What follows belongs to an exercise in optimizing a design on an open flow for a short achievable clock period and few clock cycles; a production flow would make more cautious choices.
Only simulation tests tie the RTL to the original design; equivalence was not proved.
The series may have gaps, and a smaller design here may also do less where the tests do not look.
Power and IR drop assume default switching activity.

$ cat run.sh
#!/bin/bash
# synth_recipe.tcl (not shown) runs the flow's synth.tcl, then flattens the netlist and writes it again
# the make line also repeats each setting of config.mk as NAME=value (left out here)
make -C /OpenROAD-flow-scripts/flow DESIGN_CONFIG=/design/flow/config.mk WORK_HOME=/design/flow/orfs CLKGATE_MAP_FILE= SYNTH_SCRIPT=/design/flow/synth_recipe.tcl finish
$ cat config.mk
export PLATFORM = sky130hd
export DESIGN_NAME = Top
export DESIGN_NICKNAME = Top
export VERILOG_FILES = /design/flow/design.v
export SDC_FILE = /design/flow/constraint.sdc
export NUM_CORES = 4
export LEC_CHECK = 0
export CAP_MARGIN = 20
export CORE_MARGIN = 2
export CORE_UTILIZATION = 40
export SLEW_MARGIN = 20
$ cat constraint.sdc
create_clock -name core_clock -period 8.5 [get_ports {clk}]
set_input_delay 1.7000 -clock core_clock [delete_from_list [all_inputs] [get_ports {clk}]]
set_output_delay 1.7000 -clock core_clock [all_outputs]
set_load 0.01 [all_outputs]
$ cat design.v
module ALU (
    input   logic   [ 3:0]  alu_ctrl,
    input   logic   [31:0]  src1,
    input   logic   [31:0]  src2,
    output  logic   [31:0]  out
);
    always_comb begin
        case(alu_ctrl)
            4'b0000: out = src1 + src2;
            4'b0001: out = src1 - src2;
            4'b0010: out = src1 & src2;
            4'b0011: out = src1 | src2;
            4'b0100: out = ~ (src1 | src2);
            4'b0101: out = src1 ^ src2;        
            4'b0110: out = src2 << src1;
            4'b0111: out = $signed(src2) >>> src1;
            4'b1000: out = src2 >> src1;
            4'b1001: out = {31'b0, $signed(src1) < $signed(src2)};
            4'b1010: out = {31'b0, src1 < src2};
            4'b1011: out = {src2[15:0], 16'b0};
            4'b1110: out = src1;
            4'b1111: out = src2;
            default: out = 32'b0;
        endcase
    end
endmodule
module SignExtend (
    input   logic   [15:0] in,
    output  logic   [31:0] out
);
    assign out = {{16{in[15]}}, in};
endmodule
/*verilator lint_off WIDTHTRUNC*/
module RegFile(
    input   logic   rst,
    input   logic   clk,
    input   logic   [4:0]read_addr_1,
    input   logic   [4:0]read_addr_2,
    input   logic   [4:0]write_addr,
    input   logic   [31:0]write_data,
    input   logic   write_enabled,
    output  logic   [31:0]data_1,
    output  logic   [31:0]data_2,
    output  logic   magic
);
    assign magic = (regs[2] == 32'h12345);
    logic [31:0] regs[31:0];
    integer i;
    always_ff @(posedge clk) begin
        if (rst) begin
            for (i = 0; i <= 31; i = i + 1) begin
                if (i == 32'd29) begin
                    regs[i] <= 32'h8000;
                end else if (i == 32'd31) begin
                    regs[i] <= 32'h1000 + 32'h8080;
                end else begin
                    regs[i] <= 32'b0;
                end
            end
        end
    end
    always_ff @(posedge clk) begin
        if (write_enabled && write_addr == read_addr_1) begin
            data_1 <= write_data;
        end else begin
            data_1 <= regs[read_addr_1];
        end
        if (write_enabled && write_addr == read_addr_2) begin
            data_2 <= write_data;
        end else begin
            data_2 <= regs[read_addr_2];
        end
    end
    always_ff @(posedge clk) begin
        if (write_enabled) begin
            regs[write_addr] <= write_data;
        end
    end
endmodule
/*verilator lint_off UNUSEDSIGNAL*/
module Hazard(
    input   logic   rst,
    input   logic   clk,
    input   logic   reg_write_e,
    input   logic   reg_write_m,
    input   logic   reg_write_w,
    input   logic   [4:0] rs_d,
    input   logic   [4:0] rt_d,
    input   logic   [4:0] write_reg_e,
    input   logic   [4:0] write_reg_m,
    input   logic   [4:0] write_reg_w,
    input   logic   [31:0] alu_out_e,
    input   logic   [31:0] alu_out_m,
    input   logic   [31:0] result_w,
    output  logic   forward_src_a_enabled,
    output  logic   [31:0] forward_src_a,
    output  logic   forward_src_b_enabled,
    output  logic   [31:0] forward_src_b
);
    always_comb begin
        if (reg_write_e && write_reg_e == rs_d) begin
            forward_src_a_enabled = 1'b1;
            forward_src_a = alu_out_e;
        end else if (reg_write_m && write_reg_m == rs_d) begin
            forward_src_a_enabled = 1'b1;
            forward_src_a = alu_out_m;
        end else if (reg_write_w && write_reg_w == rs_d) begin
            forward_src_a_enabled = 1'b1;
            forward_src_a = result_w;
        end else begin
            forward_src_a_enabled = 1'b0;
            forward_src_a = 32'b0;
        end
        if (reg_write_e && write_reg_e == rt_d) begin
            forward_src_b_enabled = 1'b1;
            forward_src_b = alu_out_e;
        end else if (reg_write_m && write_reg_m == rt_d) begin
            forward_src_b_enabled = 1'b1;
            forward_src_b = alu_out_m;
        end else if (reg_write_w && write_reg_w == rt_d) begin
            forward_src_b_enabled = 1'b1;
            forward_src_b = result_w;
        end else begin
            forward_src_b_enabled = 1'b0;
            forward_src_b = 32'b0;
        end
    end
endmodule
/*verilator lint_off UNUSEDSIGNAL*/
module InstMemory(
    input   logic   clk,
    input   logic   rst,
    input   logic   stall,
    input   logic   [31:0] addr,
    input   logic   [31:0] mem_rdata,
    output  logic   [31:0] r_data,
    output  logic   [1:0] r_data_status
);
    parameter latency_cycles = 1;
    logic [7:0] cycle_counter;
    always_ff @(posedge clk) begin
        if (rst || stall) begin
            r_data_status <= 2'b0;
            cycle_counter <= 8'b0;
            r_data <= 32'b0;
        end else begin
            if (r_data_status == 2'b0) begin
                r_data_status <= 2'b1;
                cycle_counter <= 8'b0;
                r_data <= 32'b0;
            end else if (r_data_status == 2'b1) begin
                if (cycle_counter == latency_cycles) begin
                    r_data <= mem_rdata;
                    r_data_status <= 2'b10;
                    cycle_counter <= 8'b0;
                end else begin
                    cycle_counter <= cycle_counter + 1;
                end
            end else begin
                r_data_status <= 2'b0;
                cycle_counter <= 8'b0;
                r_data <= 32'b0;
            end
        end
    end
endmodule
/*verilator lint_off UNUSEDSIGNAL*/
module DataMemory(
    input   logic   reset,
    input   logic   clk,
    input   logic   valid,
    input   logic   [31:0] addr,
    input   logic   write_enabled,
    input   logic   [31:0] w_data,
    input   logic   [31:0] mem_rdata,
    output  logic   mem_we,
    output  logic   [31:0] r_data,
    output  logic   [1:0] status
);
    parameter latency_cycles = 10;
    logic [7:0] cycle_counter;
    assign mem_we = ~reset && status == 2'b1 && cycle_counter == latency_cycles && write_enabled;
    always_ff @(posedge clk) begin
        if (reset) begin
            status <= 2'b0;
            cycle_counter <= 8'b0;
        end else begin
            if (status == 2'b0 && valid) begin
                status <= 2'b1;
                cycle_counter <= 8'b1;
            end else if (status == 2'b1) begin
                if (cycle_counter == latency_cycles) begin
                    if (!write_enabled) begin
                        r_data <= mem_rdata;
                    end
                    status <= 2'b10;
                    cycle_counter <= 8'b0;
                end else begin
                    cycle_counter <= cycle_counter + 1;
                end
            end else begin
                status <= 2'b0;
                cycle_counter <= 8'b0;
            end
        end
    end
endmodule
/*verilator lint_off UNUSEDSIGNAL*/
/*verilator lint_off UNDRIVEN*/
module Decode(
    input   logic   rst,
    input   logic   clk,
    input   logic   [31:0]inst,
    input   logic   [31:0]pc,
    input   logic   [4:0]write_reg,
    input   logic   [31:0]write_data,
    input   logic   write_enabled,
    input   logic   branch_continue,
    input   logic   dmem_continue,
    output  logic   branch_stall,
    output  logic   dmem_stall,
    output  logic   reg_write_d,
    output  logic   mem_to_reg_d,
    output  logic   mem_write_d,
    output  logic   branch_d,
    output  logic   [3:0]alu_control_d,
    output  logic   [1:0]alu_src_d,
    output  logic   reg_dst_d,
    output  logic   [31:0]rd1_d,
    output  logic   [31:0]rd2_d,
    output  logic   [4:0]rs_d,
    output  logic   [4:0]rt_d,
    output  logic   [4:0]rd_d,
    output  logic   [31:0]imm_d,
    output  logic   [4:0]shamt_d,
    output  logic   [31:0]pc_plus_4d,
    output  logic   [31:0]jump_addr_d,
    output  logic   [3:0]branch_type_d,
    output  logic   mem_access_d,
    output  logic   magic
);
    logic [5:0] op, funct;
    logic [4:0] rs, rt, rd;
    logic [15:0] imm;
    assign op = inst[31:26];
    assign funct = inst[5:0];
    assign rs = inst[25:21];
    assign rt = inst[20:16];
    assign rd = inst[15:11];
    always_ff @(posedge clk) begin
        shamt_d <= inst[10:6];
        rs_d <= inst[25:21];
        rt_d <= inst[20:16];
        rd_d <= inst[15:11];
        imm <= inst[15:0];
        pc_plus_4d <= pc + 4;
        jump_addr_d <= {pc[31:28], inst[25:0], 2'b0};
        if (branch_stall && branch_continue) begin
            branch_stall <= 1'b0;
        end else if (op == 6'b000100 || op == 6'b000101 || op == 6'b000001 || op == 6'b000010 || op == 6'b000011 || (op == 6'b000000 && funct == 6'b001000)) begin
            if (op == 6'b000010) begin
                branch_type_d <= 4'b0001;
            end else if (op == 6'b000011) begin
                branch_type_d <= 4'b0010;
            end else if (op == 6'b000000 && funct == 6'b001000) begin
                branch_type_d <= 4'b0011;
            end else if (op == 6'b000100) begin
                branch_type_d <= 4'b0100;
            end else if (op == 6'b000101) begin
                branch_type_d <= 4'b0101;
            end else if (op == 6'b000001 && inst[20:16] == 5'b1) begin
                branch_type_d <= 4'b0110;
            end else if (op == 6'b000001 && inst[20:16] != 5'b1) begin
                branch_type_d <= 4'b0111;
            end
            branch_stall <= 1'b1;
        end else begin
            branch_type_d <= 4'b0000;
        end
        if (dmem_stall && dmem_continue) begin
            dmem_stall <= 1'b0;
        end else if (op == 6'b101011  || op == 6'b100011) begin
            dmem_stall <= 1'b1;
        end
        if (rst) begin
            reg_write_d <= 1'b0;
            mem_to_reg_d <= 1'b0;
            mem_write_d <= 1'b0;
            branch_d <= 1'b0;
            alu_control_d <= 4'b0000;
            alu_src_d <= 2'b00;
            reg_dst_d <= 1'b1;
            mem_access_d <= 1'b0;
            branch_stall <= 1'b0;
            dmem_stall <= 1'b0;
        end 
        else if (op == 6'b000000) begin
            case(funct)
                6'b100000: begin
                    reg_write_d <= 1'b1;
                    mem_to_reg_d <= 1'b0;
                    mem_write_d <= 1'b0;
                    branch_d <= 1'b0;
                    alu_control_d <= 4'b0000;
                    alu_src_d <= 2'b00;
                    reg_dst_d <= 1'b1;
                    mem_access_d <= 1'b0;
                end
                6'b100001: begin
                    reg_write_d <= 1'b1;
                    mem_to_reg_d <= 1'b0;
                    mem_write_d <= 1'b0;
                    branch_d <= 1'b0;
                    alu_control_d <= 4'b0000;
                    alu_src_d <= 2'b00;
                    reg_dst_d <= 1'b1;
                    mem_access_d <= 1'b0;
                end
                6'b100011: begin
                    reg_write_d <= 1'b1;
                    mem_to_reg_d <= 1'b0;
                    mem_write_d <= 1'b0;
                    branch_d <= 1'b0;
                    alu_control_d <= 4'b0001;
                    alu_src_d <= 2'b00;
                    reg_dst_d <= 1'b1;
                    mem_access_d <= 1'b0;
                end
                6'b100100: begin
                    reg_write_d <= 1'b1;
                    mem_to_reg_d <= 1'b0;
                    mem_write_d <= 1'b0;
                    branch_d <= 1'b0;
                    alu_control_d <= 4'b0010;
                    alu_src_d <= 2'b00;
                    reg_dst_d <= 1'b1;
                    mem_access_d <= 1'b0;
                end
                6'b100101: begin
                    reg_write_d <= 1'b1;
                    mem_to_reg_d <= 1'b0;
                    mem_write_d <= 1'b0;
                    branch_d <= 1'b0;
                    alu_control_d <= 4'b0011;
                    alu_src_d <= 2'b00;
                    reg_dst_d <= 1'b1;
                    mem_access_d <= 1'b0;
                end
                6'b100111: begin
                    reg_write_d <= 1'b1;
                    mem_to_reg_d <= 1'b0;
                    mem_write_d <= 1'b0;
                    branch_d <= 1'b0;
                    alu_control_d <= 4'b0100;
                    alu_src_d <= 2'b00;
                    reg_dst_d <= 1'b1;
                    mem_access_d <= 1'b0;
                end
                6'b100110: begin
                    reg_write_d <= 1'b1;
                    mem_to_reg_d <= 1'b0;
                    mem_write_d <= 1'b0;
                    branch_d <= 1'b0;
                    alu_control_d <= 4'b0101;
                    alu_src_d <= 2'b00;
                    reg_dst_d <= 1'b1;
                    mem_access_d <= 1'b0;
                end     
                6'b000000: begin
                    if (inst[15:11] == 5'b0) begin
                        reg_write_d <= 1'b0;
                        mem_to_reg_d <= 1'b0;
                        mem_write_d <= 1'b0;
                        branch_d <= 1'b0;
                        alu_control_d <= 4'b0000;
                        alu_src_d <= 2'b00;
                        reg_dst_d <= 1'b0;
                        mem_access_d <= 1'b0;
                    end else begin
                        reg_write_d <= 1'b1;
                        mem_to_reg_d <= 1'b0;
                        mem_write_d <= 1'b0;
                        branch_d <= 1'b0;
                        alu_control_d <= 4'b0110;
                        alu_src_d <= 2'b01;
                        reg_dst_d <= 1'b1;
                        mem_access_d <= 1'b0;
                    end
                end
                6'b000011: begin
                    reg_write_d <= 1'b1;
                    mem_to_reg_d <= 1'b0;
                    mem_write_d <= 1'b0;
                    branch_d <= 1'b0;
                    alu_control_d <= 4'b0111;
                    alu_src_d <= 2'b01;
                    reg_dst_d <= 1'b1;
                    mem_access_d <= 1'b0;
                end
                6'b000010: begin
                    reg_write_d <= 1'b1;
                    mem_to_reg_d <= 1'b0;
                    mem_write_d <= 1'b0;
                    branch_d <= 1'b0;
                    alu_control_d <= 4'b1000;
                    alu_src_d <= 2'b01;
                    reg_dst_d <= 1'b1;
                    mem_access_d <= 1'b0;
                end
                6'b101010: begin
                    reg_write_d <= 1'b1;
                    mem_to_reg_d <= 1'b0;
                    mem_write_d <= 1'b0;
                    branch_d <= 1'b0;
                    alu_control_d <= 4'b1001;
                    alu_src_d <= 2'b00;
                    reg_dst_d <= 1'b1;
                    mem_access_d <= 1'b0;
                end
                6'b101011: begin
                    reg_write_d <= 1'b1;
                    mem_to_reg_d <= 1'b0;
                    mem_write_d <= 1'b0;
                    branch_d <= 1'b0;
                    alu_control_d <= 4'b1010;
                    alu_src_d <= 2'b00;
                    reg_dst_d <= 1'b1;
                    mem_access_d <= 1'b0;
                end
                6'b001000: begin
                    reg_write_d <= 1'b0;
                    mem_to_reg_d <= 1'b0;
                    mem_write_d <= 1'b0;
                    branch_d <= 1'b1;
                    alu_control_d <= 4'b1110;
                    alu_src_d <= 2'b00;
                    reg_dst_d <= 1'b1;
                    mem_access_d <= 1'b0;
                end
                default: begin
                end
            endcase
        end else begin
            case(op)
                6'b001001: begin
                    reg_write_d <= 1'b1;
                    mem_to_reg_d <= 1'b0;
                    mem_write_d <= 1'b0;
                    branch_d <= 1'b0;
                    alu_control_d <= 4'b0000;
                    alu_src_d <= 2'b10;
                    reg_dst_d <= 1'b0;
                    mem_access_d <= 1'b0;
                end
                6'b001100: begin
                    reg_write_d <= 1'b1;
                    mem_to_reg_d <= 1'b0;
                    mem_write_d <= 1'b0;
                    branch_d <= 1'b0;
                    alu_control_d <= 4'b0010;
                    alu_src_d <= 2'b10;
                    reg_dst_d <= 1'b0;
                    mem_access_d <= 1'b0;
                end
                6'b001101: begin
                    reg_write_d <= 1'b1;
                    mem_to_reg_d <= 1'b0;
                    mem_write_d <= 1'b0;
                    branch_d <= 1'b0;
                    alu_control_d <= 4'b0011;
                    alu_src_d <= 2'b10;
                    reg_dst_d <= 1'b0;
                    mem_access_d <= 1'b0;
                end
                6'b001110: begin
                    reg_write_d <= 1'b1;
                    mem_to_reg_d <= 1'b0;
                    mem_write_d <= 1'b0;
                    branch_d <= 1'b0;
                    alu_control_d <= 4'b0101;
                    alu_src_d <= 2'b10;
                    reg_dst_d <= 1'b0;
                    mem_access_d <= 1'b0;
                end
                6'b001010: begin
                    reg_write_d <= 1'b1;
                    mem_to_reg_d <= 1'b0;
                    mem_write_d <= 1'b0;
                    branch_d <= 1'b0;
                    alu_control_d <= 4'b1001;
                    alu_src_d <= 2'b10;
                    reg_dst_d <= 1'b0;
                    mem_access_d <= 1'b0;
                end
                6'b001011: begin
                    reg_write_d <= 1'b1;
                    mem_to_reg_d <= 1'b0;
                    mem_write_d <= 1'b0;
                    branch_d <= 1'b0;
                    alu_control_d <= 4'b1010;
                    alu_src_d <= 2'b10;
                    reg_dst_d <= 1'b0;
                    mem_access_d <= 1'b0;
                end
                6'b001111: begin
                    reg_write_d <= 1'b1;
                    mem_to_reg_d <= 1'b0;
                    mem_write_d <= 1'b0;
                    branch_d <= 1'b0;
                    alu_control_d <= 4'b1011;
                    alu_src_d <= 2'b10;
                    reg_dst_d <= 1'b0;
                    mem_access_d <= 1'b0;
                end
                6'b000100: begin
                    reg_write_d <= 1'b0;
                    mem_to_reg_d <= 1'b0;
                    mem_write_d <= 1'b0;
                    branch_d <= 1'b1;
                    alu_control_d <= 4'b0001;
                    alu_src_d <= 2'b00;
                    reg_dst_d <= 1'b0;
                    mem_access_d <= 1'b0;
                end
                6'b000101: begin
                    reg_write_d <= 1'b0;
                    mem_to_reg_d <= 1'b0;
                    mem_write_d <= 1'b0;
                    branch_d <= 1'b1;
                    alu_control_d <= 4'b0001;
                    alu_src_d <= 2'b00;
                    reg_dst_d <= 1'b0;
                    mem_access_d <= 1'b0;
                end
                6'b000001: begin
                    reg_write_d <= 1'b0;
                    mem_to_reg_d <= 1'b0;
                    mem_write_d <= 1'b0;
                    branch_d <= 1'b1;
                    alu_control_d <= 4'b1110;
                    alu_src_d <= 2'b00;
                    reg_dst_d <= 1'b0;
                    mem_access_d <= 1'b0;
                end
                6'b101011: begin
                    reg_write_d <= 1'b0;
                    mem_to_reg_d <= 1'b0;
                    mem_write_d <= 1'b1;
                    branch_d <= 1'b0;
                    alu_control_d <= 4'b0000;
                    alu_src_d <= 2'b10;
                    reg_dst_d <= 1'b0;
                    mem_access_d <= 1'b1;
                end
                6'b100011: begin
                    reg_write_d <= 1'b1;
                    mem_to_reg_d <= 1'b1;
                    mem_write_d <= 1'b0;
                    branch_d <= 1'b0;
                    alu_control_d <= 4'b0000;
                    alu_src_d <= 2'b10;
                    reg_dst_d <= 1'b0;
                    mem_access_d <= 1'b1;
                end
                6'b000010: begin
                    reg_write_d <= 1'b0;
                    mem_to_reg_d <= 1'b0;
                    mem_write_d <= 1'b0;
                    branch_d <= 1'b1;
                    alu_control_d <= 4'b0000;
                    alu_src_d <= 2'b00;
                    reg_dst_d <= 1'b0;
                    mem_access_d <= 1'b0;
                end
                default: begin
                    $display("[PC: %0x] instruction %0x not implemented. ", pc, inst);
                end
            endcase
        end
    end
    RegFile reg_file(
        .rst(rst),
        .clk(clk),
        .read_addr_1(rs),
        .read_addr_2(rt),
        .write_addr(write_reg),
        .write_data(write_data),
        .write_enabled(write_enabled),
        .data_1(rd1_d),
        .data_2(rd2_d),
        .magic(magic)
    );
    SignExtend extend(
        .in(imm),
        .out(imm_d)
    );
endmodule
module Execute(
    input   logic   clk,
    input   logic   rst,
    input   logic   [4:0] shamt_d,
    input   logic   [31:0] rd1_d,
    input   logic   [31:0] rd2_d,
    input   logic   [4:0] rt_d,
    input   logic   [4:0] rd_d,
    input   logic   [31:0] imm_d,
    input   logic   reg_write_d,
    input   logic   mem_to_reg_d,
    input   logic   mem_write_d,
    input   logic   branch_d,
    input   logic   [3:0] alu_control_d,
    input   logic   [1:0] alu_src_d,
    input   logic   reg_dst_d,
    input   logic   [31:0] pc_plus_4d,
    input   logic   mem_access_d,
    input   logic   forward_src_a_enabled,
    input   logic   [31:0] forward_src_a,
    input   logic   forward_src_b_enabled,
    input   logic   [31:0] forward_src_b,
    input   logic   [31:0] jump_addr_d,
    input   logic   [3:0] branch_type_d,
    output  logic   [31:0] alu_out_e,
    output  logic   [31:0] write_data_e,
    output  logic   [4:0] write_reg_e,
    output  logic   reg_write_e,
    output  logic   mem_to_reg_e,
    output  logic   mem_write_e,
    output  logic   branch_e,
    output  logic   zero_e,
    output  logic   [31:0] pc_branch_e,
    output  logic   [31:0] jump_addr_e,
    output  logic   [3:0] branch_type_e,
    output  logic   mem_access_e
);
    logic [3:0]alu_control_e;
    logic [1:0]alu_src_e;
    logic reg_dst_e;
    logic [31:0]rd1_e;
    logic [31:0]rd2_e;
    logic [4:0]rt_e;
    logic [4:0]rd_e;
    logic [31:0]imm_e;
    logic [31:0]src1_e;
    logic [31:0]src2_e;
    logic [4:0]shamt_e;
    assign src1_e = alu_src_e[0] ? {27'b0, shamt_e} : rd1_e;
    assign src2_e = alu_src_e[1] ? imm_e : rd2_e;
    assign write_data_e = rd2_e;
    assign write_reg_e = reg_dst_e ? rd_e : rt_e;
    always_ff @(posedge clk) begin
        if (rst) begin
            reg_write_e <= 1'b0;
            mem_to_reg_e <= 1'b0;
            mem_write_e <= 1'b0;
            branch_e <= 1'b0;
            alu_control_e <= 4'b0;
            alu_src_e <= 2'b0;
            reg_dst_e <= 1'b0;
            rd1_e <= 32'b0;
            rd2_e <= 32'b0;
            rt_e <= 5'b0;
            rd_e <= 5'b0;
            imm_e <= 32'b0;
            shamt_e <= 5'b0;
            pc_branch_e <= 32'b0;
            jump_addr_e <= 32'b0;
            branch_type_e <= 4'b0;
            mem_access_e <= 1'b0;
        end else begin
            reg_write_e <= reg_write_d;
            mem_to_reg_e <= mem_to_reg_d;
            mem_write_e <= mem_write_d;
            branch_e <= branch_d;
            alu_control_e <= alu_control_d;
            alu_src_e <= alu_src_d;
            reg_dst_e <= reg_dst_d;
            pc_branch_e <= pc_plus_4d + (imm_d << 2);
            jump_addr_e <= jump_addr_d;
            branch_type_e <= branch_type_d;
            mem_access_e <= mem_access_d;
            if (forward_src_a_enabled) begin
                rd1_e <= forward_src_a;
            end else begin
                rd1_e <= rd1_d;
            end
            if (forward_src_b_enabled) begin
                rd2_e <= forward_src_b;
            end else begin
                rd2_e <= rd2_d;
            end
            rt_e <= rt_d;
            rd_e <= rd_d;
            imm_e <= imm_d;
            shamt_e <= shamt_d;
        end
    end
    ALU alu(
        .alu_ctrl(alu_control_e),
        .src1(src1_e),
        .src2(src2_e),
        .out(alu_out_e)
    );
    assign zero_e = (alu_out_e == 32'b0) ? 1 : 0;
endmodule
/*verilator lint_off UNUSEDSIGNAL*/
/*verilator lint_off UNDRIVEN*/
module Memory(
    input   logic   clk,
    input   logic   rst,
    input   logic   mem_access_e,
    input   logic   reg_write_e,
    input   logic   mem_to_reg_e,
    input   logic   mem_write_e,
    input   logic   branch_e,
    input   logic   [31:0] alu_out_e,
    input   logic   [31:0] write_data_e,
    input   logic   [4:0] write_reg_e,
    input   logic   zero_e,
    input   logic   [31:0] pc_branch_e,
    input   logic   [31:0] jump_addr_e,
    input   logic   [3:0] branch_type_e,
    output  logic   [31:0] read_data_m,
    output  logic   [31:0] alu_out_m,
    output  logic   [4:0] write_reg_m,
    output  logic   reg_write_m,
    output  logic   mem_to_reg_m,
    output  logic   [1:0] if_pc_src,
    output  logic   [31:0] if_pc_branch_in,
    output  logic   [1:0] dmem_status,
    input   logic   [31:0] dmem_rdata,
    output  logic   dmem_we,
    output  logic   [31:0] dmem_wdata
);
    logic zero_m;
    logic [31:0] write_data_m;
    logic mem_write_m;
    logic branch_m;
    logic is_jump;
    logic branch_take;
    logic mem_access_m;
    always_comb begin
        is_jump = (branch_type_e == 4'b0001) || (branch_type_e == 4'b0010) || (branch_type_e == 4'b0011);
        branch_take = (branch_e) && ((zero_e && branch_type_e == 4'b0100) ||(!zero_e && branch_type_e == 4'b0101) || (($signed(alu_out_e) >= 0) && branch_type_e == 4'b0110) || (($signed(alu_out_e) < 0) && branch_type_e == 4'b0111));
        if_pc_src = (is_jump || branch_take) ? 2'b1 : 2'b0;
        if (branch_e) begin
            if (branch_take) begin
                if_pc_branch_in = pc_branch_e;
            end else if (branch_type_e == 4'b0011) begin
                if_pc_branch_in = alu_out_e;
            end else if (branch_type_e == 4'b0010 || branch_type_e == 4'b0001) begin
                if_pc_branch_in = jump_addr_e;
            end else begin
                if_pc_branch_in = 32'b0;
            end
        end else begin
            if_pc_branch_in = 32'b0;
        end
    end
    always_ff @(posedge clk) begin
        if (rst) begin
            reg_write_m <= 1'b0;
            mem_to_reg_m <= 1'b0;
            mem_write_m <= 1'b0;
            branch_m <= 1'b0;
            alu_out_m <= 32'b0;
            write_data_m <= 32'b0;
            write_reg_m <= 5'b0;
            zero_m <= 1'b0;
            mem_access_m <= 1'b0;
        end else if ((~mem_access_m) || (mem_access_m && dmem_status == 2'b10)) begin
            reg_write_m <= reg_write_e;
            mem_to_reg_m <= mem_to_reg_e;
            mem_write_m <= mem_write_e;
            branch_m <= branch_e;
            alu_out_m <= alu_out_e;
            write_data_m <= write_data_e;
            write_reg_m <= write_reg_e;
            zero_m <= zero_e;
            mem_access_m <= mem_access_e;
        end
    end
    DataMemory data_memory(
        .reset(rst),
        .clk(clk),
        .write_enabled(mem_write_m),
        .valid(mem_access_m),
        .addr(alu_out_m),
        .w_data(write_data_m),
        .mem_rdata(dmem_rdata),
        .mem_we(dmem_we),
        .r_data(read_data_m),
        .status(dmem_status)
    );
    assign dmem_wdata = write_data_m;
endmodule
/*verilator lint_off UNUSEDSIGNAL*/
module WriteBack(
    input   logic   rst,
    input   logic   clk,
    input   logic   reg_write_m,
    input   logic   mem_to_reg_m,
    input   logic   [31:0] alu_out_m,
    input   logic   [31:0] read_data_m,
    input   logic   [4:0] write_reg_m,
    output  logic   [31:0] result_w,
    output  logic   [4:0] write_reg_w,
    output  logic   reg_write_w
);
    logic   mem_to_reg_w;
    logic   [31:0] read_data_w;
    always_ff @(posedge clk) begin
        if (rst) begin
            reg_write_w <= 1'b0;
            mem_to_reg_w <= 1'b0;
            read_data_w <= 32'b0;
            write_reg_w <= 5'b0;
            result_w <= 32'b0;
        end else begin
            reg_write_w <= reg_write_m;
            mem_to_reg_w <= mem_to_reg_m;
            read_data_w <= read_data_m;
            write_reg_w <= write_reg_m;
            result_w <= mem_to_reg_m ? read_data_m : alu_out_m;
        end
    end
endmodule
module Top (
    input	logic	rst,
    input	logic	clk,
    output	logic	halt,
    output	logic	err,
    output	logic	[31:0] imem_addr,
    input	logic	[31:0] imem_rdata,
    output	logic	[31:0] dmem_addr,
    output	logic	[31:0] dmem_wdata,
    output	logic	dmem_we,
    input	logic	[31:0] dmem_rdata
);
    logic [31:0] pc;
    logic magic;
    always_comb begin
        if (pc == 32'h1000 + 32'h8080) begin
            halt = 1'b1;
            err = ~magic;
        end else begin
            halt = 1'b0;
            err = 1'b0;
        end
    end
    logic branch_stall;
    logic imem_stall;
    logic dmem_stall;
    logic branch_continue;
    logic dmem_continue;
    logic stall;
    assign imem_stall = ~(imem_status == 2'b10);
    assign branch_continue = branch_e;
    assign dmem_continue = dmem_status == 2'b10;
    assign stall = branch_stall || imem_stall || dmem_stall;
    logic forward_src_a_enabled;
    logic [31:0] forward_src_a;
    logic forward_src_b_enabled;
    logic [31:0] forward_src_b;
    Hazard hazard(
        .clk(clk),
        .rst(rst),
        .reg_write_e(reg_write_e),
        .reg_write_m(reg_write_m),
        .reg_write_w(reg_write_w),
        .rs_d(rs_d),
        .rt_d(rt_d),
        .write_reg_e(write_reg_e),
        .write_reg_m(write_reg_m),
        .write_reg_w(write_reg_w),
        .alu_out_e(alu_out_e),
        .alu_out_m(alu_out_m),
        .result_w(result_w),
        .forward_src_a_enabled(forward_src_a_enabled),
        .forward_src_a(forward_src_a),
        .forward_src_b_enabled(forward_src_b_enabled),
        .forward_src_b(forward_src_b)
    );
    logic [31:0] inst;
    logic [1:0] if_pc_src;
    logic [31:0] if_pc_branch_in;
    logic [1:0] imem_status;
    always_ff @(posedge clk) begin
        if (rst) begin
            pc <= 32'h1000;
        end else begin
            case (if_pc_src)
                2'h0: begin
                    pc <= stall ? pc : pc + 32'd4;
                end
                2'h1: begin
                    pc <= if_pc_branch_in;
                end
                default: begin
                    pc <= 32'h1000;
                end
            endcase  
        end
    end
    InstMemory inst_mem (
        .rst(rst),
        .clk(clk),
        .stall(dmem_stall || branch_stall),
        .addr(pc),
        .mem_rdata(imem_rdata),
        .r_data(inst),
        .r_data_status(imem_status)
    );
    logic reg_write_d;
    logic mem_to_reg_d;
    logic mem_write_d;
    logic branch_d;
    logic [3:0]alu_control_d;
    logic [1:0]alu_src_d;
    logic reg_dst_d;
    logic [31:0]rd1_d;
    logic [31:0]rd2_d;
    logic [4:0]rs_d;
    logic [4:0]rt_d;
    logic [4:0]rd_d;
    logic [31:0]imm_d;
    logic [4:0]shamt_d;
    logic [31:0]pc_plus_4d;
    logic [31:0]jump_addr_d;
    logic [3:0] branch_type_d;
    logic mem_access_d;
    Decode decode(
        .inst(inst),
        .rst(rst),
        .clk(clk),
        .pc(pc),
        .reg_write_d(reg_write_d),
        .mem_to_reg_d(mem_to_reg_d),
        .mem_write_d(mem_write_d),
        .branch_d(branch_d),
        .alu_control_d(alu_control_d),
        .alu_src_d(alu_src_d),
        .reg_dst_d(reg_dst_d),
        .rd1_d(rd1_d),
        .rd2_d(rd2_d),
        .rs_d(rs_d),
        .rt_d(rt_d),
        .rd_d(rd_d),
        .imm_d(imm_d),
        .shamt_d(shamt_d),
        .write_reg(write_reg_w),
        .write_data(result_w),
        .write_enabled(reg_write_w),
        .branch_stall(branch_stall),
        .dmem_stall(dmem_stall),
        .pc_plus_4d(pc_plus_4d),
        .branch_continue(branch_continue),
        .dmem_continue(dmem_continue),
        .jump_addr_d(jump_addr_d),
        .branch_type_d(branch_type_d),
        .magic(magic),
        .mem_access_d(mem_access_d)
    );
    logic [31:0] alu_out_e;
    logic [31:0] write_data_e;
    logic [4:0] write_reg_e;
    logic reg_write_e;
    logic mem_to_reg_e;
    logic mem_write_e;
    logic branch_e;
    logic zero_e;
    logic [31:0] pc_branch_e;
    logic [31:0]jump_addr_e;
    logic [3:0] branch_type_e;
    logic mem_access_e;
    Execute execute (
        .clk(clk),
        .rst(rst),
        .shamt_d(shamt_d),
        .rd1_d(rd1_d),
        .rd2_d(rd2_d),
        .rt_d(rt_d),
        .rd_d(rd_d),
        .imm_d(imm_d),
        .reg_write_d(reg_write_d),
        .mem_to_reg_d(mem_to_reg_d),
        .mem_write_d(mem_write_d),
        .branch_d(branch_d),
        .alu_control_d(alu_control_d),
        .alu_src_d(alu_src_d),
        .reg_dst_d(reg_dst_d),
        .jump_addr_d(jump_addr_d),
        .branch_type_d(branch_type_d),
        .mem_access_d(mem_access_d),
        .forward_src_a_enabled(forward_src_a_enabled),
        .forward_src_a(forward_src_a),
        .forward_src_b_enabled(forward_src_b_enabled),
        .forward_src_b(forward_src_b),
        .alu_out_e(alu_out_e),
        .write_data_e(write_data_e),
        .write_reg_e(write_reg_e),
        .reg_write_e(reg_write_e),
        .mem_to_reg_e(mem_to_reg_e),
        .mem_write_e(mem_write_e),
        .branch_e(branch_e),
        .zero_e(zero_e),
        .pc_plus_4d(pc_plus_4d),
        .pc_branch_e(pc_branch_e),
        .jump_addr_e(jump_addr_e),
        .branch_type_e(branch_type_e),
        .mem_access_e(mem_access_e)
    );
    logic [31:0] read_data_m;
    logic [31:0] alu_out_m;
    logic reg_write_m;
    logic mem_to_reg_m;
    logic [4:0] write_reg_m;
    logic [1:0] dmem_status;
    Memory memory(
        .clk(clk),
        .rst(rst),
        .mem_access_e(mem_access_e),
        .reg_write_e(reg_write_e),
        .mem_to_reg_e(mem_to_reg_e),
        .mem_write_e(mem_write_e),
        .branch_e(branch_e),
        .alu_out_e(alu_out_e),
        .write_data_e(write_data_e),
        .write_reg_e(write_reg_e),
        .zero_e(zero_e),
        .read_data_m(read_data_m),
        .alu_out_m(alu_out_m),
        .reg_write_m(reg_write_m),
        .mem_to_reg_m(mem_to_reg_m),
        .write_reg_m(write_reg_m),
        .if_pc_branch_in(if_pc_branch_in),
        .if_pc_src(if_pc_src),
        .pc_branch_e(pc_branch_e),
        .jump_addr_e(jump_addr_e),
        .branch_type_e(branch_type_e),
        .dmem_status(dmem_status),
        .dmem_rdata(dmem_rdata),
        .dmem_we(dmem_we),
        .dmem_wdata(dmem_wdata)
    );
    assign imem_addr = pc;
    assign dmem_addr = alu_out_m;
    logic [31:0] result_w;
    logic [4:0] write_reg_w;
    logic reg_write_w;
    WriteBack write_back(
        .rst(rst),
        .clk(clk),
        .reg_write_m(reg_write_m),
        .mem_to_reg_m(mem_to_reg_m),
        .alu_out_m(alu_out_m),
        .read_data_m(read_data_m),
        .write_reg_m(write_reg_m),
        .write_reg_w(write_reg_w),
        .result_w(result_w),
        .reg_write_w(reg_write_w)
    );
endmodule
==> impl_metrics.ini, run 1 <==
[status]
status = finished clean

[die]
die_area_um2 = 213000
taps = 2788
pin_count = 165
start_util_pct = 40.3

[critical_path]
cp_cell_sequence = buf_4, mux2i_1, ha_1, nand2b_1, o211ai_1, a31oi_1, nor4b_1, o22ai_1, and2_1, o22ai_1, o2111a_1, nand4_1, nor4_2, buf_4, nand4_1, nor3_1, buf_4, o21a_1, nand3_1, buf_4, a221o_1, nor2b_1
crit_cells = 22
crit_path_max_incr_delay_ps = 840
regToRegSetupSlack_ps = 880
crit_path_max_fanout = 21
cp-startpoint = execute.alu_src_e[1]
crit_arrival_ps = 8350
worst_path_most_repeated_cell = buf_4
crit_end = pc[0]
rr_worst_depth = 22

[final_layout]
clkCellAreaFrac_pct = 6.40
multiInputGateArea_um2 = 49300
final_cell_mix = nand2_1 (2504), dfxtp_1 (1484), a21oi_1 (1336), mux4_2 (644), nor2_1 (507)
clockBufferCount = 246
stdcell_count = 12317
final-nonclk-buf-share_pct = 4.34
largestClassByArea = multi-input combinational cells
final_common_cell = nand2_1
design_area_um2 = 94500
area_delta_synth_final_pct = 12.8
max_flop_register = decode.reg_file.regs
seq_area_um2 = 31100
largest_register_ffs = 1024
buffers_excl_clock = 466

[clock_tree]
numCtsBuffers = 172
cts_max_path_buffers = 3
clk_latency_ps = 870
cts_tree = done
ctsHoldBuffers = 0
root_buffer = clkbuf_16

[pwr]
power_leader = the clock network
pg_comb_w = 0.00178
clk-power_w = 0.00797
switching_share_pct = 27.5
pwr-share-clk_pct = 46.4
power.switching_w = 0.00472
p_seq_share_pct = 43.2
power_density_nw_per_um2 = 182
comb_power_share_pct = 10.3
finalPower_w = 0.0172

[placed_design]
gp_congestion = 1.09
numPortBuffers = 164
dpl_worst_slack_ps = 1080
postPlaceCellArea_um2 = 88400

[logic_synthesis]
synth_edf_count = 35
synth_cell_types = 98
synth_compound_area_share_pct = 15.2
yosysSeqAreaShare_pct = 37.1
synth_ff_type = dfxtp_1
avgSynthCellArea_um2 = 8.70
async_reset_ff_share_pct = 0
synthSimpleGateAreaFrac_pct = 18.2

[sta]
fin_crit_sh_pct = 89.6
relSlewSlack_pct = 10.4
grt_setup_unrepaired = no
timing.setup.tns_ps = 0
setup_viol = 0
hold_viol = 0

[min_path]
hp-class = reg -> reg
hold_depth = 0
hold_path_end = decode.shamt_d[3]

[route]
drc = 0
vias_per_cell = 6.35
drtIter0Drc = 10657
drt-met1-wl_um = 154000
routedWlPerCell_um = 33.1
drt-total-wl_um = 408000

[run]
drv_cap = 0
Testbench counts for the RTL of run 1, summed over its fixed seeds: cycles 178,236.
-- run 1: layer usage --
| metal | up-vias | track usage (%) |
|---|---|---|
| met1 | 38559 | 47.1 |
| met2 | 4725 | 56.3 |
| met3 | 1202 | 8.42 |
| met5 | - | 0 |
| li1 | 33668 | - |
| met4 | 12 | 27.0 |
-- run 1: synth_stat cells, types with 37 or more instances --
library cell | n | area share, %
dfxtp_1 | 1500 | 36
nor4_1 | 41 | 0.31
nor2b_1 | 104 | 0.78
ha_1 | 131 | 2.0
mux4_2 | 644 | 17
nand3_1 | 78 | 0.47
buf_1 | 109 | 0.49
o21ai_0 | 200 | 1.2
o211ai_1 | 49 | 0.44
clkbuf_1 | 746 | 3.3
nor2_1 | 540 | 2.4
inv_1 | 98 | 0.44
a21oi_1 | 1338 | 8.0
mux2i_1 | 293 | 3.5
a31oi_1 | 37 | 0.28
nor3_1 | 110 | 0.66
xnor2_1 | 65 | 0.68
a22oi_1 | 64 | 0.57
o22ai_1 | 53 | 0.40
nand2_1 | 2535 | 11
a211oi_1 | 126 | 1.1
and3_1 | 58 | 0.43
xor2_1 | 64 | 0.67
run_1/cts.png
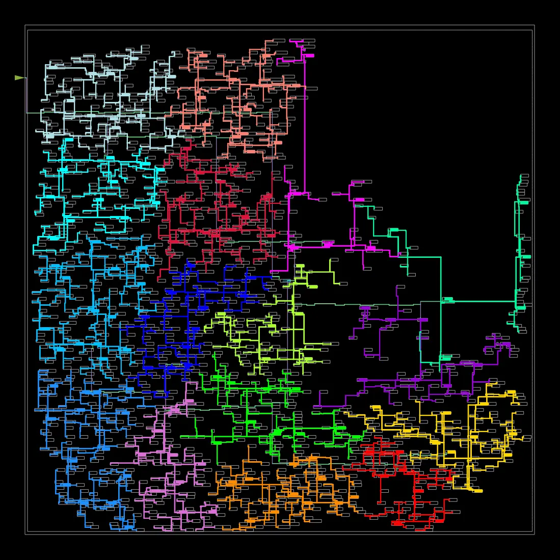
FFs & Latches: 1535
clock sink count: 1535

run_1/blocks.png
Other sequential cells in the stronger gray, the rest of the logic in the fainter gray.
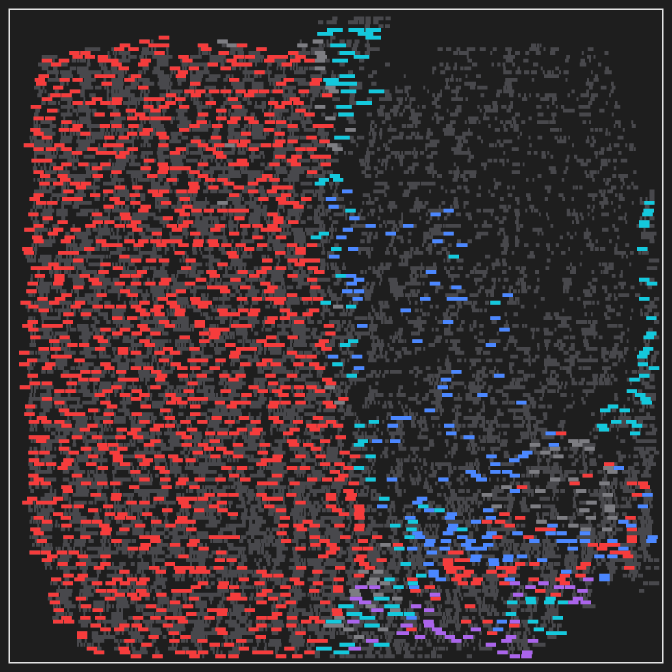
Key: decode = red [sequential cells 1167]; memory = cyan [sequential cells 115]; inst_mem = purple [sequential cells 42]; execute = blue [sequential cells 141]
Another 70 sequential cells are not colored.

run_1/ff_map.png
Scale bar: 100 um. Other sequential cells in the stronger gray, the rest of the logic in the fainter gray.
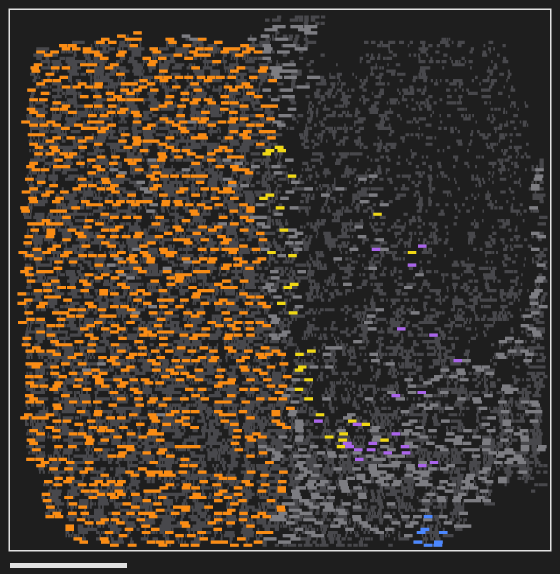
Key: execute.jump_addr_e = purple [sequential cells 22]; decode.reg_file.regs = orange [sequential cells 1024]; inst_mem.cycle_counter = blue [sequential cells 8, where bottom right]; memory.alu_out_m = yellow [sequential cells 32]
Another 449 sequential cells are not colored.

run_1/layers.png
Two of the layers only.
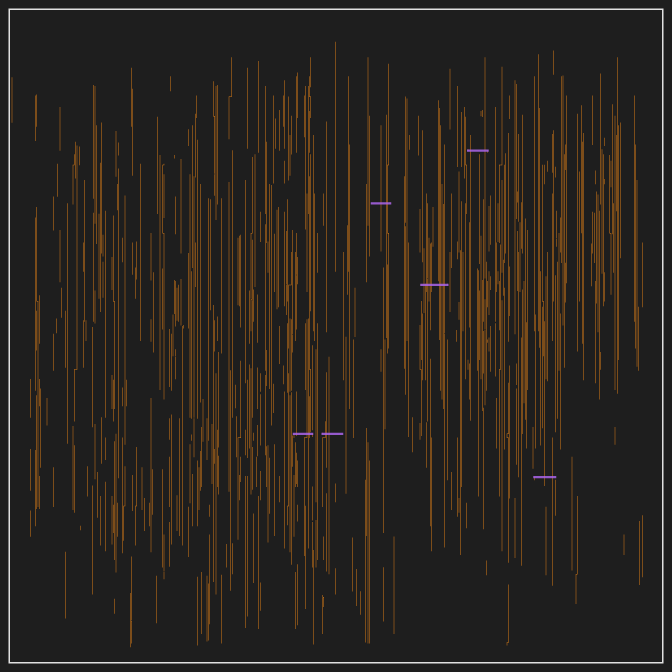
Key: M5 = purple [wire length 86.5 um]; M4 = orange [wire length 34.7 mm]

--- run 2 (changed files replaced; the others as in run 1) ---
==> design.v <==
module Top (
    input	logic	rst,
    input	logic	clk,
    output	logic	halt,
    output	logic	err,
    output	logic	[31:0] imem_addr,
    input	logic	[31:0] imem_rdata,
    output	logic	[31:0] dmem_addr,
    output	logic	[31:0] dmem_wdata,
    output	logic	dmem_we,
    input	logic	[31:0] dmem_rdata
);
    localparam logic [31:0] EXIT = 32'h1000 + 32'h8080;
    logic [31:0] pc_f;
    logic        valid_e;
    logic [31:0] a_e, b_e, sd_e;
    logic        fwd_a_e, fwd_b_e, fwd_sd_e;
    logic [4:0]  sh_e;
    logic        s_add_e, s_sub_e, s_and_e, s_or_e, s_xor_e, s_nor_e;
    logic        s_slt_e, s_sltu_e, s_sll_e, s_srl_e, s_sra_e, s_lui_e;
    logic        wr_e, ld_e, st_e;
    logic [4:0]  wreg_e;
    logic        beq_e, bne_e, bgez_e, bltz_e, br_e, j_e, jr_e, pred_e;
    logic [31:0] tgt_e, pc4_e;
    logic        wr_m, ld_m, st_m;
    logic [4:0]  wreg_m;
    logic [31:0] alu_m, sd_m;
    logic        halt_r, err_r, magic_r;
    logic [31:0] rf [1:31];
    logic [31:0] res_m;
    assign res_m = ld_m ? dmem_rdata : alu_m;
    genvar gi;
    generate
        for (gi = 1; gi < 32; gi = gi + 1) begin : g_rf
            always_ff @(posedge clk) begin
                if (rst) begin
                    if (gi == 29)      rf[gi] <= 32'h8000;
                    else if (gi == 31) rf[gi] <= EXIT;
                    else               rf[gi] <= 32'h0;
                end else if (wr_m && wreg_m == gi) begin
                    rf[gi] <= res_m;
                end
            end
        end
    endgenerate
    logic [31:0] ins;
    logic [5:0]  op, fn;
    logic [4:0]  rs, rt, rd;
    logic [15:0] imm;
    logic [31:0] se;
    assign ins = imem_rdata;
    assign op  = ins[31:26];
    assign fn  = ins[5:0];
    assign rs  = ins[25:21];
    assign rt  = ins[20:16];
    assign rd  = ins[15:11];
    assign imm = ins[15:0];
    assign se  = {{16{imm[15]}}, imm};
    logic is_r, is_jr, is_addiu, is_andi, is_ori, is_xori, is_slti, is_sltiu, is_lui;
    logic is_lw, is_sw, is_beq, is_bne, is_regimm, is_j, is_br, is_ialu;
    logic is_shift;
    assign is_r      = op == 6'b000000;
    assign is_jr     = is_r && fn == 6'b001000;
    assign is_addiu  = op == 6'b001001;
    assign is_andi   = op == 6'b001100;
    assign is_ori    = op == 6'b001101;
    assign is_xori   = op == 6'b001110;
    assign is_slti   = op == 6'b001010;
    assign is_sltiu  = op == 6'b001011;
    assign is_lui    = op == 6'b001111;
    assign is_lw     = op == 6'b100011;
    assign is_sw     = op == 6'b101011;
    assign is_beq    = op == 6'b000100;
    assign is_bne    = op == 6'b000101;
    assign is_regimm = op == 6'b000001;
    assign is_j      = op == 6'b000010;
    assign is_br     = is_beq || is_bne || is_regimm;
    assign is_ialu   = is_addiu || is_andi || is_ori || is_xori || is_slti || is_sltiu || is_lui;
    assign is_shift  = is_r && (fn == 6'b000000 || fn == 6'b000010 || fn == 6'b000011);
    logic       wr_d, use_rs, use_rt, b_imm;
    logic [4:0] wreg_d;
    assign wreg_d = is_r ? rd : rt;
    assign wr_d   = ((is_r && !is_jr) || is_ialu || is_lw) && wreg_d != 5'd0;
    assign use_rs = !is_j && !is_shift && !is_lui;
    assign use_rt = is_r || is_beq || is_bne || is_sw;
    assign b_imm  = is_ialu || is_lw || is_sw;
    logic [31:0] ra, rb;
    logic        byp_a, byp_b;
    assign byp_a = wr_m && wreg_m == rs;
    assign byp_b = wr_m && wreg_m == rt;
    assign ra = byp_a ? res_m : (rs == 5'd0 ? 32'h0 : rf[rs]);
    assign rb = byp_b ? res_m : (rt == 5'd0 ? 32'h0 : rf[rt]);
    logic m_rs_e, m_rt_e, stall;
    assign m_rs_e = valid_e && wr_e && wreg_e == rs;
    assign m_rt_e = valid_e && wr_e && wreg_e == rt;
    assign stall  = ld_e && ((use_rs && m_rs_e) || (use_rt && m_rt_e));
    logic [31:0] pc4_f, btgt_f, jtgt_f, ptgt_f;
    logic        pred_f;
    logic [16:0] lo_sum;
    logic [13:0] hi_inc, hi_dec, hi_sel;
    assign pc4_f  = pc_f + 32'd4;
    assign lo_sum = {1'b0, pc4_f[17:2]} + {1'b0, imm};
    assign hi_inc = pc4_f[31:18] + 14'd1;
    assign hi_dec = pc4_f[31:18] - 14'd1;
    always_comb begin
        case ({lo_sum[16], imm[15]})
            2'b10:   hi_sel = hi_inc;
            2'b01:   hi_sel = hi_dec;
            default: hi_sel = pc4_f[31:18];
        endcase
    end
    assign btgt_f = {hi_sel, lo_sum[15:0], 2'b00};
    assign jtgt_f = {pc_f[31:28], ins[25:0], 2'b00};
    assign pred_f = is_j || (is_br && imm[15]);
    assign ptgt_f = is_j ? jtgt_f : btgt_f;
    logic [31:0] a, b, sdv, alu_e;
    assign a   = fwd_a_e ? alu_m : a_e;
    assign b   = fwd_b_e ? alu_m : b_e;
    assign sdv = fwd_sd_e ? alu_m : sd_e;
    logic [31:0] sum, dif, sra_v;
    assign sra_v = $signed(b) >>> sh_e;
    logic        lt_s, lt_u;
    assign sum  = a + b;
    assign dif  = a - b;
    assign lt_u = a < b;
    assign lt_s = $signed(a) < $signed(b);
    always_comb begin
        alu_e = ({32{s_add_e}}  & sum)
              | ({32{s_sub_e}}  & dif)
              | ({32{s_and_e}}  & (a & b))
              | ({32{s_or_e}}   & (a | b))
              | ({32{s_xor_e}}  & (a ^ b))
              | ({32{s_nor_e}}  & ~(a | b))
              | ({32{s_slt_e}}  & {31'b0, lt_s})
              | ({32{s_sltu_e}} & {31'b0, lt_u})
              | ({32{s_sll_e}}  & (b << sh_e))
              | ({32{s_srl_e}}  & (b >> sh_e))
              | ({32{s_sra_e}}  & sra_v)
              | ({32{s_lui_e}}  & b);
    end
    logic eq, taken, mispred, redirect;
    logic [31:0] rtgt;
    assign eq       = a == b;
    assign taken    = (beq_e && eq) || (bne_e && !eq) || (bgez_e && !a[31]) || (bltz_e && a[31]);
    assign mispred  = valid_e && br_e && (taken != pred_e);
    assign redirect = mispred || (valid_e && jr_e);
    assign rtgt     = jr_e ? a : (pred_e ? pc4_e : tgt_e);
    logic halt_c;
    always_comb begin
        if (jr_e)
            halt_c = a == EXIT;
        else if (j_e || (br_e && taken))
            halt_c = tgt_e == EXIT;
        else
            halt_c = pc4_e == EXIT;
        halt_c = halt_c && valid_e;
    end
    always_ff @(posedge clk) begin
        if (rst)           pc_f <= 32'h1000;
        else if (redirect) pc_f <= rtgt;
        else if (stall)    pc_f <= pc_f;
        else if (pred_f)   pc_f <= ptgt_f;
        else               pc_f <= pc4_f;
    end
    always_ff @(posedge clk) begin
        valid_e <= !(rst || redirect || stall);
        a_e     <= ra;
        b_e     <= b_imm ? (is_lui ? {imm, 16'h0} : se) : rb;
        sd_e    <= rb;
        fwd_a_e <= m_rs_e;
        fwd_b_e <= m_rt_e && !b_imm;
        fwd_sd_e <= m_rt_e;
        sh_e    <= ins[10:6];
        s_add_e  <= (is_r && (fn == 6'b100000 || fn == 6'b100001)) || is_addiu || is_lw || is_sw;
        s_sub_e  <= is_r && fn == 6'b100011;
        s_and_e  <= (is_r && fn == 6'b100100) || is_andi;
        s_or_e   <= (is_r && fn == 6'b100101) || is_ori;
        s_xor_e  <= (is_r && fn == 6'b100110) || is_xori;
        s_nor_e  <= is_r && fn == 6'b100111;
        s_slt_e  <= (is_r && fn == 6'b101010) || is_slti;
        s_sltu_e <= (is_r && fn == 6'b101011) || is_sltiu;
        s_sll_e  <= is_r && fn == 6'b000000;
        s_srl_e  <= is_r && fn == 6'b000010;
        s_sra_e  <= is_r && fn == 6'b000011;
        s_lui_e  <= is_lui;
        wr_e    <= wr_d;
        ld_e    <= is_lw && !(rst || redirect || stall);
        st_e    <= is_sw;
        wreg_e  <= wreg_d;
        beq_e   <= is_beq;
        bne_e   <= is_bne;
        bgez_e  <= is_regimm && rt == 5'd1;
        bltz_e  <= is_regimm && rt != 5'd1;
        br_e    <= is_br;
        j_e     <= is_j;
        jr_e    <= is_jr;
        pred_e  <= pred_f;
        tgt_e   <= ptgt_f;
        pc4_e   <= pc4_f;
    end
    always_ff @(posedge clk) begin
        wr_m   <= !rst && valid_e && wr_e;
        ld_m   <= ld_e;
        st_m   <= !rst && valid_e && st_e;
        wreg_m <= wreg_e;
        alu_m  <= alu_e;
        sd_m   <= sdv;
    end
    logic magic_n;
    assign magic_n = (wr_m && wreg_m == 5'd2) ? (res_m == 32'h12345) : magic_r;
    always_ff @(posedge clk) begin
        if (rst) begin
            halt_r  <= 1'b0;
            err_r   <= 1'b0;
            magic_r <= 1'b0;
        end else begin
            magic_r <= magic_n;
            if (!halt_r) begin
                halt_r <= halt_c;
                err_r  <= halt_c && !magic_n;
            end
        end
    end
    assign halt       = halt_r;
    assign err        = err_r;
    assign imem_addr  = pc_f;
    assign dmem_addr  = alu_m;
    assign dmem_wdata = sd_m;
    assign dmem_we    = st_m;
endmodule
==> run 2 against run 1 <==
Worst hold slack better by 41 ps; first-iteration DRC count is 37% higher; clock power is 14% lower; fmax is 4.7% higher; critical path depth is 4 higher; global-route usage is 4.2 points higher; register-to-register slack better by 750 ps; area after synthesis is 20% lower.
==> impl_metrics.ini, run 2 <==
[global_route]
use_met3_pct = 16.0
busiest_layer = met2
grt_pass1_wl_um = 511000
gr-usage-met1_pct = 51.5

[route]
drt-met1-wl_um = 134000
drt-total-wl_um = 370000
drc = 0
routedWlPerCell_um = 36.5

[die]
start_util_pct = 40.2

[clock_tree]
post_cts_buffers = 0
cts_tree = done
ctsHoldBuffers = 0
clk_latency_ps = 820
numCtsBuffers = 147
cts_max_path_buffers = 3
cts_sinks = 1294

[critical_path]
crit_arrival_ps = 7980
crit_path_max_fanout = 7
crit_path_max_incr_delay_ps = 530

[logic_synthesis]
synth_compound_area_share_pct = 31.2
synth_commonest_cells = nor2_1 (1337), dfxtp_1 (1294), a211oi_1 (1038)
synth_seq_cells = 1294
synth_ff_type = dfxtp_1
synthSimpleGateAreaFrac_pct = 16.0
synth_cell_types = 100
synth_edf_count = 0
avgSynthCellArea_um2 = 8.33
yosysSeqAreaShare_pct = 38.6
async_reset_ff_share_pct = 0
yosys.cell_count.top_type = nor2_1
synth.largest_area_cell = dfxtp_1

[sta]
fin_crit_sh_pct = 85.6
grt_setup_unrepaired = no
setup_viol = 0
hold_viol = 0
relSlewSlack_pct = 9.75
clock_skew_ps = 52.5
timing.setup.tns_ps = 0

[run]
drv_cap = 0

[final_layout]
stdcell_count = 10117
area_delta_synth_final_pct = 14.6
design_area_um2 = 76800
final_common_cell = dfxtp_1
final_cell_mix = dfxtp_1 (1283), nor2_1 (1245), a211oi_1 (1038), a22oi_1 (681), nand2_1 (362)
max_flop_register = rf
largest_register_ffs = 992

[placed_design]
gp_congestion = 1.03
numPortBuffers = 164
dpl_worst_slack_ps = 569

[status]
status = finished clean

[pwr]
finalPower_w = 0.0148
power_density_nw_per_um2 = 192
Testbench counts for the RTL of run 2, summed over its fixed seeds: cycles 24,664.
==> run 2: cell count changes after synthesis, sizes merged, moves of 161 or more <==
cell,before,now
a211oi,129,1039
a21oi,1338,317
a22oi,64,681
dfxtp,1500,1294
mux4,644,35
nand2,2535,362
nand4,30,191
nor2,540,1337
==> run 2: cell type report <==
| type | instances | area [um2] |
|---|---|---|
| fill | 16101 | 90000 |
| timing repair buffer | 416 | 3850 |
| inverter | 142 | 533 |
| clock buffer | 197 | 4180 |
| sequential | 1294 | 25900 |
| tap | 2204 | 2760 |
| clock inverter | 71 | 991 |
| antenna | 8 | 20.0 |
| multi-input combinational | 5785 | 38600 |
==> run 2: path summary, 6_finish.rpt <==
| path | startpoint | endpoint | slack [ps] | cells after the start |
|---|---|---|---|---|
| setup / recovery | imem_rdata[0] | pc_f[29] | 1220 | 26 |
| hold / removal | wreg_e[1] | wreg_m[1] | 400 | 0 |
| setup reg to reg | pc_f[2] | pc_f[29] | 1630 | 25 |
| hold reg to reg | wreg_e[1] | wreg_m[1] | 400 | 0 |
==> run 2: power breakdown <==
group | switching [W] | internal (W)
clock | 0.00284 | 0.00401
sequential | 0.000111 | 0.00615
combinational | 0.00116 | 0.000487
total | 0.00411 | 0.0106
run_2/ff_map.png
Scale bar: 100 um. Other sequential cells in the stronger gray, the rest of the logic in the fainter gray.
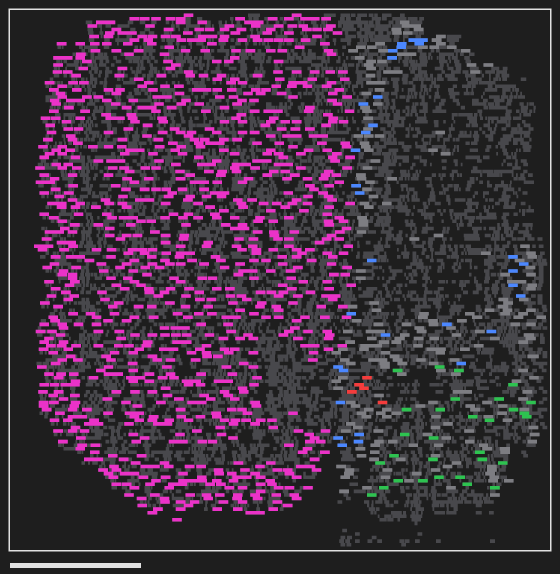
Key: tgt_e = green [sequential cells 30, where bottom right]; sd_e = blue [sequential cells 32]; wreg_e = red [sequential cells 5]; rf = magenta [sequential cells 992]
Another 235 sequential cells are not colored.

run_2/layers.png
Two of the layers only.
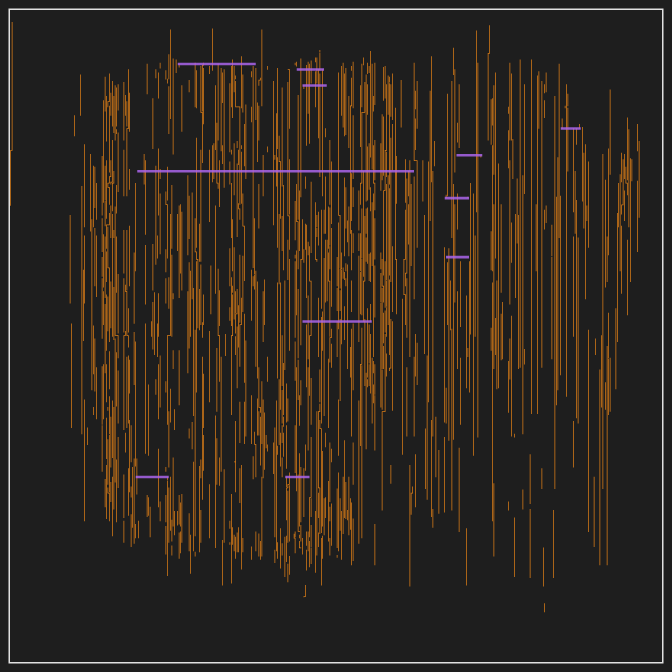
Key: M4 = orange [wire length 31.8 mm]; M5 = purple [wire length 379 um]

--- run 3 (changed files replaced; the others as in run 2) ---
==> design.v <==
module bit_and #(parameter int W = 32) (
    input  logic [W-1:0] a,
    input  logic [W-1:0] b,
    output logic [W-1:0] y
);
    assign y = a & b;
endmodule
module bit_xor #(parameter int W = 32) (
    input  logic [W-1:0] a,
    input  logic [W-1:0] b,
    output logic [W-1:0] y
);
    assign y = a ^ b;
endmodule
module ks_tree #(parameter int W = 32) (
    input  logic [W-1:0] g_in,
    input  logic [W-1:0] p_in,
    input  logic         cin,
    output logic [W-1:0] s,
    output logic         cout
);
    localparam int L = (W >= 32) ? 6 : (W >= 16) ? 5 : (W >= 8) ? 4 : 3;   
    logic [W:0] g [0:L];
    logic [W:0] p [0:L];
    assign g[0] = {g_in, cin};
    assign p[0] = {p_in, 1'b0};
    genvar lv, i;
    generate
        for (lv = 0; lv < L; lv = lv + 1) begin : g_lv
            for (i = 0; i <= W; i = i + 1) begin : g_bit
                if (i >= (1 << lv)) begin : g_op
                    assign g[lv+1][i] = g[lv][i] | (p[lv][i] & g[lv][i - (1 << lv)]);
                    assign p[lv+1][i] = p[lv][i] & p[lv][i - (1 << lv)];
                end else begin : g_pass
                    assign g[lv+1][i] = g[lv][i];
                    assign p[lv+1][i] = p[lv][i];
                end
            end
        end
    endgenerate
    assign s    = p_in ^ g[L][W-1:0];
    assign cout = g[L][W];
endmodule
module ks_add #(parameter int W = 32) (
    input  logic [W-1:0] a,
    input  logic [W-1:0] b,
    input  logic         cin,
    output logic [W-1:0] s,
    output logic         cout
);
    logic [W-1:0] g, p;
    bit_and #(.W(W)) u_g (.a(a), .b(b), .y(g));
    bit_xor #(.W(W)) u_p (.a(a), .b(b), .y(p));
    ks_tree #(.W(W)) u_t (.g_in(g), .p_in(p), .cin(cin), .s(s), .cout(cout));
endmodule
module ks_inc #(parameter int W = 14) (
    input  logic [W-1:0] x,
    output logic [W-1:0] inc,
    output logic [W-1:0] dec
);
    genvar i;
    generate
        for (i = 0; i < W; i = i + 1) begin : g_bit
            if (i == 0) begin : g_lsb
                assign inc[i] = ~x[i];
                assign dec[i] = ~x[i];
            end else begin : g_up
                assign inc[i] = x[i] ^ (&x[i-1:0]);
                assign dec[i] = x[i] ^ ~(|x[i-1:0]);
            end
        end
    endgenerate
endmodule
module eq32 (
    input  logic [31:0] a,
    input  logic [31:0] b,
    output logic        eq
);
    assign eq = a == b;
endmodule
module rf_read (
    input  logic [1023:0] regs,
    input  logic [4:0]    idx,
    output logic [31:0]   q
);
    assign q = regs[idx*32 +: 32];
endmodule
module br_target (
    input  logic [15:0] lo,        
    input  logic [13:0] hi,        
    input  logic [13:0] hi_inc,
    input  logic [13:0] hi_dec,
    input  logic [15:0] imm,
    output logic [31:0] tgt
);
    logic [15:0] s;
    logic        c;
    logic [13:0] h;
    ks_add #(.W(16)) u_lo (.a(lo), .b(imm), .cin(1'b0), .s(s), .cout(c));
    always_comb begin
        case ({c, imm[15]})
            2'b10:   h = hi_inc;
            2'b01:   h = hi_dec;
            default: h = hi;
        endcase
    end
    assign tgt = {h, s, 2'b00};
endmodule
module alu (
    input  logic [31:0] a,
    input  logic [31:0] b,
    input  logic [4:0]  sh,
    input  logic        s_add, s_sub,
    input  logic        s_log,           
    input  logic [1:0]  lop,
    input  logic        s_sll, s_srl, s_sra, s_lui,
    input  logic        s_slt, s_sltu,
    output logic [31:0] y,
    output logic [31:0] sum
);
    logic [31:0] dif, sra_v, logv, other;
    logic        c_add, c_sub, lt_s, lt_u;
    ks_add #(.W(32)) u_add (.a(a), .b(b),  .cin(1'b0), .s(sum), .cout(c_add));
    ks_add #(.W(32)) u_sub (.a(a), .b(~b), .cin(1'b1), .s(dif), .cout(c_sub));
    assign lt_u  = !c_sub;
    assign lt_s  = (a[31] != b[31]) ? a[31] : lt_u;
    assign sra_v = $signed(b) >>> sh;
    always_comb begin
        case (lop)
            2'd0:    logv = a & b;
            2'd1:    logv = a | b;
            2'd2:    logv = a ^ b;
            default: logv = ~(a | b);
        endcase
    end
    assign other = ({32{s_log}} & logv)
                 | ({32{s_sll}} & (b << sh))
                 | ({32{s_srl}} & (b >> sh))
                 | ({32{s_sra}} & sra_v)
                 | ({32{s_lui}} & b);
    alu_out u_out (.sum(sum), .dif(dif),
                   .other({other[31:1], other[0] | (s_slt & lt_s) | (s_sltu & lt_u)}),
                   .s_add(s_add), .s_sub(s_sub), .y(y));
endmodule
module alu_out (
    input  logic [31:0] sum,
    input  logic [31:0] dif,
    input  logic [31:0] other,
    input  logic        s_add,
    input  logic        s_sub,
    output logic [31:0] y
);
    assign y = ({32{s_add}} & sum) | ({32{s_sub}} & dif) | other;
endmodule
module pc_sel (
    input  logic        rst,
    input  logic        redirect,
    input  logic [31:0] rtgt,
    input  logic [31:0] fd_next,
    output logic [31:0] pc_next
);
    assign pc_next = rst ? 32'h1000 : redirect ? rtgt : fd_next;
endmodule
module Top (
    input	logic	rst,
    input	logic	clk,
    output	logic	halt,
    output	logic	err,
    output	logic	[31:0] imem_addr,
    input	logic	[31:0] imem_rdata,
    output	logic	[31:0] dmem_addr,
    output	logic	[31:0] dmem_wdata,
    output	logic	dmem_we,
    input	logic	[31:0] dmem_rdata
);
    localparam logic [31:0] EXIT = 32'h1000 + 32'h8080;
    logic [31:0] pc_f;
    logic        valid_e;
    logic [31:0] a_e, b_e, sd_e;
    logic        ar_e, am_e, aw_e, al_e;
    logic        br_e, bm_e, bw_e, bl_e;
    logic        sr_e, sm_e, sw_e, sl_e;
    logic [4:0]  sh_e;
    logic        s_add_e, s_sub_e, s_log_e, s_sll_e, s_srl_e, s_sra_e, s_lui_e;
    logic        s_slt_e, s_sltu_e;
    logic [1:0]  lop_e;
    logic        wr_e, ld_e, st_e;
    logic [4:0]  wreg_e;
    logic        beq_e, bne_e, bgez_e, bltz_e, cb_e, j_e, jr_e, pred_e;
    logic        rd_eq_e, rd_ne_e, rd_neg_e, rd_pos_e;
    logic [31:0] tgt_e, pc4_e;
    logic        tx_e, px_e;         
    logic        wr_m, ld_m, st_m;
    logic [4:0]  wreg_m;
    logic [31:0] alu_m, addr_m, sd_m;
    logic [31:0] w_val;
    logic        halt_r, err_r, magic_r;
    logic [31:0] rf [1:31];
    logic [31:0] res_m;
    assign res_m = ld_m ? dmem_rdata : alu_m;
    genvar gi;
    generate
        for (gi = 1; gi < 32; gi = gi + 1) begin : g_rf
            always_ff @(posedge clk) begin
                if (rst) begin
                    if (gi == 29)      rf[gi] <= 32'h8000;
                    else if (gi == 31) rf[gi] <= EXIT;
                    else               rf[gi] <= 32'h0;
                end else if (wr_m && wreg_m == gi) begin
                    rf[gi] <= res_m;
                end
            end
        end
    endgenerate
    logic [31:0] ins;
    logic [5:0]  op, fn;
    logic [4:0]  rs, rt, rd;
    logic [15:0] imm;
    logic [31:0] se;
    assign ins = imem_rdata;
    assign op  = ins[31:26];
    assign fn  = ins[5:0];
    assign rs  = ins[25:21];
    assign rt  = ins[20:16];
    assign rd  = ins[15:11];
    assign imm = ins[15:0];
    assign se  = {{16{imm[15]}}, imm};
    logic is_r, is_jr, is_addiu, is_andi, is_ori, is_xori, is_slti, is_sltiu, is_lui;
    logic is_lw, is_sw, is_beq, is_bne, is_regimm, is_j, is_br, is_ialu;
    assign is_r      = op == 6'b000000;
    assign is_jr     = is_r && fn == 6'b001000;
    assign is_addiu  = op == 6'b001001;
    assign is_andi   = op == 6'b001100;
    assign is_ori    = op == 6'b001101;
    assign is_xori   = op == 6'b001110;
    assign is_slti   = op == 6'b001010;
    assign is_sltiu  = op == 6'b001011;
    assign is_lui    = op == 6'b001111;
    assign is_lw     = op == 6'b100011;
    assign is_sw     = op == 6'b101011;
    assign is_beq    = op == 6'b000100;
    assign is_bne    = op == 6'b000101;
    assign is_regimm = op == 6'b000001;
    assign is_j      = op == 6'b000010;
    assign is_br     = is_beq || is_bne || is_regimm;
    assign is_ialu   = is_addiu || is_andi || is_ori || is_xori || is_slti || is_sltiu || is_lui;
    logic       wr_d, b_imm;
    logic [4:0] wreg_d;
    assign wreg_d = is_r ? rd : rt;
    assign wr_d   = ((is_r && !is_jr) || is_ialu || is_lw) && wreg_d != 5'd0;
    assign b_imm  = is_ialu || is_lw || is_sw;
    logic [31:0]   ra, rb;
    logic [1023:0] rf_flat;
    always_comb begin
        rf_flat[31:0] = 32'h0;
        for (int k = 1; k < 32; k++) rf_flat[k*32 +: 32] = rf[k];
    end
    rf_read u_ra (.regs(rf_flat), .idx(rs), .q(ra));
    rf_read u_rb (.regs(rf_flat), .idx(rt), .q(rb));
    logic he_a, he_b, hm_a, hm_b;
    assign he_a = valid_e && wr_e && wreg_e == rs;
    assign he_b = valid_e && wr_e && wreg_e == rt;
    assign hm_a = wr_m && wreg_m == rs;
    assign hm_b = wr_m && wreg_m == rt;
    logic [31:0] pc4_f, btgt_f, jtgt_f, ptgt_f;
    logic        pred_f;
    logic [13:0] hi_inc, hi_dec;
    logic [29:0] pcw_inc, pcw_dec;
    ks_inc #(.W(30)) u_pcinc (.x(pc_f[31:2]), .inc(pcw_inc), .dec(pcw_dec));
    assign pc4_f = {pcw_inc, 2'b00};
    ks_inc #(.W(14)) u_hi (.x(pc4_f[31:18]), .inc(hi_inc), .dec(hi_dec));
    br_target u_bt (.lo(pc4_f[17:2]), .hi(pc4_f[31:18]), .hi_inc(hi_inc), .hi_dec(hi_dec),
                    .imm(imm), .tgt(btgt_f));
    assign jtgt_f = {pc_f[31:28], ins[25:0], 2'b00};
    assign pred_f = is_j || (is_br && imm[15])
                 || (is_beq && rs == rt) || (is_bne && rs != rt)
                 || (is_regimm && rt == 5'd1 && rs == 5'd0);
    assign ptgt_f = is_j ? jtgt_f : btgt_f;
    logic [31:0] a, b, sdv, alu_e, sum_e;
    assign a   = ({32{ar_e}} & a_e) | ({32{am_e}} & alu_m) | ({32{aw_e}} & w_val);
    assign b   = ({32{br_e}} & b_e) | ({32{bm_e}} & alu_m) | ({32{bw_e}} & w_val);
    assign sdv = ({32{sr_e}} & sd_e) | ({32{sm_e}} & alu_m) | ({32{sw_e}} & w_val)
               | ({32{sl_e}} & dmem_rdata);
    logic stall_e;
    assign stall_e = valid_e && (al_e || bl_e);
    alu u_alu (.a(a), .b(b), .sh(sh_e),
               .s_add(s_add_e), .s_sub(s_sub_e), .s_log(s_log_e), .lop(lop_e),
               .s_sll(s_sll_e), .s_srl(s_srl_e), .s_sra(s_sra_e), .s_lui(s_lui_e),
               .s_slt(s_slt_e), .s_sltu(s_sltu_e),
               .y(alu_e), .sum(sum_e));
    logic eq, taken, go_e, redirect;
    logic [31:0] rtgt;
    eq32 u_eq (.a(a), .b(b), .eq(eq));
    assign taken    = (beq_e && eq) || (bne_e && !eq) || (bgez_e && !a[31]) || (bltz_e && a[31]);
    assign go_e     = valid_e && !stall_e;
    assign redirect = go_e && (jr_e || (eq && rd_eq_e) || (!eq && rd_ne_e)
                                    || (a[31] && rd_neg_e) || (!a[31] && rd_pos_e));
    assign rtgt     = jr_e ? a : (pred_e ? pc4_e : tgt_e);
    logic halt_c, nx_exit;
    always_comb begin
        if (jr_e)
            nx_exit = a == EXIT;
        else if (j_e || (cb_e && taken))
            nx_exit = tx_e;
        else
            nx_exit = px_e;
    end
    assign halt_c = go_e && nx_exit;
    logic [31:0] fd_next, pc_next;
    assign fd_next = stall_e ? pc_f : pred_f ? ptgt_f : pc4_f;
    pc_sel u_pcsel (.rst(rst), .redirect(redirect), .rtgt(rtgt), .fd_next(fd_next),
                    .pc_next(pc_next));
    always_ff @(posedge clk) pc_f <= pc_next;
    always_ff @(posedge clk) begin
        if (rst || redirect)
            valid_e <= 1'b0;
        else if (!stall_e)
            valid_e <= 1'b1;
        if (stall_e) begin
            a_e  <= a;
            ar_e <= !al_e; am_e <= 1'b0; aw_e <= al_e; al_e <= 1'b0;
            b_e  <= b;
            br_e <= !bl_e; bm_e <= 1'b0; bw_e <= bl_e; bl_e <= 1'b0;
            sd_e <= sdv;
            sr_e <= 1'b1;  sm_e <= 1'b0; sw_e <= 1'b0; sl_e <= 1'b0;
        end else begin
            a_e  <= ra;
            ar_e <= !he_a && !hm_a;
            am_e <= he_a && !ld_e;
            al_e <= he_a && ld_e;
            aw_e <= !he_a && hm_a;
            b_e  <= b_imm ? (is_lui ? {imm, 16'h0} : se) : rb;
            br_e <= b_imm || (!he_b && !hm_b);
            bm_e <= !b_imm && he_b && !ld_e;
            bl_e <= !b_imm && he_b && ld_e;
            bw_e <= !b_imm && !he_b && hm_b;
            sd_e <= rb;
            sr_e <= !he_b && !hm_b;
            sm_e <= he_b && !ld_e;
            sl_e <= he_b && ld_e;
            sw_e <= !he_b && hm_b;
            sh_e     <= ins[10:6];
            s_add_e  <= (is_r && (fn == 6'b100000 || fn == 6'b100001)) || is_addiu || is_lw || is_sw;
            s_sub_e  <= is_r && fn == 6'b100011;
            s_log_e  <= (is_r && (fn == 6'b100100 || fn == 6'b100101 || fn == 6'b100110 || fn == 6'b100111))
                     || is_andi || is_ori || is_xori;
            lop_e    <= is_r ? fn[1:0] : op[1:0];
            s_slt_e  <= (is_r && fn == 6'b101010) || is_slti;
            s_sltu_e <= (is_r && fn == 6'b101011) || is_sltiu;
            s_sll_e  <= is_r && fn == 6'b000000;
            s_srl_e  <= is_r && fn == 6'b000010;
            s_sra_e  <= is_r && fn == 6'b000011;
            s_lui_e  <= is_lui;
            wr_e    <= wr_d;
            ld_e    <= is_lw;
            st_e    <= is_sw;
            wreg_e  <= wreg_d;
            beq_e   <= is_beq;
            bne_e   <= is_bne;
            bgez_e  <= is_regimm && rt == 5'd1;
            bltz_e  <= is_regimm && rt != 5'd1;
            cb_e    <= is_br;
            j_e     <= is_j;
            jr_e    <= is_jr;
            pred_e  <= pred_f;
            rd_eq_e  <= (is_beq && !pred_f) || (is_bne && pred_f);
            rd_ne_e  <= (is_beq && pred_f) || (is_bne && !pred_f);
            rd_neg_e <= is_regimm && (rt == 5'd1 ? pred_f : !pred_f);
            rd_pos_e <= is_regimm && (rt == 5'd1 ? !pred_f : pred_f);
            tx_e     <= ptgt_f == EXIT;
            px_e     <= pc4_f == EXIT;
            tgt_e   <= ptgt_f;
            pc4_e   <= pc4_f;
        end
    end
    always_ff @(posedge clk) begin
        wr_m   <= !rst && go_e && wr_e;
        ld_m   <= go_e && ld_e;
        st_m   <= !rst && go_e && st_e;
        wreg_m <= wreg_e;
        alu_m  <= alu_e;
        addr_m <= sum_e;
        sd_m   <= sdv;
        w_val  <= res_m;
    end
    logic magic_n;
    assign magic_n = (wr_m && wreg_m == 5'd2) ? (res_m == 32'h12345) : magic_r;
    always_ff @(posedge clk) begin
        if (rst) begin
            halt_r  <= 1'b0;
            err_r   <= 1'b0;
            magic_r <= 1'b0;
        end else begin
            magic_r <= magic_n;
            if (!halt_r) begin
                halt_r <= halt_c;
                err_r  <= halt_c && !magic_n;
            end
        end
    end
    assign halt       = halt_r;
    assign err        = err_r;
    assign imem_addr  = pc_f;
    assign dmem_addr  = addr_m;
    assign dmem_wdata = sd_m;
    assign dmem_we    = st_m;
endmodule
==> config.mk <==
export PLATFORM = sky130hd
export DESIGN_NAME = Top
export DESIGN_NICKNAME = Top
export VERILOG_FILES = /design/flow/design.v
export SDC_FILE = /design/flow/constraint.sdc
export NUM_CORES = 4
export LEC_CHECK = 0
export CAP_MARGIN = 20
export CORE_MARGIN = 2
export CORE_UTILIZATION = 40
export SETUP_SLACK_MARGIN = 5
export SLEW_MARGIN = 20
export SYNTH_HIERARCHICAL = 1
export SYNTH_MINIMUM_KEEP_SIZE = 0
export TNS_END_PERCENT = 100
==> run 3 against run 2 <==
Still clean on timing, DRC and antenna; critical path depth shrank 9; flip-flop and latch count grew 78; synthesized cell count grew 14%; sequential share of layout area shrank 4.2 points; clock power grew 3%; wire length shrank 3.4%; die area grew 20%; critical path type unchanged; critical endpoint is now tx_e.
==> impl_metrics.ini, run 3 <==
[route]
num_vias = 76544
drtIter0Drc = 9491
routedWlPerCell_um = 29.6
drt-met1-wl_um = 140000
drt-total-wl_um = 357000
wl_met2_um = 154000
drc = 0
drtAntennaViolNets = 0
top_layer_used = met5

[sta]
clock_skew_ps = 35.1
relSlewSlack_pct = 19.5
setup_viol = 0
period_needed_ps = 4430
grt_setup_unrepaired = yes
fin_crit_sh_pct = 52.1
timing.setup.tns_ps = 0
hold_viol = 0

[die]
die_height_um = 452
die_area_um2 = 204000
core_um2 = 200000
start_util_pct = 40.2

[logic_synthesis]
avgSynthCellArea_um2 = 8.73
synth_warnings = 16

[clock_tree]
clkTransAtPathRegs_ps = 60
numCtsBuffers = 159
cts_tree = done
cts_sinks = 1372
htreeDepth = 4
cts_max_path_buffers = 3
clk_latency_ps = 840

[final_layout]
final_common_cell = nor2_1
max_flop_register = rf
fillers = 18727
multiInputGateArea_um2 = 50800
final_cell_mix = nor2_1 (1240), dfxtp_1 (1228), mux2i_1 (1174), a211oi_1 (1025), nand2_1 (533)
design_area_um2 = 96700
largest_register_ffs = 992
seq_area_um2 = 28600
stdcell_count = 12066
area_delta_synth_final_pct = 20.4

[global_route]
grt_use_total_pct = 33.0
gr-usage-met1_pct = 42.1
grt_pass1_wl_um = 503000
grt_max_degree = 233
overflow = 0
busiest_layer = met2
use_met3_pct = 7.27
grtUsageMet2_pct = 49.9
grt_pass1_vias = 71379

[pwr]
internal_power_w = 0.0125
clk-power_w = 0.00704
seq-power_w = 0.00687
pg_comb_w = 0.00467
switching_share_pct = 32.7
power_leader = the clock network
comb_power_share_pct = 25.1
power.switching_w = 0.00608
power_density_nw_per_um2 = 192
p_seq_share_pct = 37.0
vdd_ir_drop_max_mv = 0.220
pwr-share-clk_pct = 37.9

[critical_path]
cp-startpoint = imem_rdata[9]
crit_arrival_ps = 5130
crit_path_max_incr_delay_ps = 330
crit_path_end_kind = flop
worst-path-buf-inv = 3
r2r-start = pc_f[3]
crit_path_max_fanout = 6
critPathSlowestCell = clkdlybuf4s15_2

[status]
status = finished clean

[min_path]
worstHoldStart = sd_e[20]
hp-class = reg -> reg

[run]
drv_cap = 0

[placed_design]
numPortBuffers = 164
gp_congestion = 0.994
postPlaceCellArea_um2 = 83900
Testbench counts for the RTL of run 3, summed over its fixed seeds: cycles 24,469.
## run 3: timing repair
action	4_1_cts	5_1_grt
endpoints found under the setup margin	269	190
hold buffers	0	0
setup buffers	202	96
resized for setup	635	217
gates cloned	29	12
pin swaps	155	111
## run 3: worst paths after layout
check,end,slack (ps),depth (start not counted)
hold reg to reg,sd_m[20],460,2
setup / recovery,tx_e,4070,17
hold / removal,sd_m[20],460,2
setup reg to reg,tx_e,4100,22
## run 3: final cells by class
class / instances / area share (%)
tap: 2656 / 3.44
clock buffer: 244 / 4.96
multi-input combinational: 6808 / 52.5
timing repair buffer: 716 / 8.11
antenna: 27 / 0.0698
sequential: 1372 / 29.5
inverter: 195 / 0.811
clock inverter: 48 / 0.609
## run 3: through the flow
stage | worst slack, ps | util (%) | hold WS, ps | total power [W]
floorplan | 3870 | - | 407 | 0.00925
global placement | 1900 | 42.0 | 442 | 0.0107
detailed placement | 1910 | 42.0 | 429 | 0.0107
CTS | 4200 | 47.2 | 451 | 0.0182
global route | 3980 | 48.4 | 471 | 0.0191
finish | 4070 | 48.4 | 457 | 0.0186
## run 3: worst min-delay path, cell delays in order (launching register included)
cell	delay, ps
dfxtp_1	310
a22oi_1	70
nand2_1	70
run_3/m1.png
Scale bar: 100 um. Supply wires on this layer in gray.
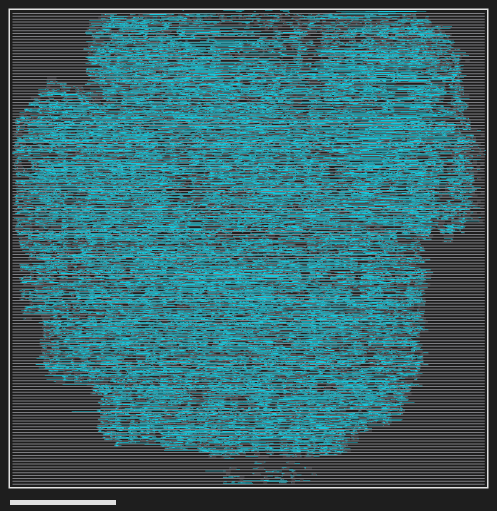
The layer carries 140 mm of wire. The wires run mostly horizontal.

run_3/layers.png
Two of the layers only.
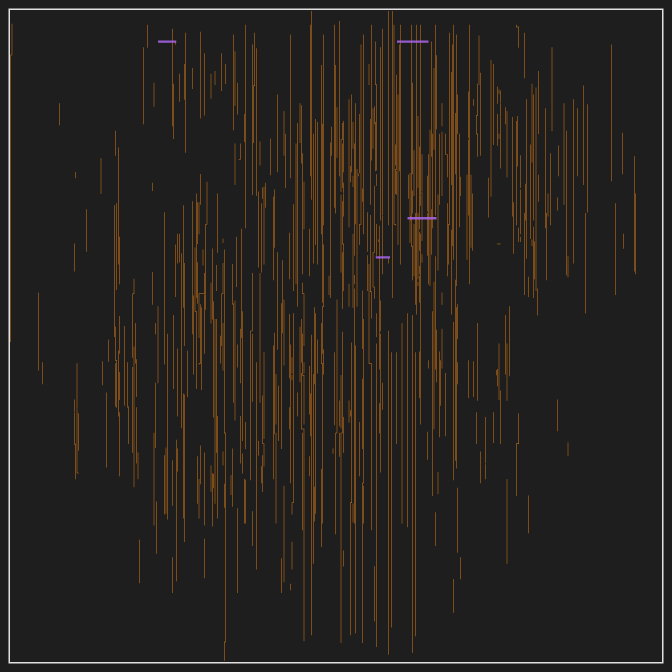
Key: M4 = orange [wire length 26.2 mm]; M5 = purple [wire length 58.0 um]

--- run 4: outline of the changes from run 3 ---
design.v: 407 -> 683 lines; modules unchanged: 7
  br_target: edited, 21 -> 22 lines
  pc_parts: new, 7 lines
  idec: new, 80 lines
  fwd_sel: new, 24 lines
  alu: edited, 36 -> 46 lines
  alu_out: edited, 10 -> 12 lines
  opnd_nx: new, 22 lines
  nxt_sel: new, 8 lines
  nsel_gen: new, 22 lines
  Top: edited, 244 -> 353 lines
  removed: pc_sel
==> module fwd_sel as of run 4 <==
module fwd_sel (
    input  logic [4:0] r,
    input  logic       use_r,
    input  logic       we0, we1,      
    input  logic [4:0] de0, de1,
    input  logic       le0, le1,      
    input  logic       wm0, wm1,      
    input  logic [4:0] dm0, dm1,
    output logic [6:0] sel
);
    logic e0, e1, m0, m1;
    assign e1 = we1 && de1 == r;
    assign e0 = we0 && de0 == r;
    assign m1 = wm1 && dm1 == r;
    assign m0 = wm0 && dm0 == r;
    always_comb begin
        sel = 7'b0;
        if (e1)      sel = le1 ? (use_r ? 7'b1000000 : 7'b0000001) : 7'b0000100;
        else if (e0) sel = le0 ? (use_r ? 7'b0100000 : 7'b0000001) : 7'b0000010;
        else if (m1) sel = 7'b0010000;
        else if (m0) sel = 7'b0001000;
        else         sel = 7'b0000001;
    end
endmodule
==> module nsel_gen as of run 4 <==
module nsel_gen (
    input  logic       rst,
    input  logic       redirect,
    input  logic       stall,
    input  logic       take0,       
    input  logic       br0,
    input  logic       j0,
    input  logic       dual,
    input  logic       j1,
    output logic [7:0] s
);
    logic go;
    assign go   = !rst && !redirect && !stall;
    assign s[0] = !rst && redirect;               
    assign s[1] = go && take0 && br0;             
    assign s[2] = go && take0 && j0;              
    assign s[3] = !rst && !redirect && stall;     
    assign s[4] = go && dual && j1;               
    assign s[5] = go && dual && !j1;              
    assign s[6] = go && !take0 && !dual;          
    assign s[7] = rst;
endmodule
==> module opnd_nx as of run 4 <==
module opnd_nx (
    input  logic        stall,
    input  logic [6:0]  sel,
    input  logic [1:0]  lq,
    input  logic [31:0] rv,
    input  logic [31:0] cur,
    input  logic [31:0] m0,
    input  logic [31:0] m1,
    input  logic [31:0] x0,
    input  logic [31:0] x1,
    output logic [31:0] y
);
    logic s_r, s_m0, s_m1, s_cur, s_x0, s_x1;
    assign s_r   = !stall && !(sel[1] || sel[2] || sel[3] || sel[4]);
    assign s_m0  = stall ? lq[0] : sel[3];
    assign s_m1  = stall ? lq[1] : sel[4];
    assign s_cur = stall && lq == 2'b00;
    assign s_x0  = !stall && sel[1];
    assign s_x1  = !stall && sel[2];
    assign y = ({32{s_r}} & rv) | ({32{s_m0}} & m0) | ({32{s_m1}} & m1) | ({32{s_cur}} & cur)
             | ({32{s_x0}} & x0) | ({32{s_x1}} & x1);
endmodule
==> module alu_out as of run 4 <==
module alu_out (
    input  logic [31:0] sum,
    input  logic [31:0] dif,
    input  logic [31:0] other,
    input  logic        s_add,
    input  logic        s_sub,
    input  logic        lt_sel,
    input  logic        lt_u,
    output logic [31:0] y
);
    assign y = ({32{s_add}} & sum) | ({32{s_sub}} & dif) | other | {31'b0, lt_sel && lt_u};
endmodule
==> module nxt_sel as of run 4 <==
module nxt_sel (
    input  logic [7:0]  s,
    input  logic [31:0] v0, v1, v2, v3, v4, v5, v6, v7,
    output logic [31:0] y
);
    assign y = ({32{s[0]}} & v0) | ({32{s[1]}} & v1) | ({32{s[2]}} & v2) | ({32{s[3]}} & v3)
             | ({32{s[4]}} & v4) | ({32{s[5]}} & v5) | ({32{s[6]}} & v6) | ({32{s[7]}} & v7);
endmodule
==> module idec as of run 4 <==
module idec (
    input  logic [31:0] ins,
    output logic        wr,           
    output logic [4:0]  wreg,
    output logic        use_rs,
    output logic        use_rt,
    output logic        b_imm,        
    output logic [31:0] bimm,
    output logic        is_lw,
    output logic        is_sw,
    output logic        is_mem,
    output logic        is_ctl,       
    output logic        is_j,
    output logic        is_jr,
    output logic        is_br,
    output logic        pred,         
    output logic        rd_eq,        
    output logic        rd_ne,        
    output logic        rd_neg,       
    output logic        rd_pos,       
    output logic        s_add, s_sub, s_log, s_sll, s_srl, s_sra, s_lui, s_slt, s_sltu,
    output logic [1:0]  lop
);
    logic [5:0]  op, fn;
    logic [4:0]  rs, rt, rd;
    logic [15:0] imm;
    logic is_r, is_addiu, is_andi, is_ori, is_xori, is_slti, is_sltiu, is_lui;
    logic is_beq, is_bne, is_regimm, is_ialu, is_shift;
    assign op  = ins[31:26];
    assign fn  = ins[5:0];
    assign rs  = ins[25:21];
    assign rt  = ins[20:16];
    assign rd  = ins[15:11];
    assign imm = ins[15:0];
    assign is_r      = op == 6'b000000;
    assign is_jr     = is_r && fn == 6'b001000;
    assign is_addiu  = op == 6'b001001;
    assign is_andi   = op == 6'b001100;
    assign is_ori    = op == 6'b001101;
    assign is_xori   = op == 6'b001110;
    assign is_slti   = op == 6'b001010;
    assign is_sltiu  = op == 6'b001011;
    assign is_lui    = op == 6'b001111;
    assign is_lw     = op == 6'b100011;
    assign is_sw     = op == 6'b101011;
    assign is_beq    = op == 6'b000100;
    assign is_bne    = op == 6'b000101;
    assign is_regimm = op == 6'b000001;
    assign is_j      = op == 6'b000010;
    assign is_br     = is_beq || is_bne || is_regimm;
    assign is_ialu   = is_addiu || is_andi || is_ori || is_xori || is_slti || is_sltiu || is_lui;
    assign is_shift  = is_r && (fn == 6'b000000 || fn == 6'b000010 || fn == 6'b000011);
    assign is_mem    = is_lw || is_sw;
    assign is_ctl    = is_j || is_jr || is_br;
    assign wreg   = is_r ? rd : rt;
    assign wr     = ((is_r && !is_jr) || is_ialu || is_lw) && wreg != 5'd0;
    assign use_rs = !is_j && !is_shift && !is_lui;
    assign use_rt = is_r || is_beq || is_bne || is_sw;
    assign b_imm  = is_ialu || is_lw || is_sw;
    assign bimm   = is_lui ? {imm, 16'h0} : {{16{imm[15]}}, imm};
    logic pbr;
    assign pbr  = imm[15] || (is_beq && rs == rt) || (is_bne && rs != rt)
               || (is_regimm && rt == 5'd1 && rs == 5'd0);
    assign pred = is_j || (is_br && pbr);
    assign rd_eq  = (is_beq && !pbr) || (is_bne && pbr);
    assign rd_ne  = (is_beq && pbr) || (is_bne && !pbr);
    assign rd_neg = is_regimm && (rt == 5'd1 ? pbr : !pbr);
    assign rd_pos = is_regimm && (rt == 5'd1 ? !pbr : pbr);
    assign s_add  = (is_r && (fn == 6'b100000 || fn == 6'b100001)) || is_addiu || is_lw || is_sw;
    assign s_sub  = is_r && fn == 6'b100011;
    assign s_log  = (is_r && (fn == 6'b100100 || fn == 6'b100101 || fn == 6'b100110 || fn == 6'b100111))
                 || is_andi || is_ori || is_xori;
    assign lop    = is_r ? fn[1:0] : op[1:0];
    assign s_slt  = (is_r && fn == 6'b101010) || is_slti;
    assign s_sltu = (is_r && fn == 6'b101011) || is_sltiu;
    assign s_sll  = is_r && fn == 6'b000000;
    assign s_srl  = is_r && fn == 6'b000010;
    assign s_sra  = is_r && fn == 6'b000011;
    assign s_lui  = is_lui;
endmodule
==> module pc_parts as of run 4 <==
module pc_parts (
    input  logic [29:0] w,
    output logic [13:0] hi_inc,
    output logic [13:0] hi_dec
);
    ks_inc #(.W(14)) u_hi (.x(w[29:16]), .inc(hi_inc), .dec(hi_dec));
endmodule
==> module alu as of run 4 <==
module alu (
    input  logic [31:0] a,
    input  logic [31:0] b,
    input  logic [31:0] aa,              
    input  logic [31:0] ba,
    input  logic [4:0]  sh,
    input  logic        s_add, s_sub,
    input  logic        s_log,           
    input  logic [1:0]  lop,
    input  logic        s_sll, s_srl, s_sra, s_lui,
    input  logic        s_slt, s_sltu,
    output logic [31:0] y,
    output logic [31:0] yf0,             
    output logic [31:0] yf1,
    output logic [31:0] sum
);
    logic [31:0] dif, sra_v, logv, other;
    logic        c_add, c_sub, lt_u;
    ks_add #(.W(32)) u_add (.a(aa), .b(ba),  .cin(1'b0), .s(sum), .cout(c_add));
    ks_add #(.W(32)) u_sub (.a(aa), .b(~ba), .cin(1'b1), .s(dif), .cout(c_sub));
    assign lt_u  = !c_sub;
    assign sra_v = $signed(b) >>> sh;
    always_comb begin
        case (lop)
            2'd0:    logv = a & b;
            2'd1:    logv = a | b;
            2'd2:    logv = a ^ b;
            default: logv = ~(a | b);
        endcase
    end
    assign other = ({32{s_log}} & logv)
                 | ({32{s_sll}} & (b << sh))
                 | ({32{s_srl}} & (b >> sh))
                 | ({32{s_sra}} & sra_v)
                 | ({32{s_lui}} & b);
    logic sdiff, lt_sel, neg_sel;
    assign sdiff   = aa[31] != ba[31];
    assign lt_sel  = (s_slt && !sdiff) || s_sltu;
    assign neg_sel = s_slt && sdiff && aa[31];
    alu_out u_out  (.sum(sum), .dif(dif), .other({other[31:1], other[0] || neg_sel}),
                    .s_add(s_add), .s_sub(s_sub), .lt_sel(lt_sel), .lt_u(lt_u), .y(y));
    alu_out u_outf0 (.sum(sum), .dif(dif), .other({other[31:1], other[0] || neg_sel}),
                    .s_add(s_add), .s_sub(s_sub), .lt_sel(lt_sel), .lt_u(lt_u), .y(yf0));
    alu_out u_outf1 (.sum(sum), .dif(dif), .other({other[31:1], other[0] || neg_sel}),
                    .s_add(s_add), .s_sub(s_sub), .lt_sel(lt_sel), .lt_u(lt_u), .y(yf1));
endmodule
==> module br_target as of run 4 <==
module br_target (
    input  logic [15:0] lo,        
    input  logic [13:0] hi,        
    input  logic [13:0] hi_inc,
    input  logic [13:0] hi_dec,
    input  logic [15:0] imm,
    input  logic        cin,       
    output logic [31:0] tgt
);
    logic [15:0] s;
    logic        c;
    logic [13:0] h;
    ks_add #(.W(16)) u_lo (.a(lo), .b(imm), .cin(cin), .s(s), .cout(c));
    always_comb begin
        case ({c, imm[15]})
            2'b10:   h = hi_inc;
            2'b01:   h = hi_dec;
            default: h = hi;
        endcase
    end
    assign tgt = {h, s, 2'b00};
endmodule
--- a/config.mk
+++ b/config.mk
@@ -7,6 +7,8 @@
 export LEC_CHECK = 0
 export CAP_MARGIN = 20
+export CELL_PAD_IN_SITES_DETAIL_PLACEMENT = 1
+export CELL_PAD_IN_SITES_GLOBAL_PLACEMENT = 2
 export CORE_MARGIN = 2
-export CORE_UTILIZATION = 40
+export CORE_UTILIZATION = 38
 export SETUP_SLACK_MARGIN = 5
 export SLEW_MARGIN = 20
==> run 4 against run 3 <==
Now fails the layout checks on max-capacitance violations; flip-flop and latch count up 190; design area up 92%; critical path depth up 2; wire length rose to 3.0 times the previous value; total power up 69%; clock-buffer cell count up 52; combinational power rose to 2.8 times the previous value; clock power up 39%; critical path type is now reg -> reg.
==> impl_metrics.ini, run 4 <==
[route]
num_vias = 174787
drc = 0
routedWlPerCell_um = 42.9
drtIter0Drc = 24892
drtAntennaViolNets = 0
drt-met1-wl_um = 395000
vias_per_cell = 7.11
wl_met2_um = 423000
drt-total-wl_um = 1050000
top_layer_used = met5

[critical_path]
critPathSlowestCell = nor2_4
crit_path_end_kind = flop
crit_path_max_incr_delay_ps = 520
crit_path_max_fanout = 8
cp_top_family = simple AND/OR/NAND/NOR gates
rr_worst_depth = 19
regToRegSetupSlack_ps = 4240
cp_cell_sequence = buf_12, buf_8, xor2_2, nor4_2, nand4_1, nor2_4, mux2i_2, nand2_1, nor2_1, a31oi_1, buf_4, nor3_4, nor3b_4, buf_6, buf_12, a22oi_1, nand4_1, nand2_1, o21ai_2
crit_arrival_ps = 5170
worst-path-buf-inv = 5
r2r_end = da_r[31]

[status]
check-failures = max-capacitance violations
status = complete, but fails checks

[sta]
slew_viol_final = 0
relSlewSlack_pct = 0.893
period_needed_ps = 4260
fin_crit_sh_pct = 50.2
whs_ps = 490
grt_setup_unrepaired = yes
setup_viol = 0
clock_skew_ps = 71.0
timing.setup.tns_ps = 0
hold_viol = 0

[die]
start_util_pct = 38.1
die_height_um = 628
die_area_um2 = 394000
core_um2 = 388000

[run]
drv_cap = 1

[final_layout]
stdcell_count = 24580
multiInputGateArea_um2 = 115000
area_delta_synth_final_pct = 25.6
drive_gt1_share_pct = 21.7
max_flop_register = rf
fillers = 44794
seq_area_um2 = 33400
final_core_util_pct = 47.8
final_common_cell = mux2i_1
largest_register_ffs = 992
final_cell_mix = mux2i_1 (2278), nand2_1 (2070), a21oi_1 (1594), dfxtp_1 (1291), nor2_1 (1238)

[pwr]
switching_share_pct = 43.4
pg_comb_w = 0.0131
power_density_nw_per_um2 = 169
vdd_ir_drop_max_mv = 0.186
seq-power_w = 0.00840
finalPower_w = 0.0313
clk-power_w = 0.00982
power.switching_w = 0.0136
pwr-share-clk_pct = 31.3
p_seq_share_pct = 26.8
power_leader = combinational cells
internal_power_w = 0.0177
comb_power_share_pct = 41.9

[clock_tree]
cts_max_path_buffers = 4
ctsHoldBuffers = 0
htreeDepth = 4
clkTransAtPathRegs_ps = 60
cts_tree = done
clk_latency_ps = 1020

[logic_synthesis]
synth_warnings = 17
avgSynthCellArea_um2 = 7.92
syn_area_um2 = 148000

[min_path]
hold_path_end = pc_f[27]
worstHoldStart = pc_f[27]
hold_depth = 2
hp-class = reg -> reg

[placed_design]
gp_congestion = 1.04
numPortBuffers = 164

[global_route]
grt_use_total_pct = 50.6
grt_pass1_vias = 162841
gr-usage-met1_pct = 61.3
grt_pass1_wl_um = 1400000
use_met3_pct = 17.0
grt_max_degree = 182
grtUsageMet2_pct = 72.0
busiest_layer = met2
overflow = 0
Testbench counts for the RTL of run 4, summed over its fixed seeds: cycles 18,452.
==> run 4: what timing repair did <==
item                       in CTS  in global routing
pin swaps                     457                361
gates cloned                  108                 21
setup endpoints to repair     704                481
setup buffers                 642                228
resized for setup            2326                541
==> run 4: worst max-delay path by stage <==
stage | cells after the start | startpoint | to | slack (ps)
finish | 19 | b_e[42] | da_r[31] | 4240
global route | 18 | b_e[58] | da_r[31] | 4280
CTS | 14 | a_e[32] | sd_e[31] | 4500
detailed placement | 16 | dmem_rdata[30] | da_r[26] | 1640
global placement | 10 | imem_rdata[19] | b_e[11] | 1560
floorplan | 11 | bl_e[2] | da_r[16] | 4060
==> run 4: layout make-up <==
type,instances,area share [%]
clock buffers,296,3.31
flip-flops and latches,1562,18.0
repair buffers,1856,11.7
diodes,70,0.0943
multi-input cells,15118,62.0
well taps,5197,3.50
inverters,385,0.807
clock inverters,96,0.552
==> run 4: metrics by stage <==
stage	instance area, um2	setup WS (ps)
floorplan	149000	4060
global placement	155000	1560
detailed placement	155000	1640
CTS	181000	4500
global route	186000	4280
finish	186000	4240
run_4/layers.png
Two of the layers only.
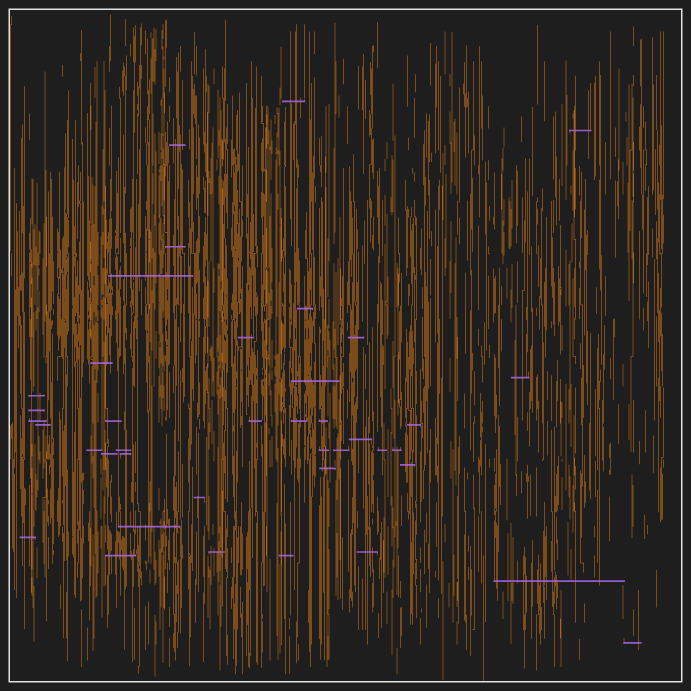
Key: M4 = orange [wire length 108 mm]; M5 = purple [wire length 806 um]

run_4/cts.png
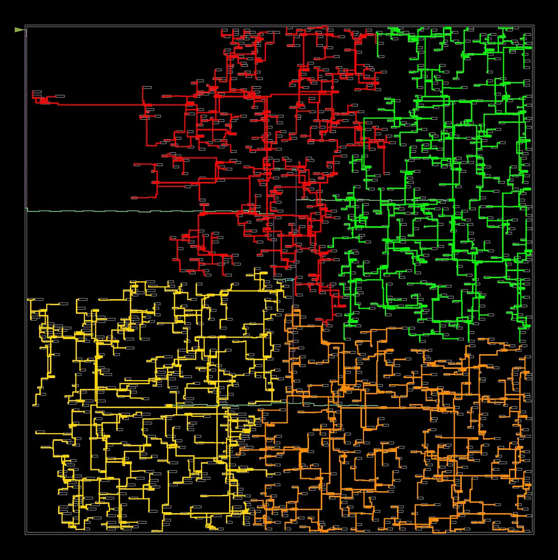
clock sink count: 1562
CTS root buffer: clkbuf_16
total CTS buffers: 214

## Run 5: what changed since run 4
--- a/config.mk
+++ b/config.mk
@@ -6,11 +6,11 @@
 export NUM_CORES = 4
 export LEC_CHECK = 0
-export CAP_MARGIN = 20
+export CAP_MARGIN = 50
 export CELL_PAD_IN_SITES_DETAIL_PLACEMENT = 1
 export CELL_PAD_IN_SITES_GLOBAL_PLACEMENT = 2
 export CORE_MARGIN = 2
-export CORE_UTILIZATION = 38
+export CORE_UTILIZATION = 36
 export SETUP_SLACK_MARGIN = 5
-export SLEW_MARGIN = 20
+export SLEW_MARGIN = 40
 export SYNTH_HIERARCHICAL = 1
 export SYNTH_MINIMUM_KEEP_SIZE = 0
==> run 5 against run 4 <==
Now clean on timing, DRC and antenna; die area up 5.5%; worst setup slack better by 190 ps; clock skew up 65 ps; worst hold slack better by 8.5 ps; via count down 0.53%.
==> impl_metrics.ini, run 5 <==
[status]
status = finished clean

[pwr]
switching_share_pct = 42.5
comb_power_share_pct = 41.3
internal_power_w = 0.0184
p_seq_share_pct = 26.2
p_leak_nw = 73.1
power.switching_w = 0.0136
finalPower_w = 0.0319
power_density_nw_per_um2 = 168
vdd_ir_drop_max_mv = 0.185
pwr-share-clk_pct = 32.5

[min_path]
hold_depth = 2
hp-class = reg -> reg
hold_path_end = halt_p
worstHoldStart = halt_p

[sta]
max_freq_ghz = 0.245
whs_ps = 499
clock_skew_ps = 136
setup_viol = 0
relSlewSlack_pct = 35.4
grt_setup_unrepaired = yes
timing.setup.tns_ps = 0
worst_pin_slew_ps = 969
slew_viol_final = 0
hold_viol = 0
period_needed_ps = 4080
fin_crit_sh_pct = 47.9

[clock_tree]
ctsHoldBuffers = 0
clkTransAtPathRegs_ps = 60
cts_sinks = 1562
cts_tree = done
clk_latency_ps = 1060
post_cts_buffers = 645
cts_max_path_buffers = 4
cts_resized = 2359
root_buffer = clkbuf_16

[critical_path]
crit_path_end_kind = flop
crit_arrival_ps = 4890
cp-startpoint = a_e[40]
worst_path_most_repeated_cell = buf_4
rr_worst_depth = 15
critPathSlowestCell = a221o_2
crit_end = a_e[30]
regToRegSetupSlack_ps = 4420
crit_cells = 15
r2r_end = a_e[30]
startpoint_type = flop
crit_type = reg -> reg
cp_cell_sequence = buf_8, xor2_4, buf_4, o21ai_1, o21ai_0, o2111a_2, a2111oi_4, buf_4, o211ai_4, a41oi_4, xnor2_4, a221o_2, a222oi_1, nand2_1, a221o_1
worst-path-buf-inv = 3
crit_path_max_incr_delay_ps = 510
cp_top_family = compound AO/OA/AOI/OAI gates
r2r-start = a_e[40]
crit_path_max_fanout = 10
required_ps = 9320

[die]
die_area_um2 = 416000
core_um2 = 409000
pin_count = 165
placementRows = 235
die_w_um = 645
start_util_pct = 36.1
die_height_um = 645

[route]
drt-total-wl_um = 1060000
drtAntennaViolNets = 0
num_vias = 173867
drtIter0Drc = 22909
vias_per_cell = 6.96
dr.pass1.iters = 13
drc = 0
routedWlPerCell_um = 42.6

[global_route]
grt_pass1_wl_um = 1430000
overflow = 0
grt_max_degree = 132
grtUsageMet2_pct = 71.6
gr-usage-met1_pct = 59.3
grt_use_total_pct = 48.6
antenna_found_initial = 88
grt_pass1_vias = 164951
busiest_layer = met2
use_met3_pct = 13.1

[final_layout]
max_flop_register = rf
area_delta_synth_final_pct = 28.2
drive_gt1_share_pct = 22.2
final_cell_mix = mux2i_1 (2266), nand2_1 (2072), a21oi_1 (1584), dfxtp_1 (1298), nor2_1 (1240)
design_area_um2 = 190000
final_common_cell = mux2i_1
largest_register_ffs = 992
final_nets = 19563

[placed_design]
dp_hpwl_um = 689000
gp_congestion = 1.02
numPortBuffers = 164
postPlaceCellArea_um2 = 159000

[run]
drv_cap = 0

[logic_synthesis]
syn_area_um2 = 148000
synth_warnings = 17
avgSynthCellArea_um2 = 7.92
syn-instance-count = 18680
run 5: routing by layer:
metal	vias up	wire length, um
met5	-	402
met1	88037	404000
li1	70895	-
met2	11215	438000
met3	3668	112000
met4	52	108000
run 5: final cells by class:
class | count | area [um2]
fillers | 47112 | 220000
multi-input cells | 15110 | 115000
flip-flops and latches | 1562 | 33300
repair buffers | 2040 | 25300
well taps | 5451 | 6820
clock buffers | 300 | 6220
inverters | 385 | 1490
clock inverters | 87 | 1340
diodes | 51 | 128
run 5: stage by stage:
| step | utilization [%] | setup WS (ps) | cells |
|---|---|---|---|
| after floorplan | - | 4060 | 18950 |
| after global placement | 37.8 | 1530 | 23348 |
| after detailed placement | 38.7 | 2060 | 23583 |
| after CTS | 45.3 | 4520 | 24740 |
| after global routing | 46.3 | 4430 | 24942 |
| final | 46.3 | 4420 | 24986 |
run 5: power by group through the flow:
stage          Combinational (W)  Sequential (W)  Clock, W
6_report                  0.0132         0.00837    0.0104
5_1_grt                   0.0132         0.00836    0.0106
4_1_cts                   0.0120         0.00832    0.0104
3_5_place_dp              0.0101         0.00844         0
3_3_place_gp             0.00984         0.00845         0
2_1_floorplan            0.00521         0.00841         0
run_5/cts.png
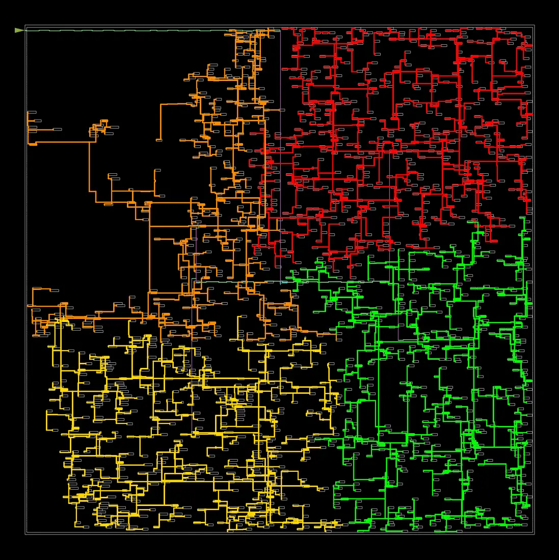
H-tree depth: 4
total CTS buffers: 213

run_5/m1.png
Scale bar: 200 um. Supply wires on this layer in gray.
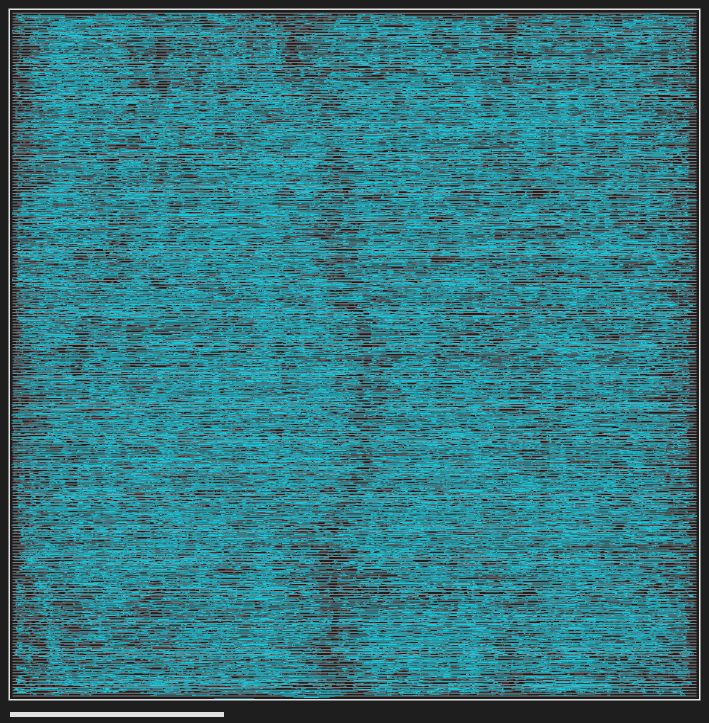
The longest straight run is 185 um. The layer holds 38% of the routed length. The layer carries 404 mm of wire. The wires run mostly horizontal. 18356 nets have wire on it.

## Run 6: what changed since run 5
--- a/design.v
+++ b/design.v
@@ -231,6 +231,4 @@
     input  logic        s_slt, s_sltu,
     output logic [31:0] y,
-    output logic [31:0] yf0,             
-    output logic [31:0] yf1,
     output logic [31:0] sum
 );
@@ -258,10 +256,6 @@
     assign lt_sel  = (s_slt && !sdiff) || s_sltu;
     assign neg_sel = s_slt && sdiff && aa[31];
-    alu_out u_out  (.sum(sum), .dif(dif), .other({other[31:1], other[0] || neg_sel}),
-                    .s_add(s_add), .s_sub(s_sub), .lt_sel(lt_sel), .lt_u(lt_u), .y(y));
-    alu_out u_outf0 (.sum(sum), .dif(dif), .other({other[31:1], other[0] || neg_sel}),
-                    .s_add(s_add), .s_sub(s_sub), .lt_sel(lt_sel), .lt_u(lt_u), .y(yf0));
-    alu_out u_outf1 (.sum(sum), .dif(dif), .other({other[31:1], other[0] || neg_sel}),
-                    .s_add(s_add), .s_sub(s_sub), .lt_sel(lt_sel), .lt_u(lt_u), .y(yf1));
+    alu_out u_out (.sum(sum), .dif(dif), .other({other[31:1], other[0] || neg_sel}),
+                   .s_add(s_add), .s_sub(s_sub), .lt_sel(lt_sel), .lt_u(lt_u), .y(y));
 endmodule
 module alu_out (
@@ -307,26 +301,4 @@
              | ({32{s[4]}} & v4) | ({32{s[5]}} & v5) | ({32{s[6]}} & v6) | ({32{s[7]}} & v7);
 endmodule
-module nsel_gen (
-    input  logic       rst,
-    input  logic       redirect,
-    input  logic       stall,
-    input  logic       take0,       
-    input  logic       br0,
-    input  logic       j0,
-    input  logic       dual,
-    input  logic       j1,
-    output logic [7:0] s
-);
-    logic go;
-    assign go   = !rst && !redirect && !stall;
-    assign s[0] = !rst && redirect;               
-    assign s[1] = go && take0 && br0;             
-    assign s[2] = go && take0 && j0;              
-    assign s[3] = !rst && !redirect && stall;     
-    assign s[4] = go && dual && j1;               
-    assign s[5] = go && dual && !j1;              
-    assign s[6] = go && !take0 && !dual;          
-    assign s[7] = rst;
-endmodule
 module Top (
     input	logic	rst,
@@ -481,5 +453,5 @@
     logic take0;
     assign take0 = d_ctl[0] && d_pred[0];
-    logic [1:0][31:0] a, b, aa, ba, alu_e, sum_e, xf0, xf1;    
+    logic [1:0][31:0] a, b, aa, ba, alu_e, sum_e;
     logic [1:0]       eq;
     logic [31:0]      sdv;
@@ -495,5 +467,5 @@
                        .s_sra(s_sra_e[gs]), .s_lui(s_lui_e[gs]),
                        .s_slt(s_slt_e[gs]), .s_sltu(s_sltu_e[gs]),
-                       .y(alu_e[gs]), .yf0(xf0[gs]), .yf1(xf1[gs]), .sum(sum_e[gs]));
+                       .y(alu_e[gs]), .sum(sum_e[gs]));
             eq32 u_eq (.a(a[gs]), .b(b[gs]), .eq(eq[gs]));
         end
@@ -530,16 +502,18 @@
     assign halt_c = go_e && nx_exit;
     logic [31:0] pc_next, pc4_next, dnext;
-    logic [2:0][7:0] nsel;
-    generate
-        for (gs = 0; gs < 3; gs = gs + 1) begin : g_nsel
-            nsel_gen u_ns (.rst(rst), .redirect(redirect), .stall(stall_e), .take0(take0),
-                           .br0(d_br[0]), .j0(d_j[0]), .dual(dual), .j1(d_j[1]), .s(nsel[gs]));
-        end
-    endgenerate
-    nxt_sel u_npc  (.s(nsel[0]), .v0(rtgt), .v1(bt0), .v2(jt0), .v3(pc_f), .v4(jt1),
+    logic [7:0] nsel;
+    assign nsel[0] = !rst && redirect;                                    
+    assign nsel[1] = !rst && !redirect && !stall_e && take0 && d_br[0];    
+    assign nsel[2] = !rst && !redirect && !stall_e && take0 && d_j[0];     
+    assign nsel[3] = !rst && !redirect && stall_e;                         
+    assign nsel[4] = !rst && !redirect && !stall_e && dual && d_j[1];      
+    assign nsel[5] = !rst && !redirect && !stall_e && dual && !d_j[1];     
+    assign nsel[6] = !rst && !redirect && !stall_e && !take0 && !dual;     
+    assign nsel[7] = rst;
+    nxt_sel u_npc  (.s(nsel), .v0(rtgt), .v1(bt0), .v2(jt0), .v3(pc_f), .v4(jt1),
                     .v5(pc8_f), .v6(pc4_f), .v7(32'h1000), .y(pc_next));
-    nxt_sel u_npc4 (.s(nsel[1]), .v0(rtgt4), .v1(bt0p4), .v2(jt0p4), .v3(pc4_f), .v4(jt1p4),
+    nxt_sel u_npc4 (.s(nsel), .v0(rtgt4), .v1(bt0p4), .v2(jt0p4), .v3(pc4_f), .v4(jt1p4),
                     .v5(pc12_f), .v6(pc8_f), .v7(32'h1000 + 32'd4), .y(pc4_next));
-    nxt_sel u_nda  (.s(nsel[2]), .v0(rtgt4), .v1(bt0p4), .v2(jt0p4), .v3(pc4_f), .v4(jt1p4),
+    nxt_sel u_nda  (.s(nsel), .v0(rtgt4), .v1(bt0p4), .v2(jt0p4), .v3(pc4_f), .v4(jt1p4),
                     .v5(pc12_f), .v6(pc8_f), .v7(32'h1000 + 32'd4), .y(dnext));
     logic mem_go;
@@ -566,13 +540,13 @@
             opnd_nx u_an (.stall(stall_e), .sel(asel[gs]), .lq(al_e[gs]), .rv(ra_v),
                           .cur(a_e[gs]), .m0(res_m[0]), .m1(res_m[1]),
-                          .x0(gs == 0 ? xf0[0] : xf1[0]), .x1(gs == 0 ? xf0[1] : xf1[1]), .y(a_nx[gs]));
+                          .x0(alu_e[0]), .x1(alu_e[1]), .y(a_nx[gs]));
             opnd_nx u_bn (.stall(stall_e), .sel(bs_v), .lq(bl_e[gs]), .rv(rb_v),
                           .cur(b_e[gs]), .m0(res_m[0]), .m1(res_m[1]),
-                          .x0(gs == 0 ? xf0[0] : xf1[0]), .x1(gs == 0 ? xf0[1] : xf1[1]), .y(b_nx[gs]));
+                          .x0(alu_e[0]), .x1(alu_e[1]), .y(b_nx[gs]));
         end
     endgenerate
     opnd_nx u_sn (.stall(stall_e), .sel(sd_sel), .lq(2'b00), .rv(sd_rb),
                   .cur(sdv), .m0(res_m[0]), .m1(res_m[1]),
-                  .x0(xf0[0]), .x1(xf0[1]), .y(sd_nx));
+                  .x0(alu_e[0]), .x1(alu_e[1]), .y(sd_nx));
     logic [1:0] v_in;
     assign v_in[0] = 1'b1;
--- a/config.mk
+++ b/config.mk
@@ -6,11 +6,11 @@
 export NUM_CORES = 4
 export LEC_CHECK = 0
-export CAP_MARGIN = 50
+export CAP_MARGIN = 20
 export CELL_PAD_IN_SITES_DETAIL_PLACEMENT = 1
 export CELL_PAD_IN_SITES_GLOBAL_PLACEMENT = 2
 export CORE_MARGIN = 2
-export CORE_UTILIZATION = 36
+export CORE_UTILIZATION = 50
 export SETUP_SLACK_MARGIN = 5
-export SLEW_MARGIN = 40
+export SLEW_MARGIN = 20
 export SYNTH_HIERARCHICAL = 1
 export SYNTH_MINIMUM_KEEP_SIZE = 0
==> run 6 against run 5 <==
The run now fails in global routing; synthesized cell count shrank 0.87%; area after synthesis fell by 1.3%.
==> impl_metrics.ini, run 6 <==
[placed_design]
numPortBuffers = 164
postPlaceCellArea_um2 = 151000
gp_congestion = 1.07
dp_hpwl_um = 564000

[status]
status = did not finish
first-error = [ERROR GRT-0232] Routing congestion too high. Check the congestion heatmap in the GUI.
haltStage = global routing

[clock_tree]
numCtsBuffers = 198
post_cts_buffers = 617
root_buffer = clkbuf_16
cts_max_path_buffers = 4
htreeDepth = 4
ctsHoldBuffers = 0
cts_resized = 2026

[logic_synthesis]
syn-instance-count = 18518
avgSynthCellArea_um2 = 7.89
syn_area_um2 = 146000
synth_warnings = 17

[die]
die_height_um = 544
die_w_um = 544
placementRows = 198
start_util_pct = 50.2
pin_count = 165

[global_route]
grt_max_degree = 191
overflow = 142
grt_use_total_pct = 74.0
Testbench counts for the RTL of run 6, summed over its fixed seeds: cycles 18,452.
## run 6: per-layer routing
metal	overflow	track usage (%)
met4	61	68.3
met5	0	34.7
met1	2	76.7
met2	76	89.0
met3	3	58.7
## run 6: power groups by stage
stage / Sequential (W) / Combinational, W / Clock, W
after CTS: 0.00829 / 0.0104 / 0.00898
after floorplan: 0.00840 / 0.00503 / 0
after detailed placement: 0.00842 / 0.00871 / 0
after global placement: 0.00841 / 0.00861 / 0
## run 6: stage by stage
stage / util (%) / setup WS, ps / cells / hold WS (ps)
after floorplan: - / 4010 / 18788 / 420
after global placement: 51.9 / 1980 / 21563 / 443
after detailed placement: 51.9 / 1860 / 21566 / 457
after CTS: 60.3 / 4520 / 22678 / 464
## run 6: how the worst max path moves through the flow
| stage | start | to | slack (ps) | cells past startpoint |
|---|---|---|---|---|
| 2_1_floorplan | dmem_rdata[31] | da_r[24] | 4010 | 17 |
| 3_3_place_gp | imem_rdata[27] | sd_e[6] | 1980 | 8 |
| 4_1_cts | dmem_rdata[24] | pc4_r[13] | 4520 | 20 |
| 3_5_place_dp | imem_rdata[27] | sd_e[20] | 1860 | 8 |

==> gallery <==
Register map, names as in the netlist.
image #1
Scale bar: 200 um. Other sequential cells in the stronger gray, the rest of the logic in the fainter gray.
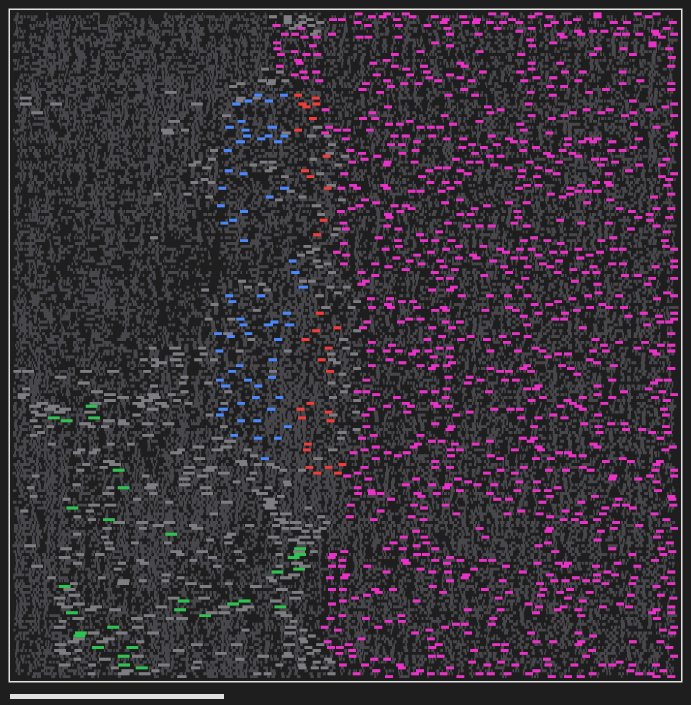
image #2
Scale bar: 100 um. Other sequential cells in the stronger gray, the rest of the logic in the fainter gray.
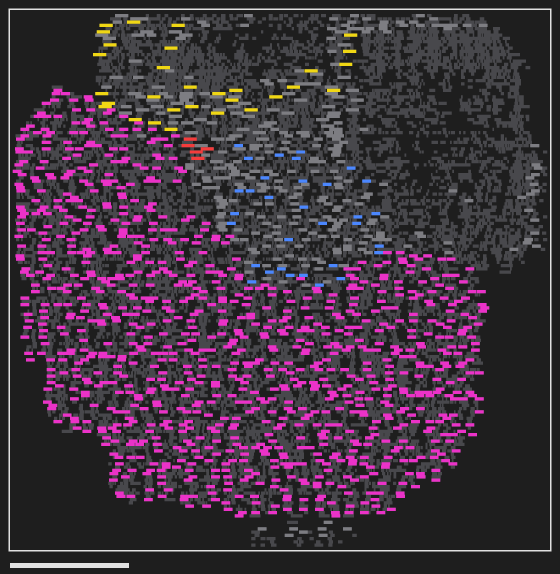
- largest die: image #1
- image #1 = run 4
- image #2 = run 3

Key to image #2:
Key: rf = magenta [sequential cells 992]; pc4_e = yellow [sequential cells 30]; sd_e = blue [sequential cells 32]; wreg_e = red [sequential cells 5]
Another 313 sequential cells are not colored.

static timing again, ports no longer ideal:
The results above use ideal ports. As a check the final layouts listed here were re-extracted and re-timed, cells and wires unchanged. Step 1 (the two cells are an assumption about what drives the block):
set clk [get_ports {clk}]
set_driving_cell -lib_cell sky130_fd_sc_hd__clkbuf_16 $clk
set_driving_cell -lib_cell sky130_fd_sc_hd__buf_2 [delete_from_list [all_inputs] $clk]
Step 2 also shifts input and output timing later by t, the mid clock arrival at the registers, as if the neighbouring blocks saw the same clock. Three values: ideal, step 1, step 2; two values: the first two.
run	t (ns)	setup WS [ns]	hold WS [ns]
run 1	0.938	0.881 / 0.882 / 0.882	0.358 / 0.358 / 0.358
run 2	0.879	1.221 / 1.279 / 0.400	0.399 / 0.399 / 0.399
run 3	0.917	4.071 / 4.103 / 3.198	0.457 / 0.457 / 0.457
run 4	1.120	4.236 / 4.236 / 3.195	0.490 / 0.490 / 0.490
run 5	1.129	4.425 / 4.421 / 3.292	0.499 / 0.499 / 0.499
The setup slack of run 5, which loses most, moves by -0.004 ns with the drivers and by -1.133 ns with both steps.
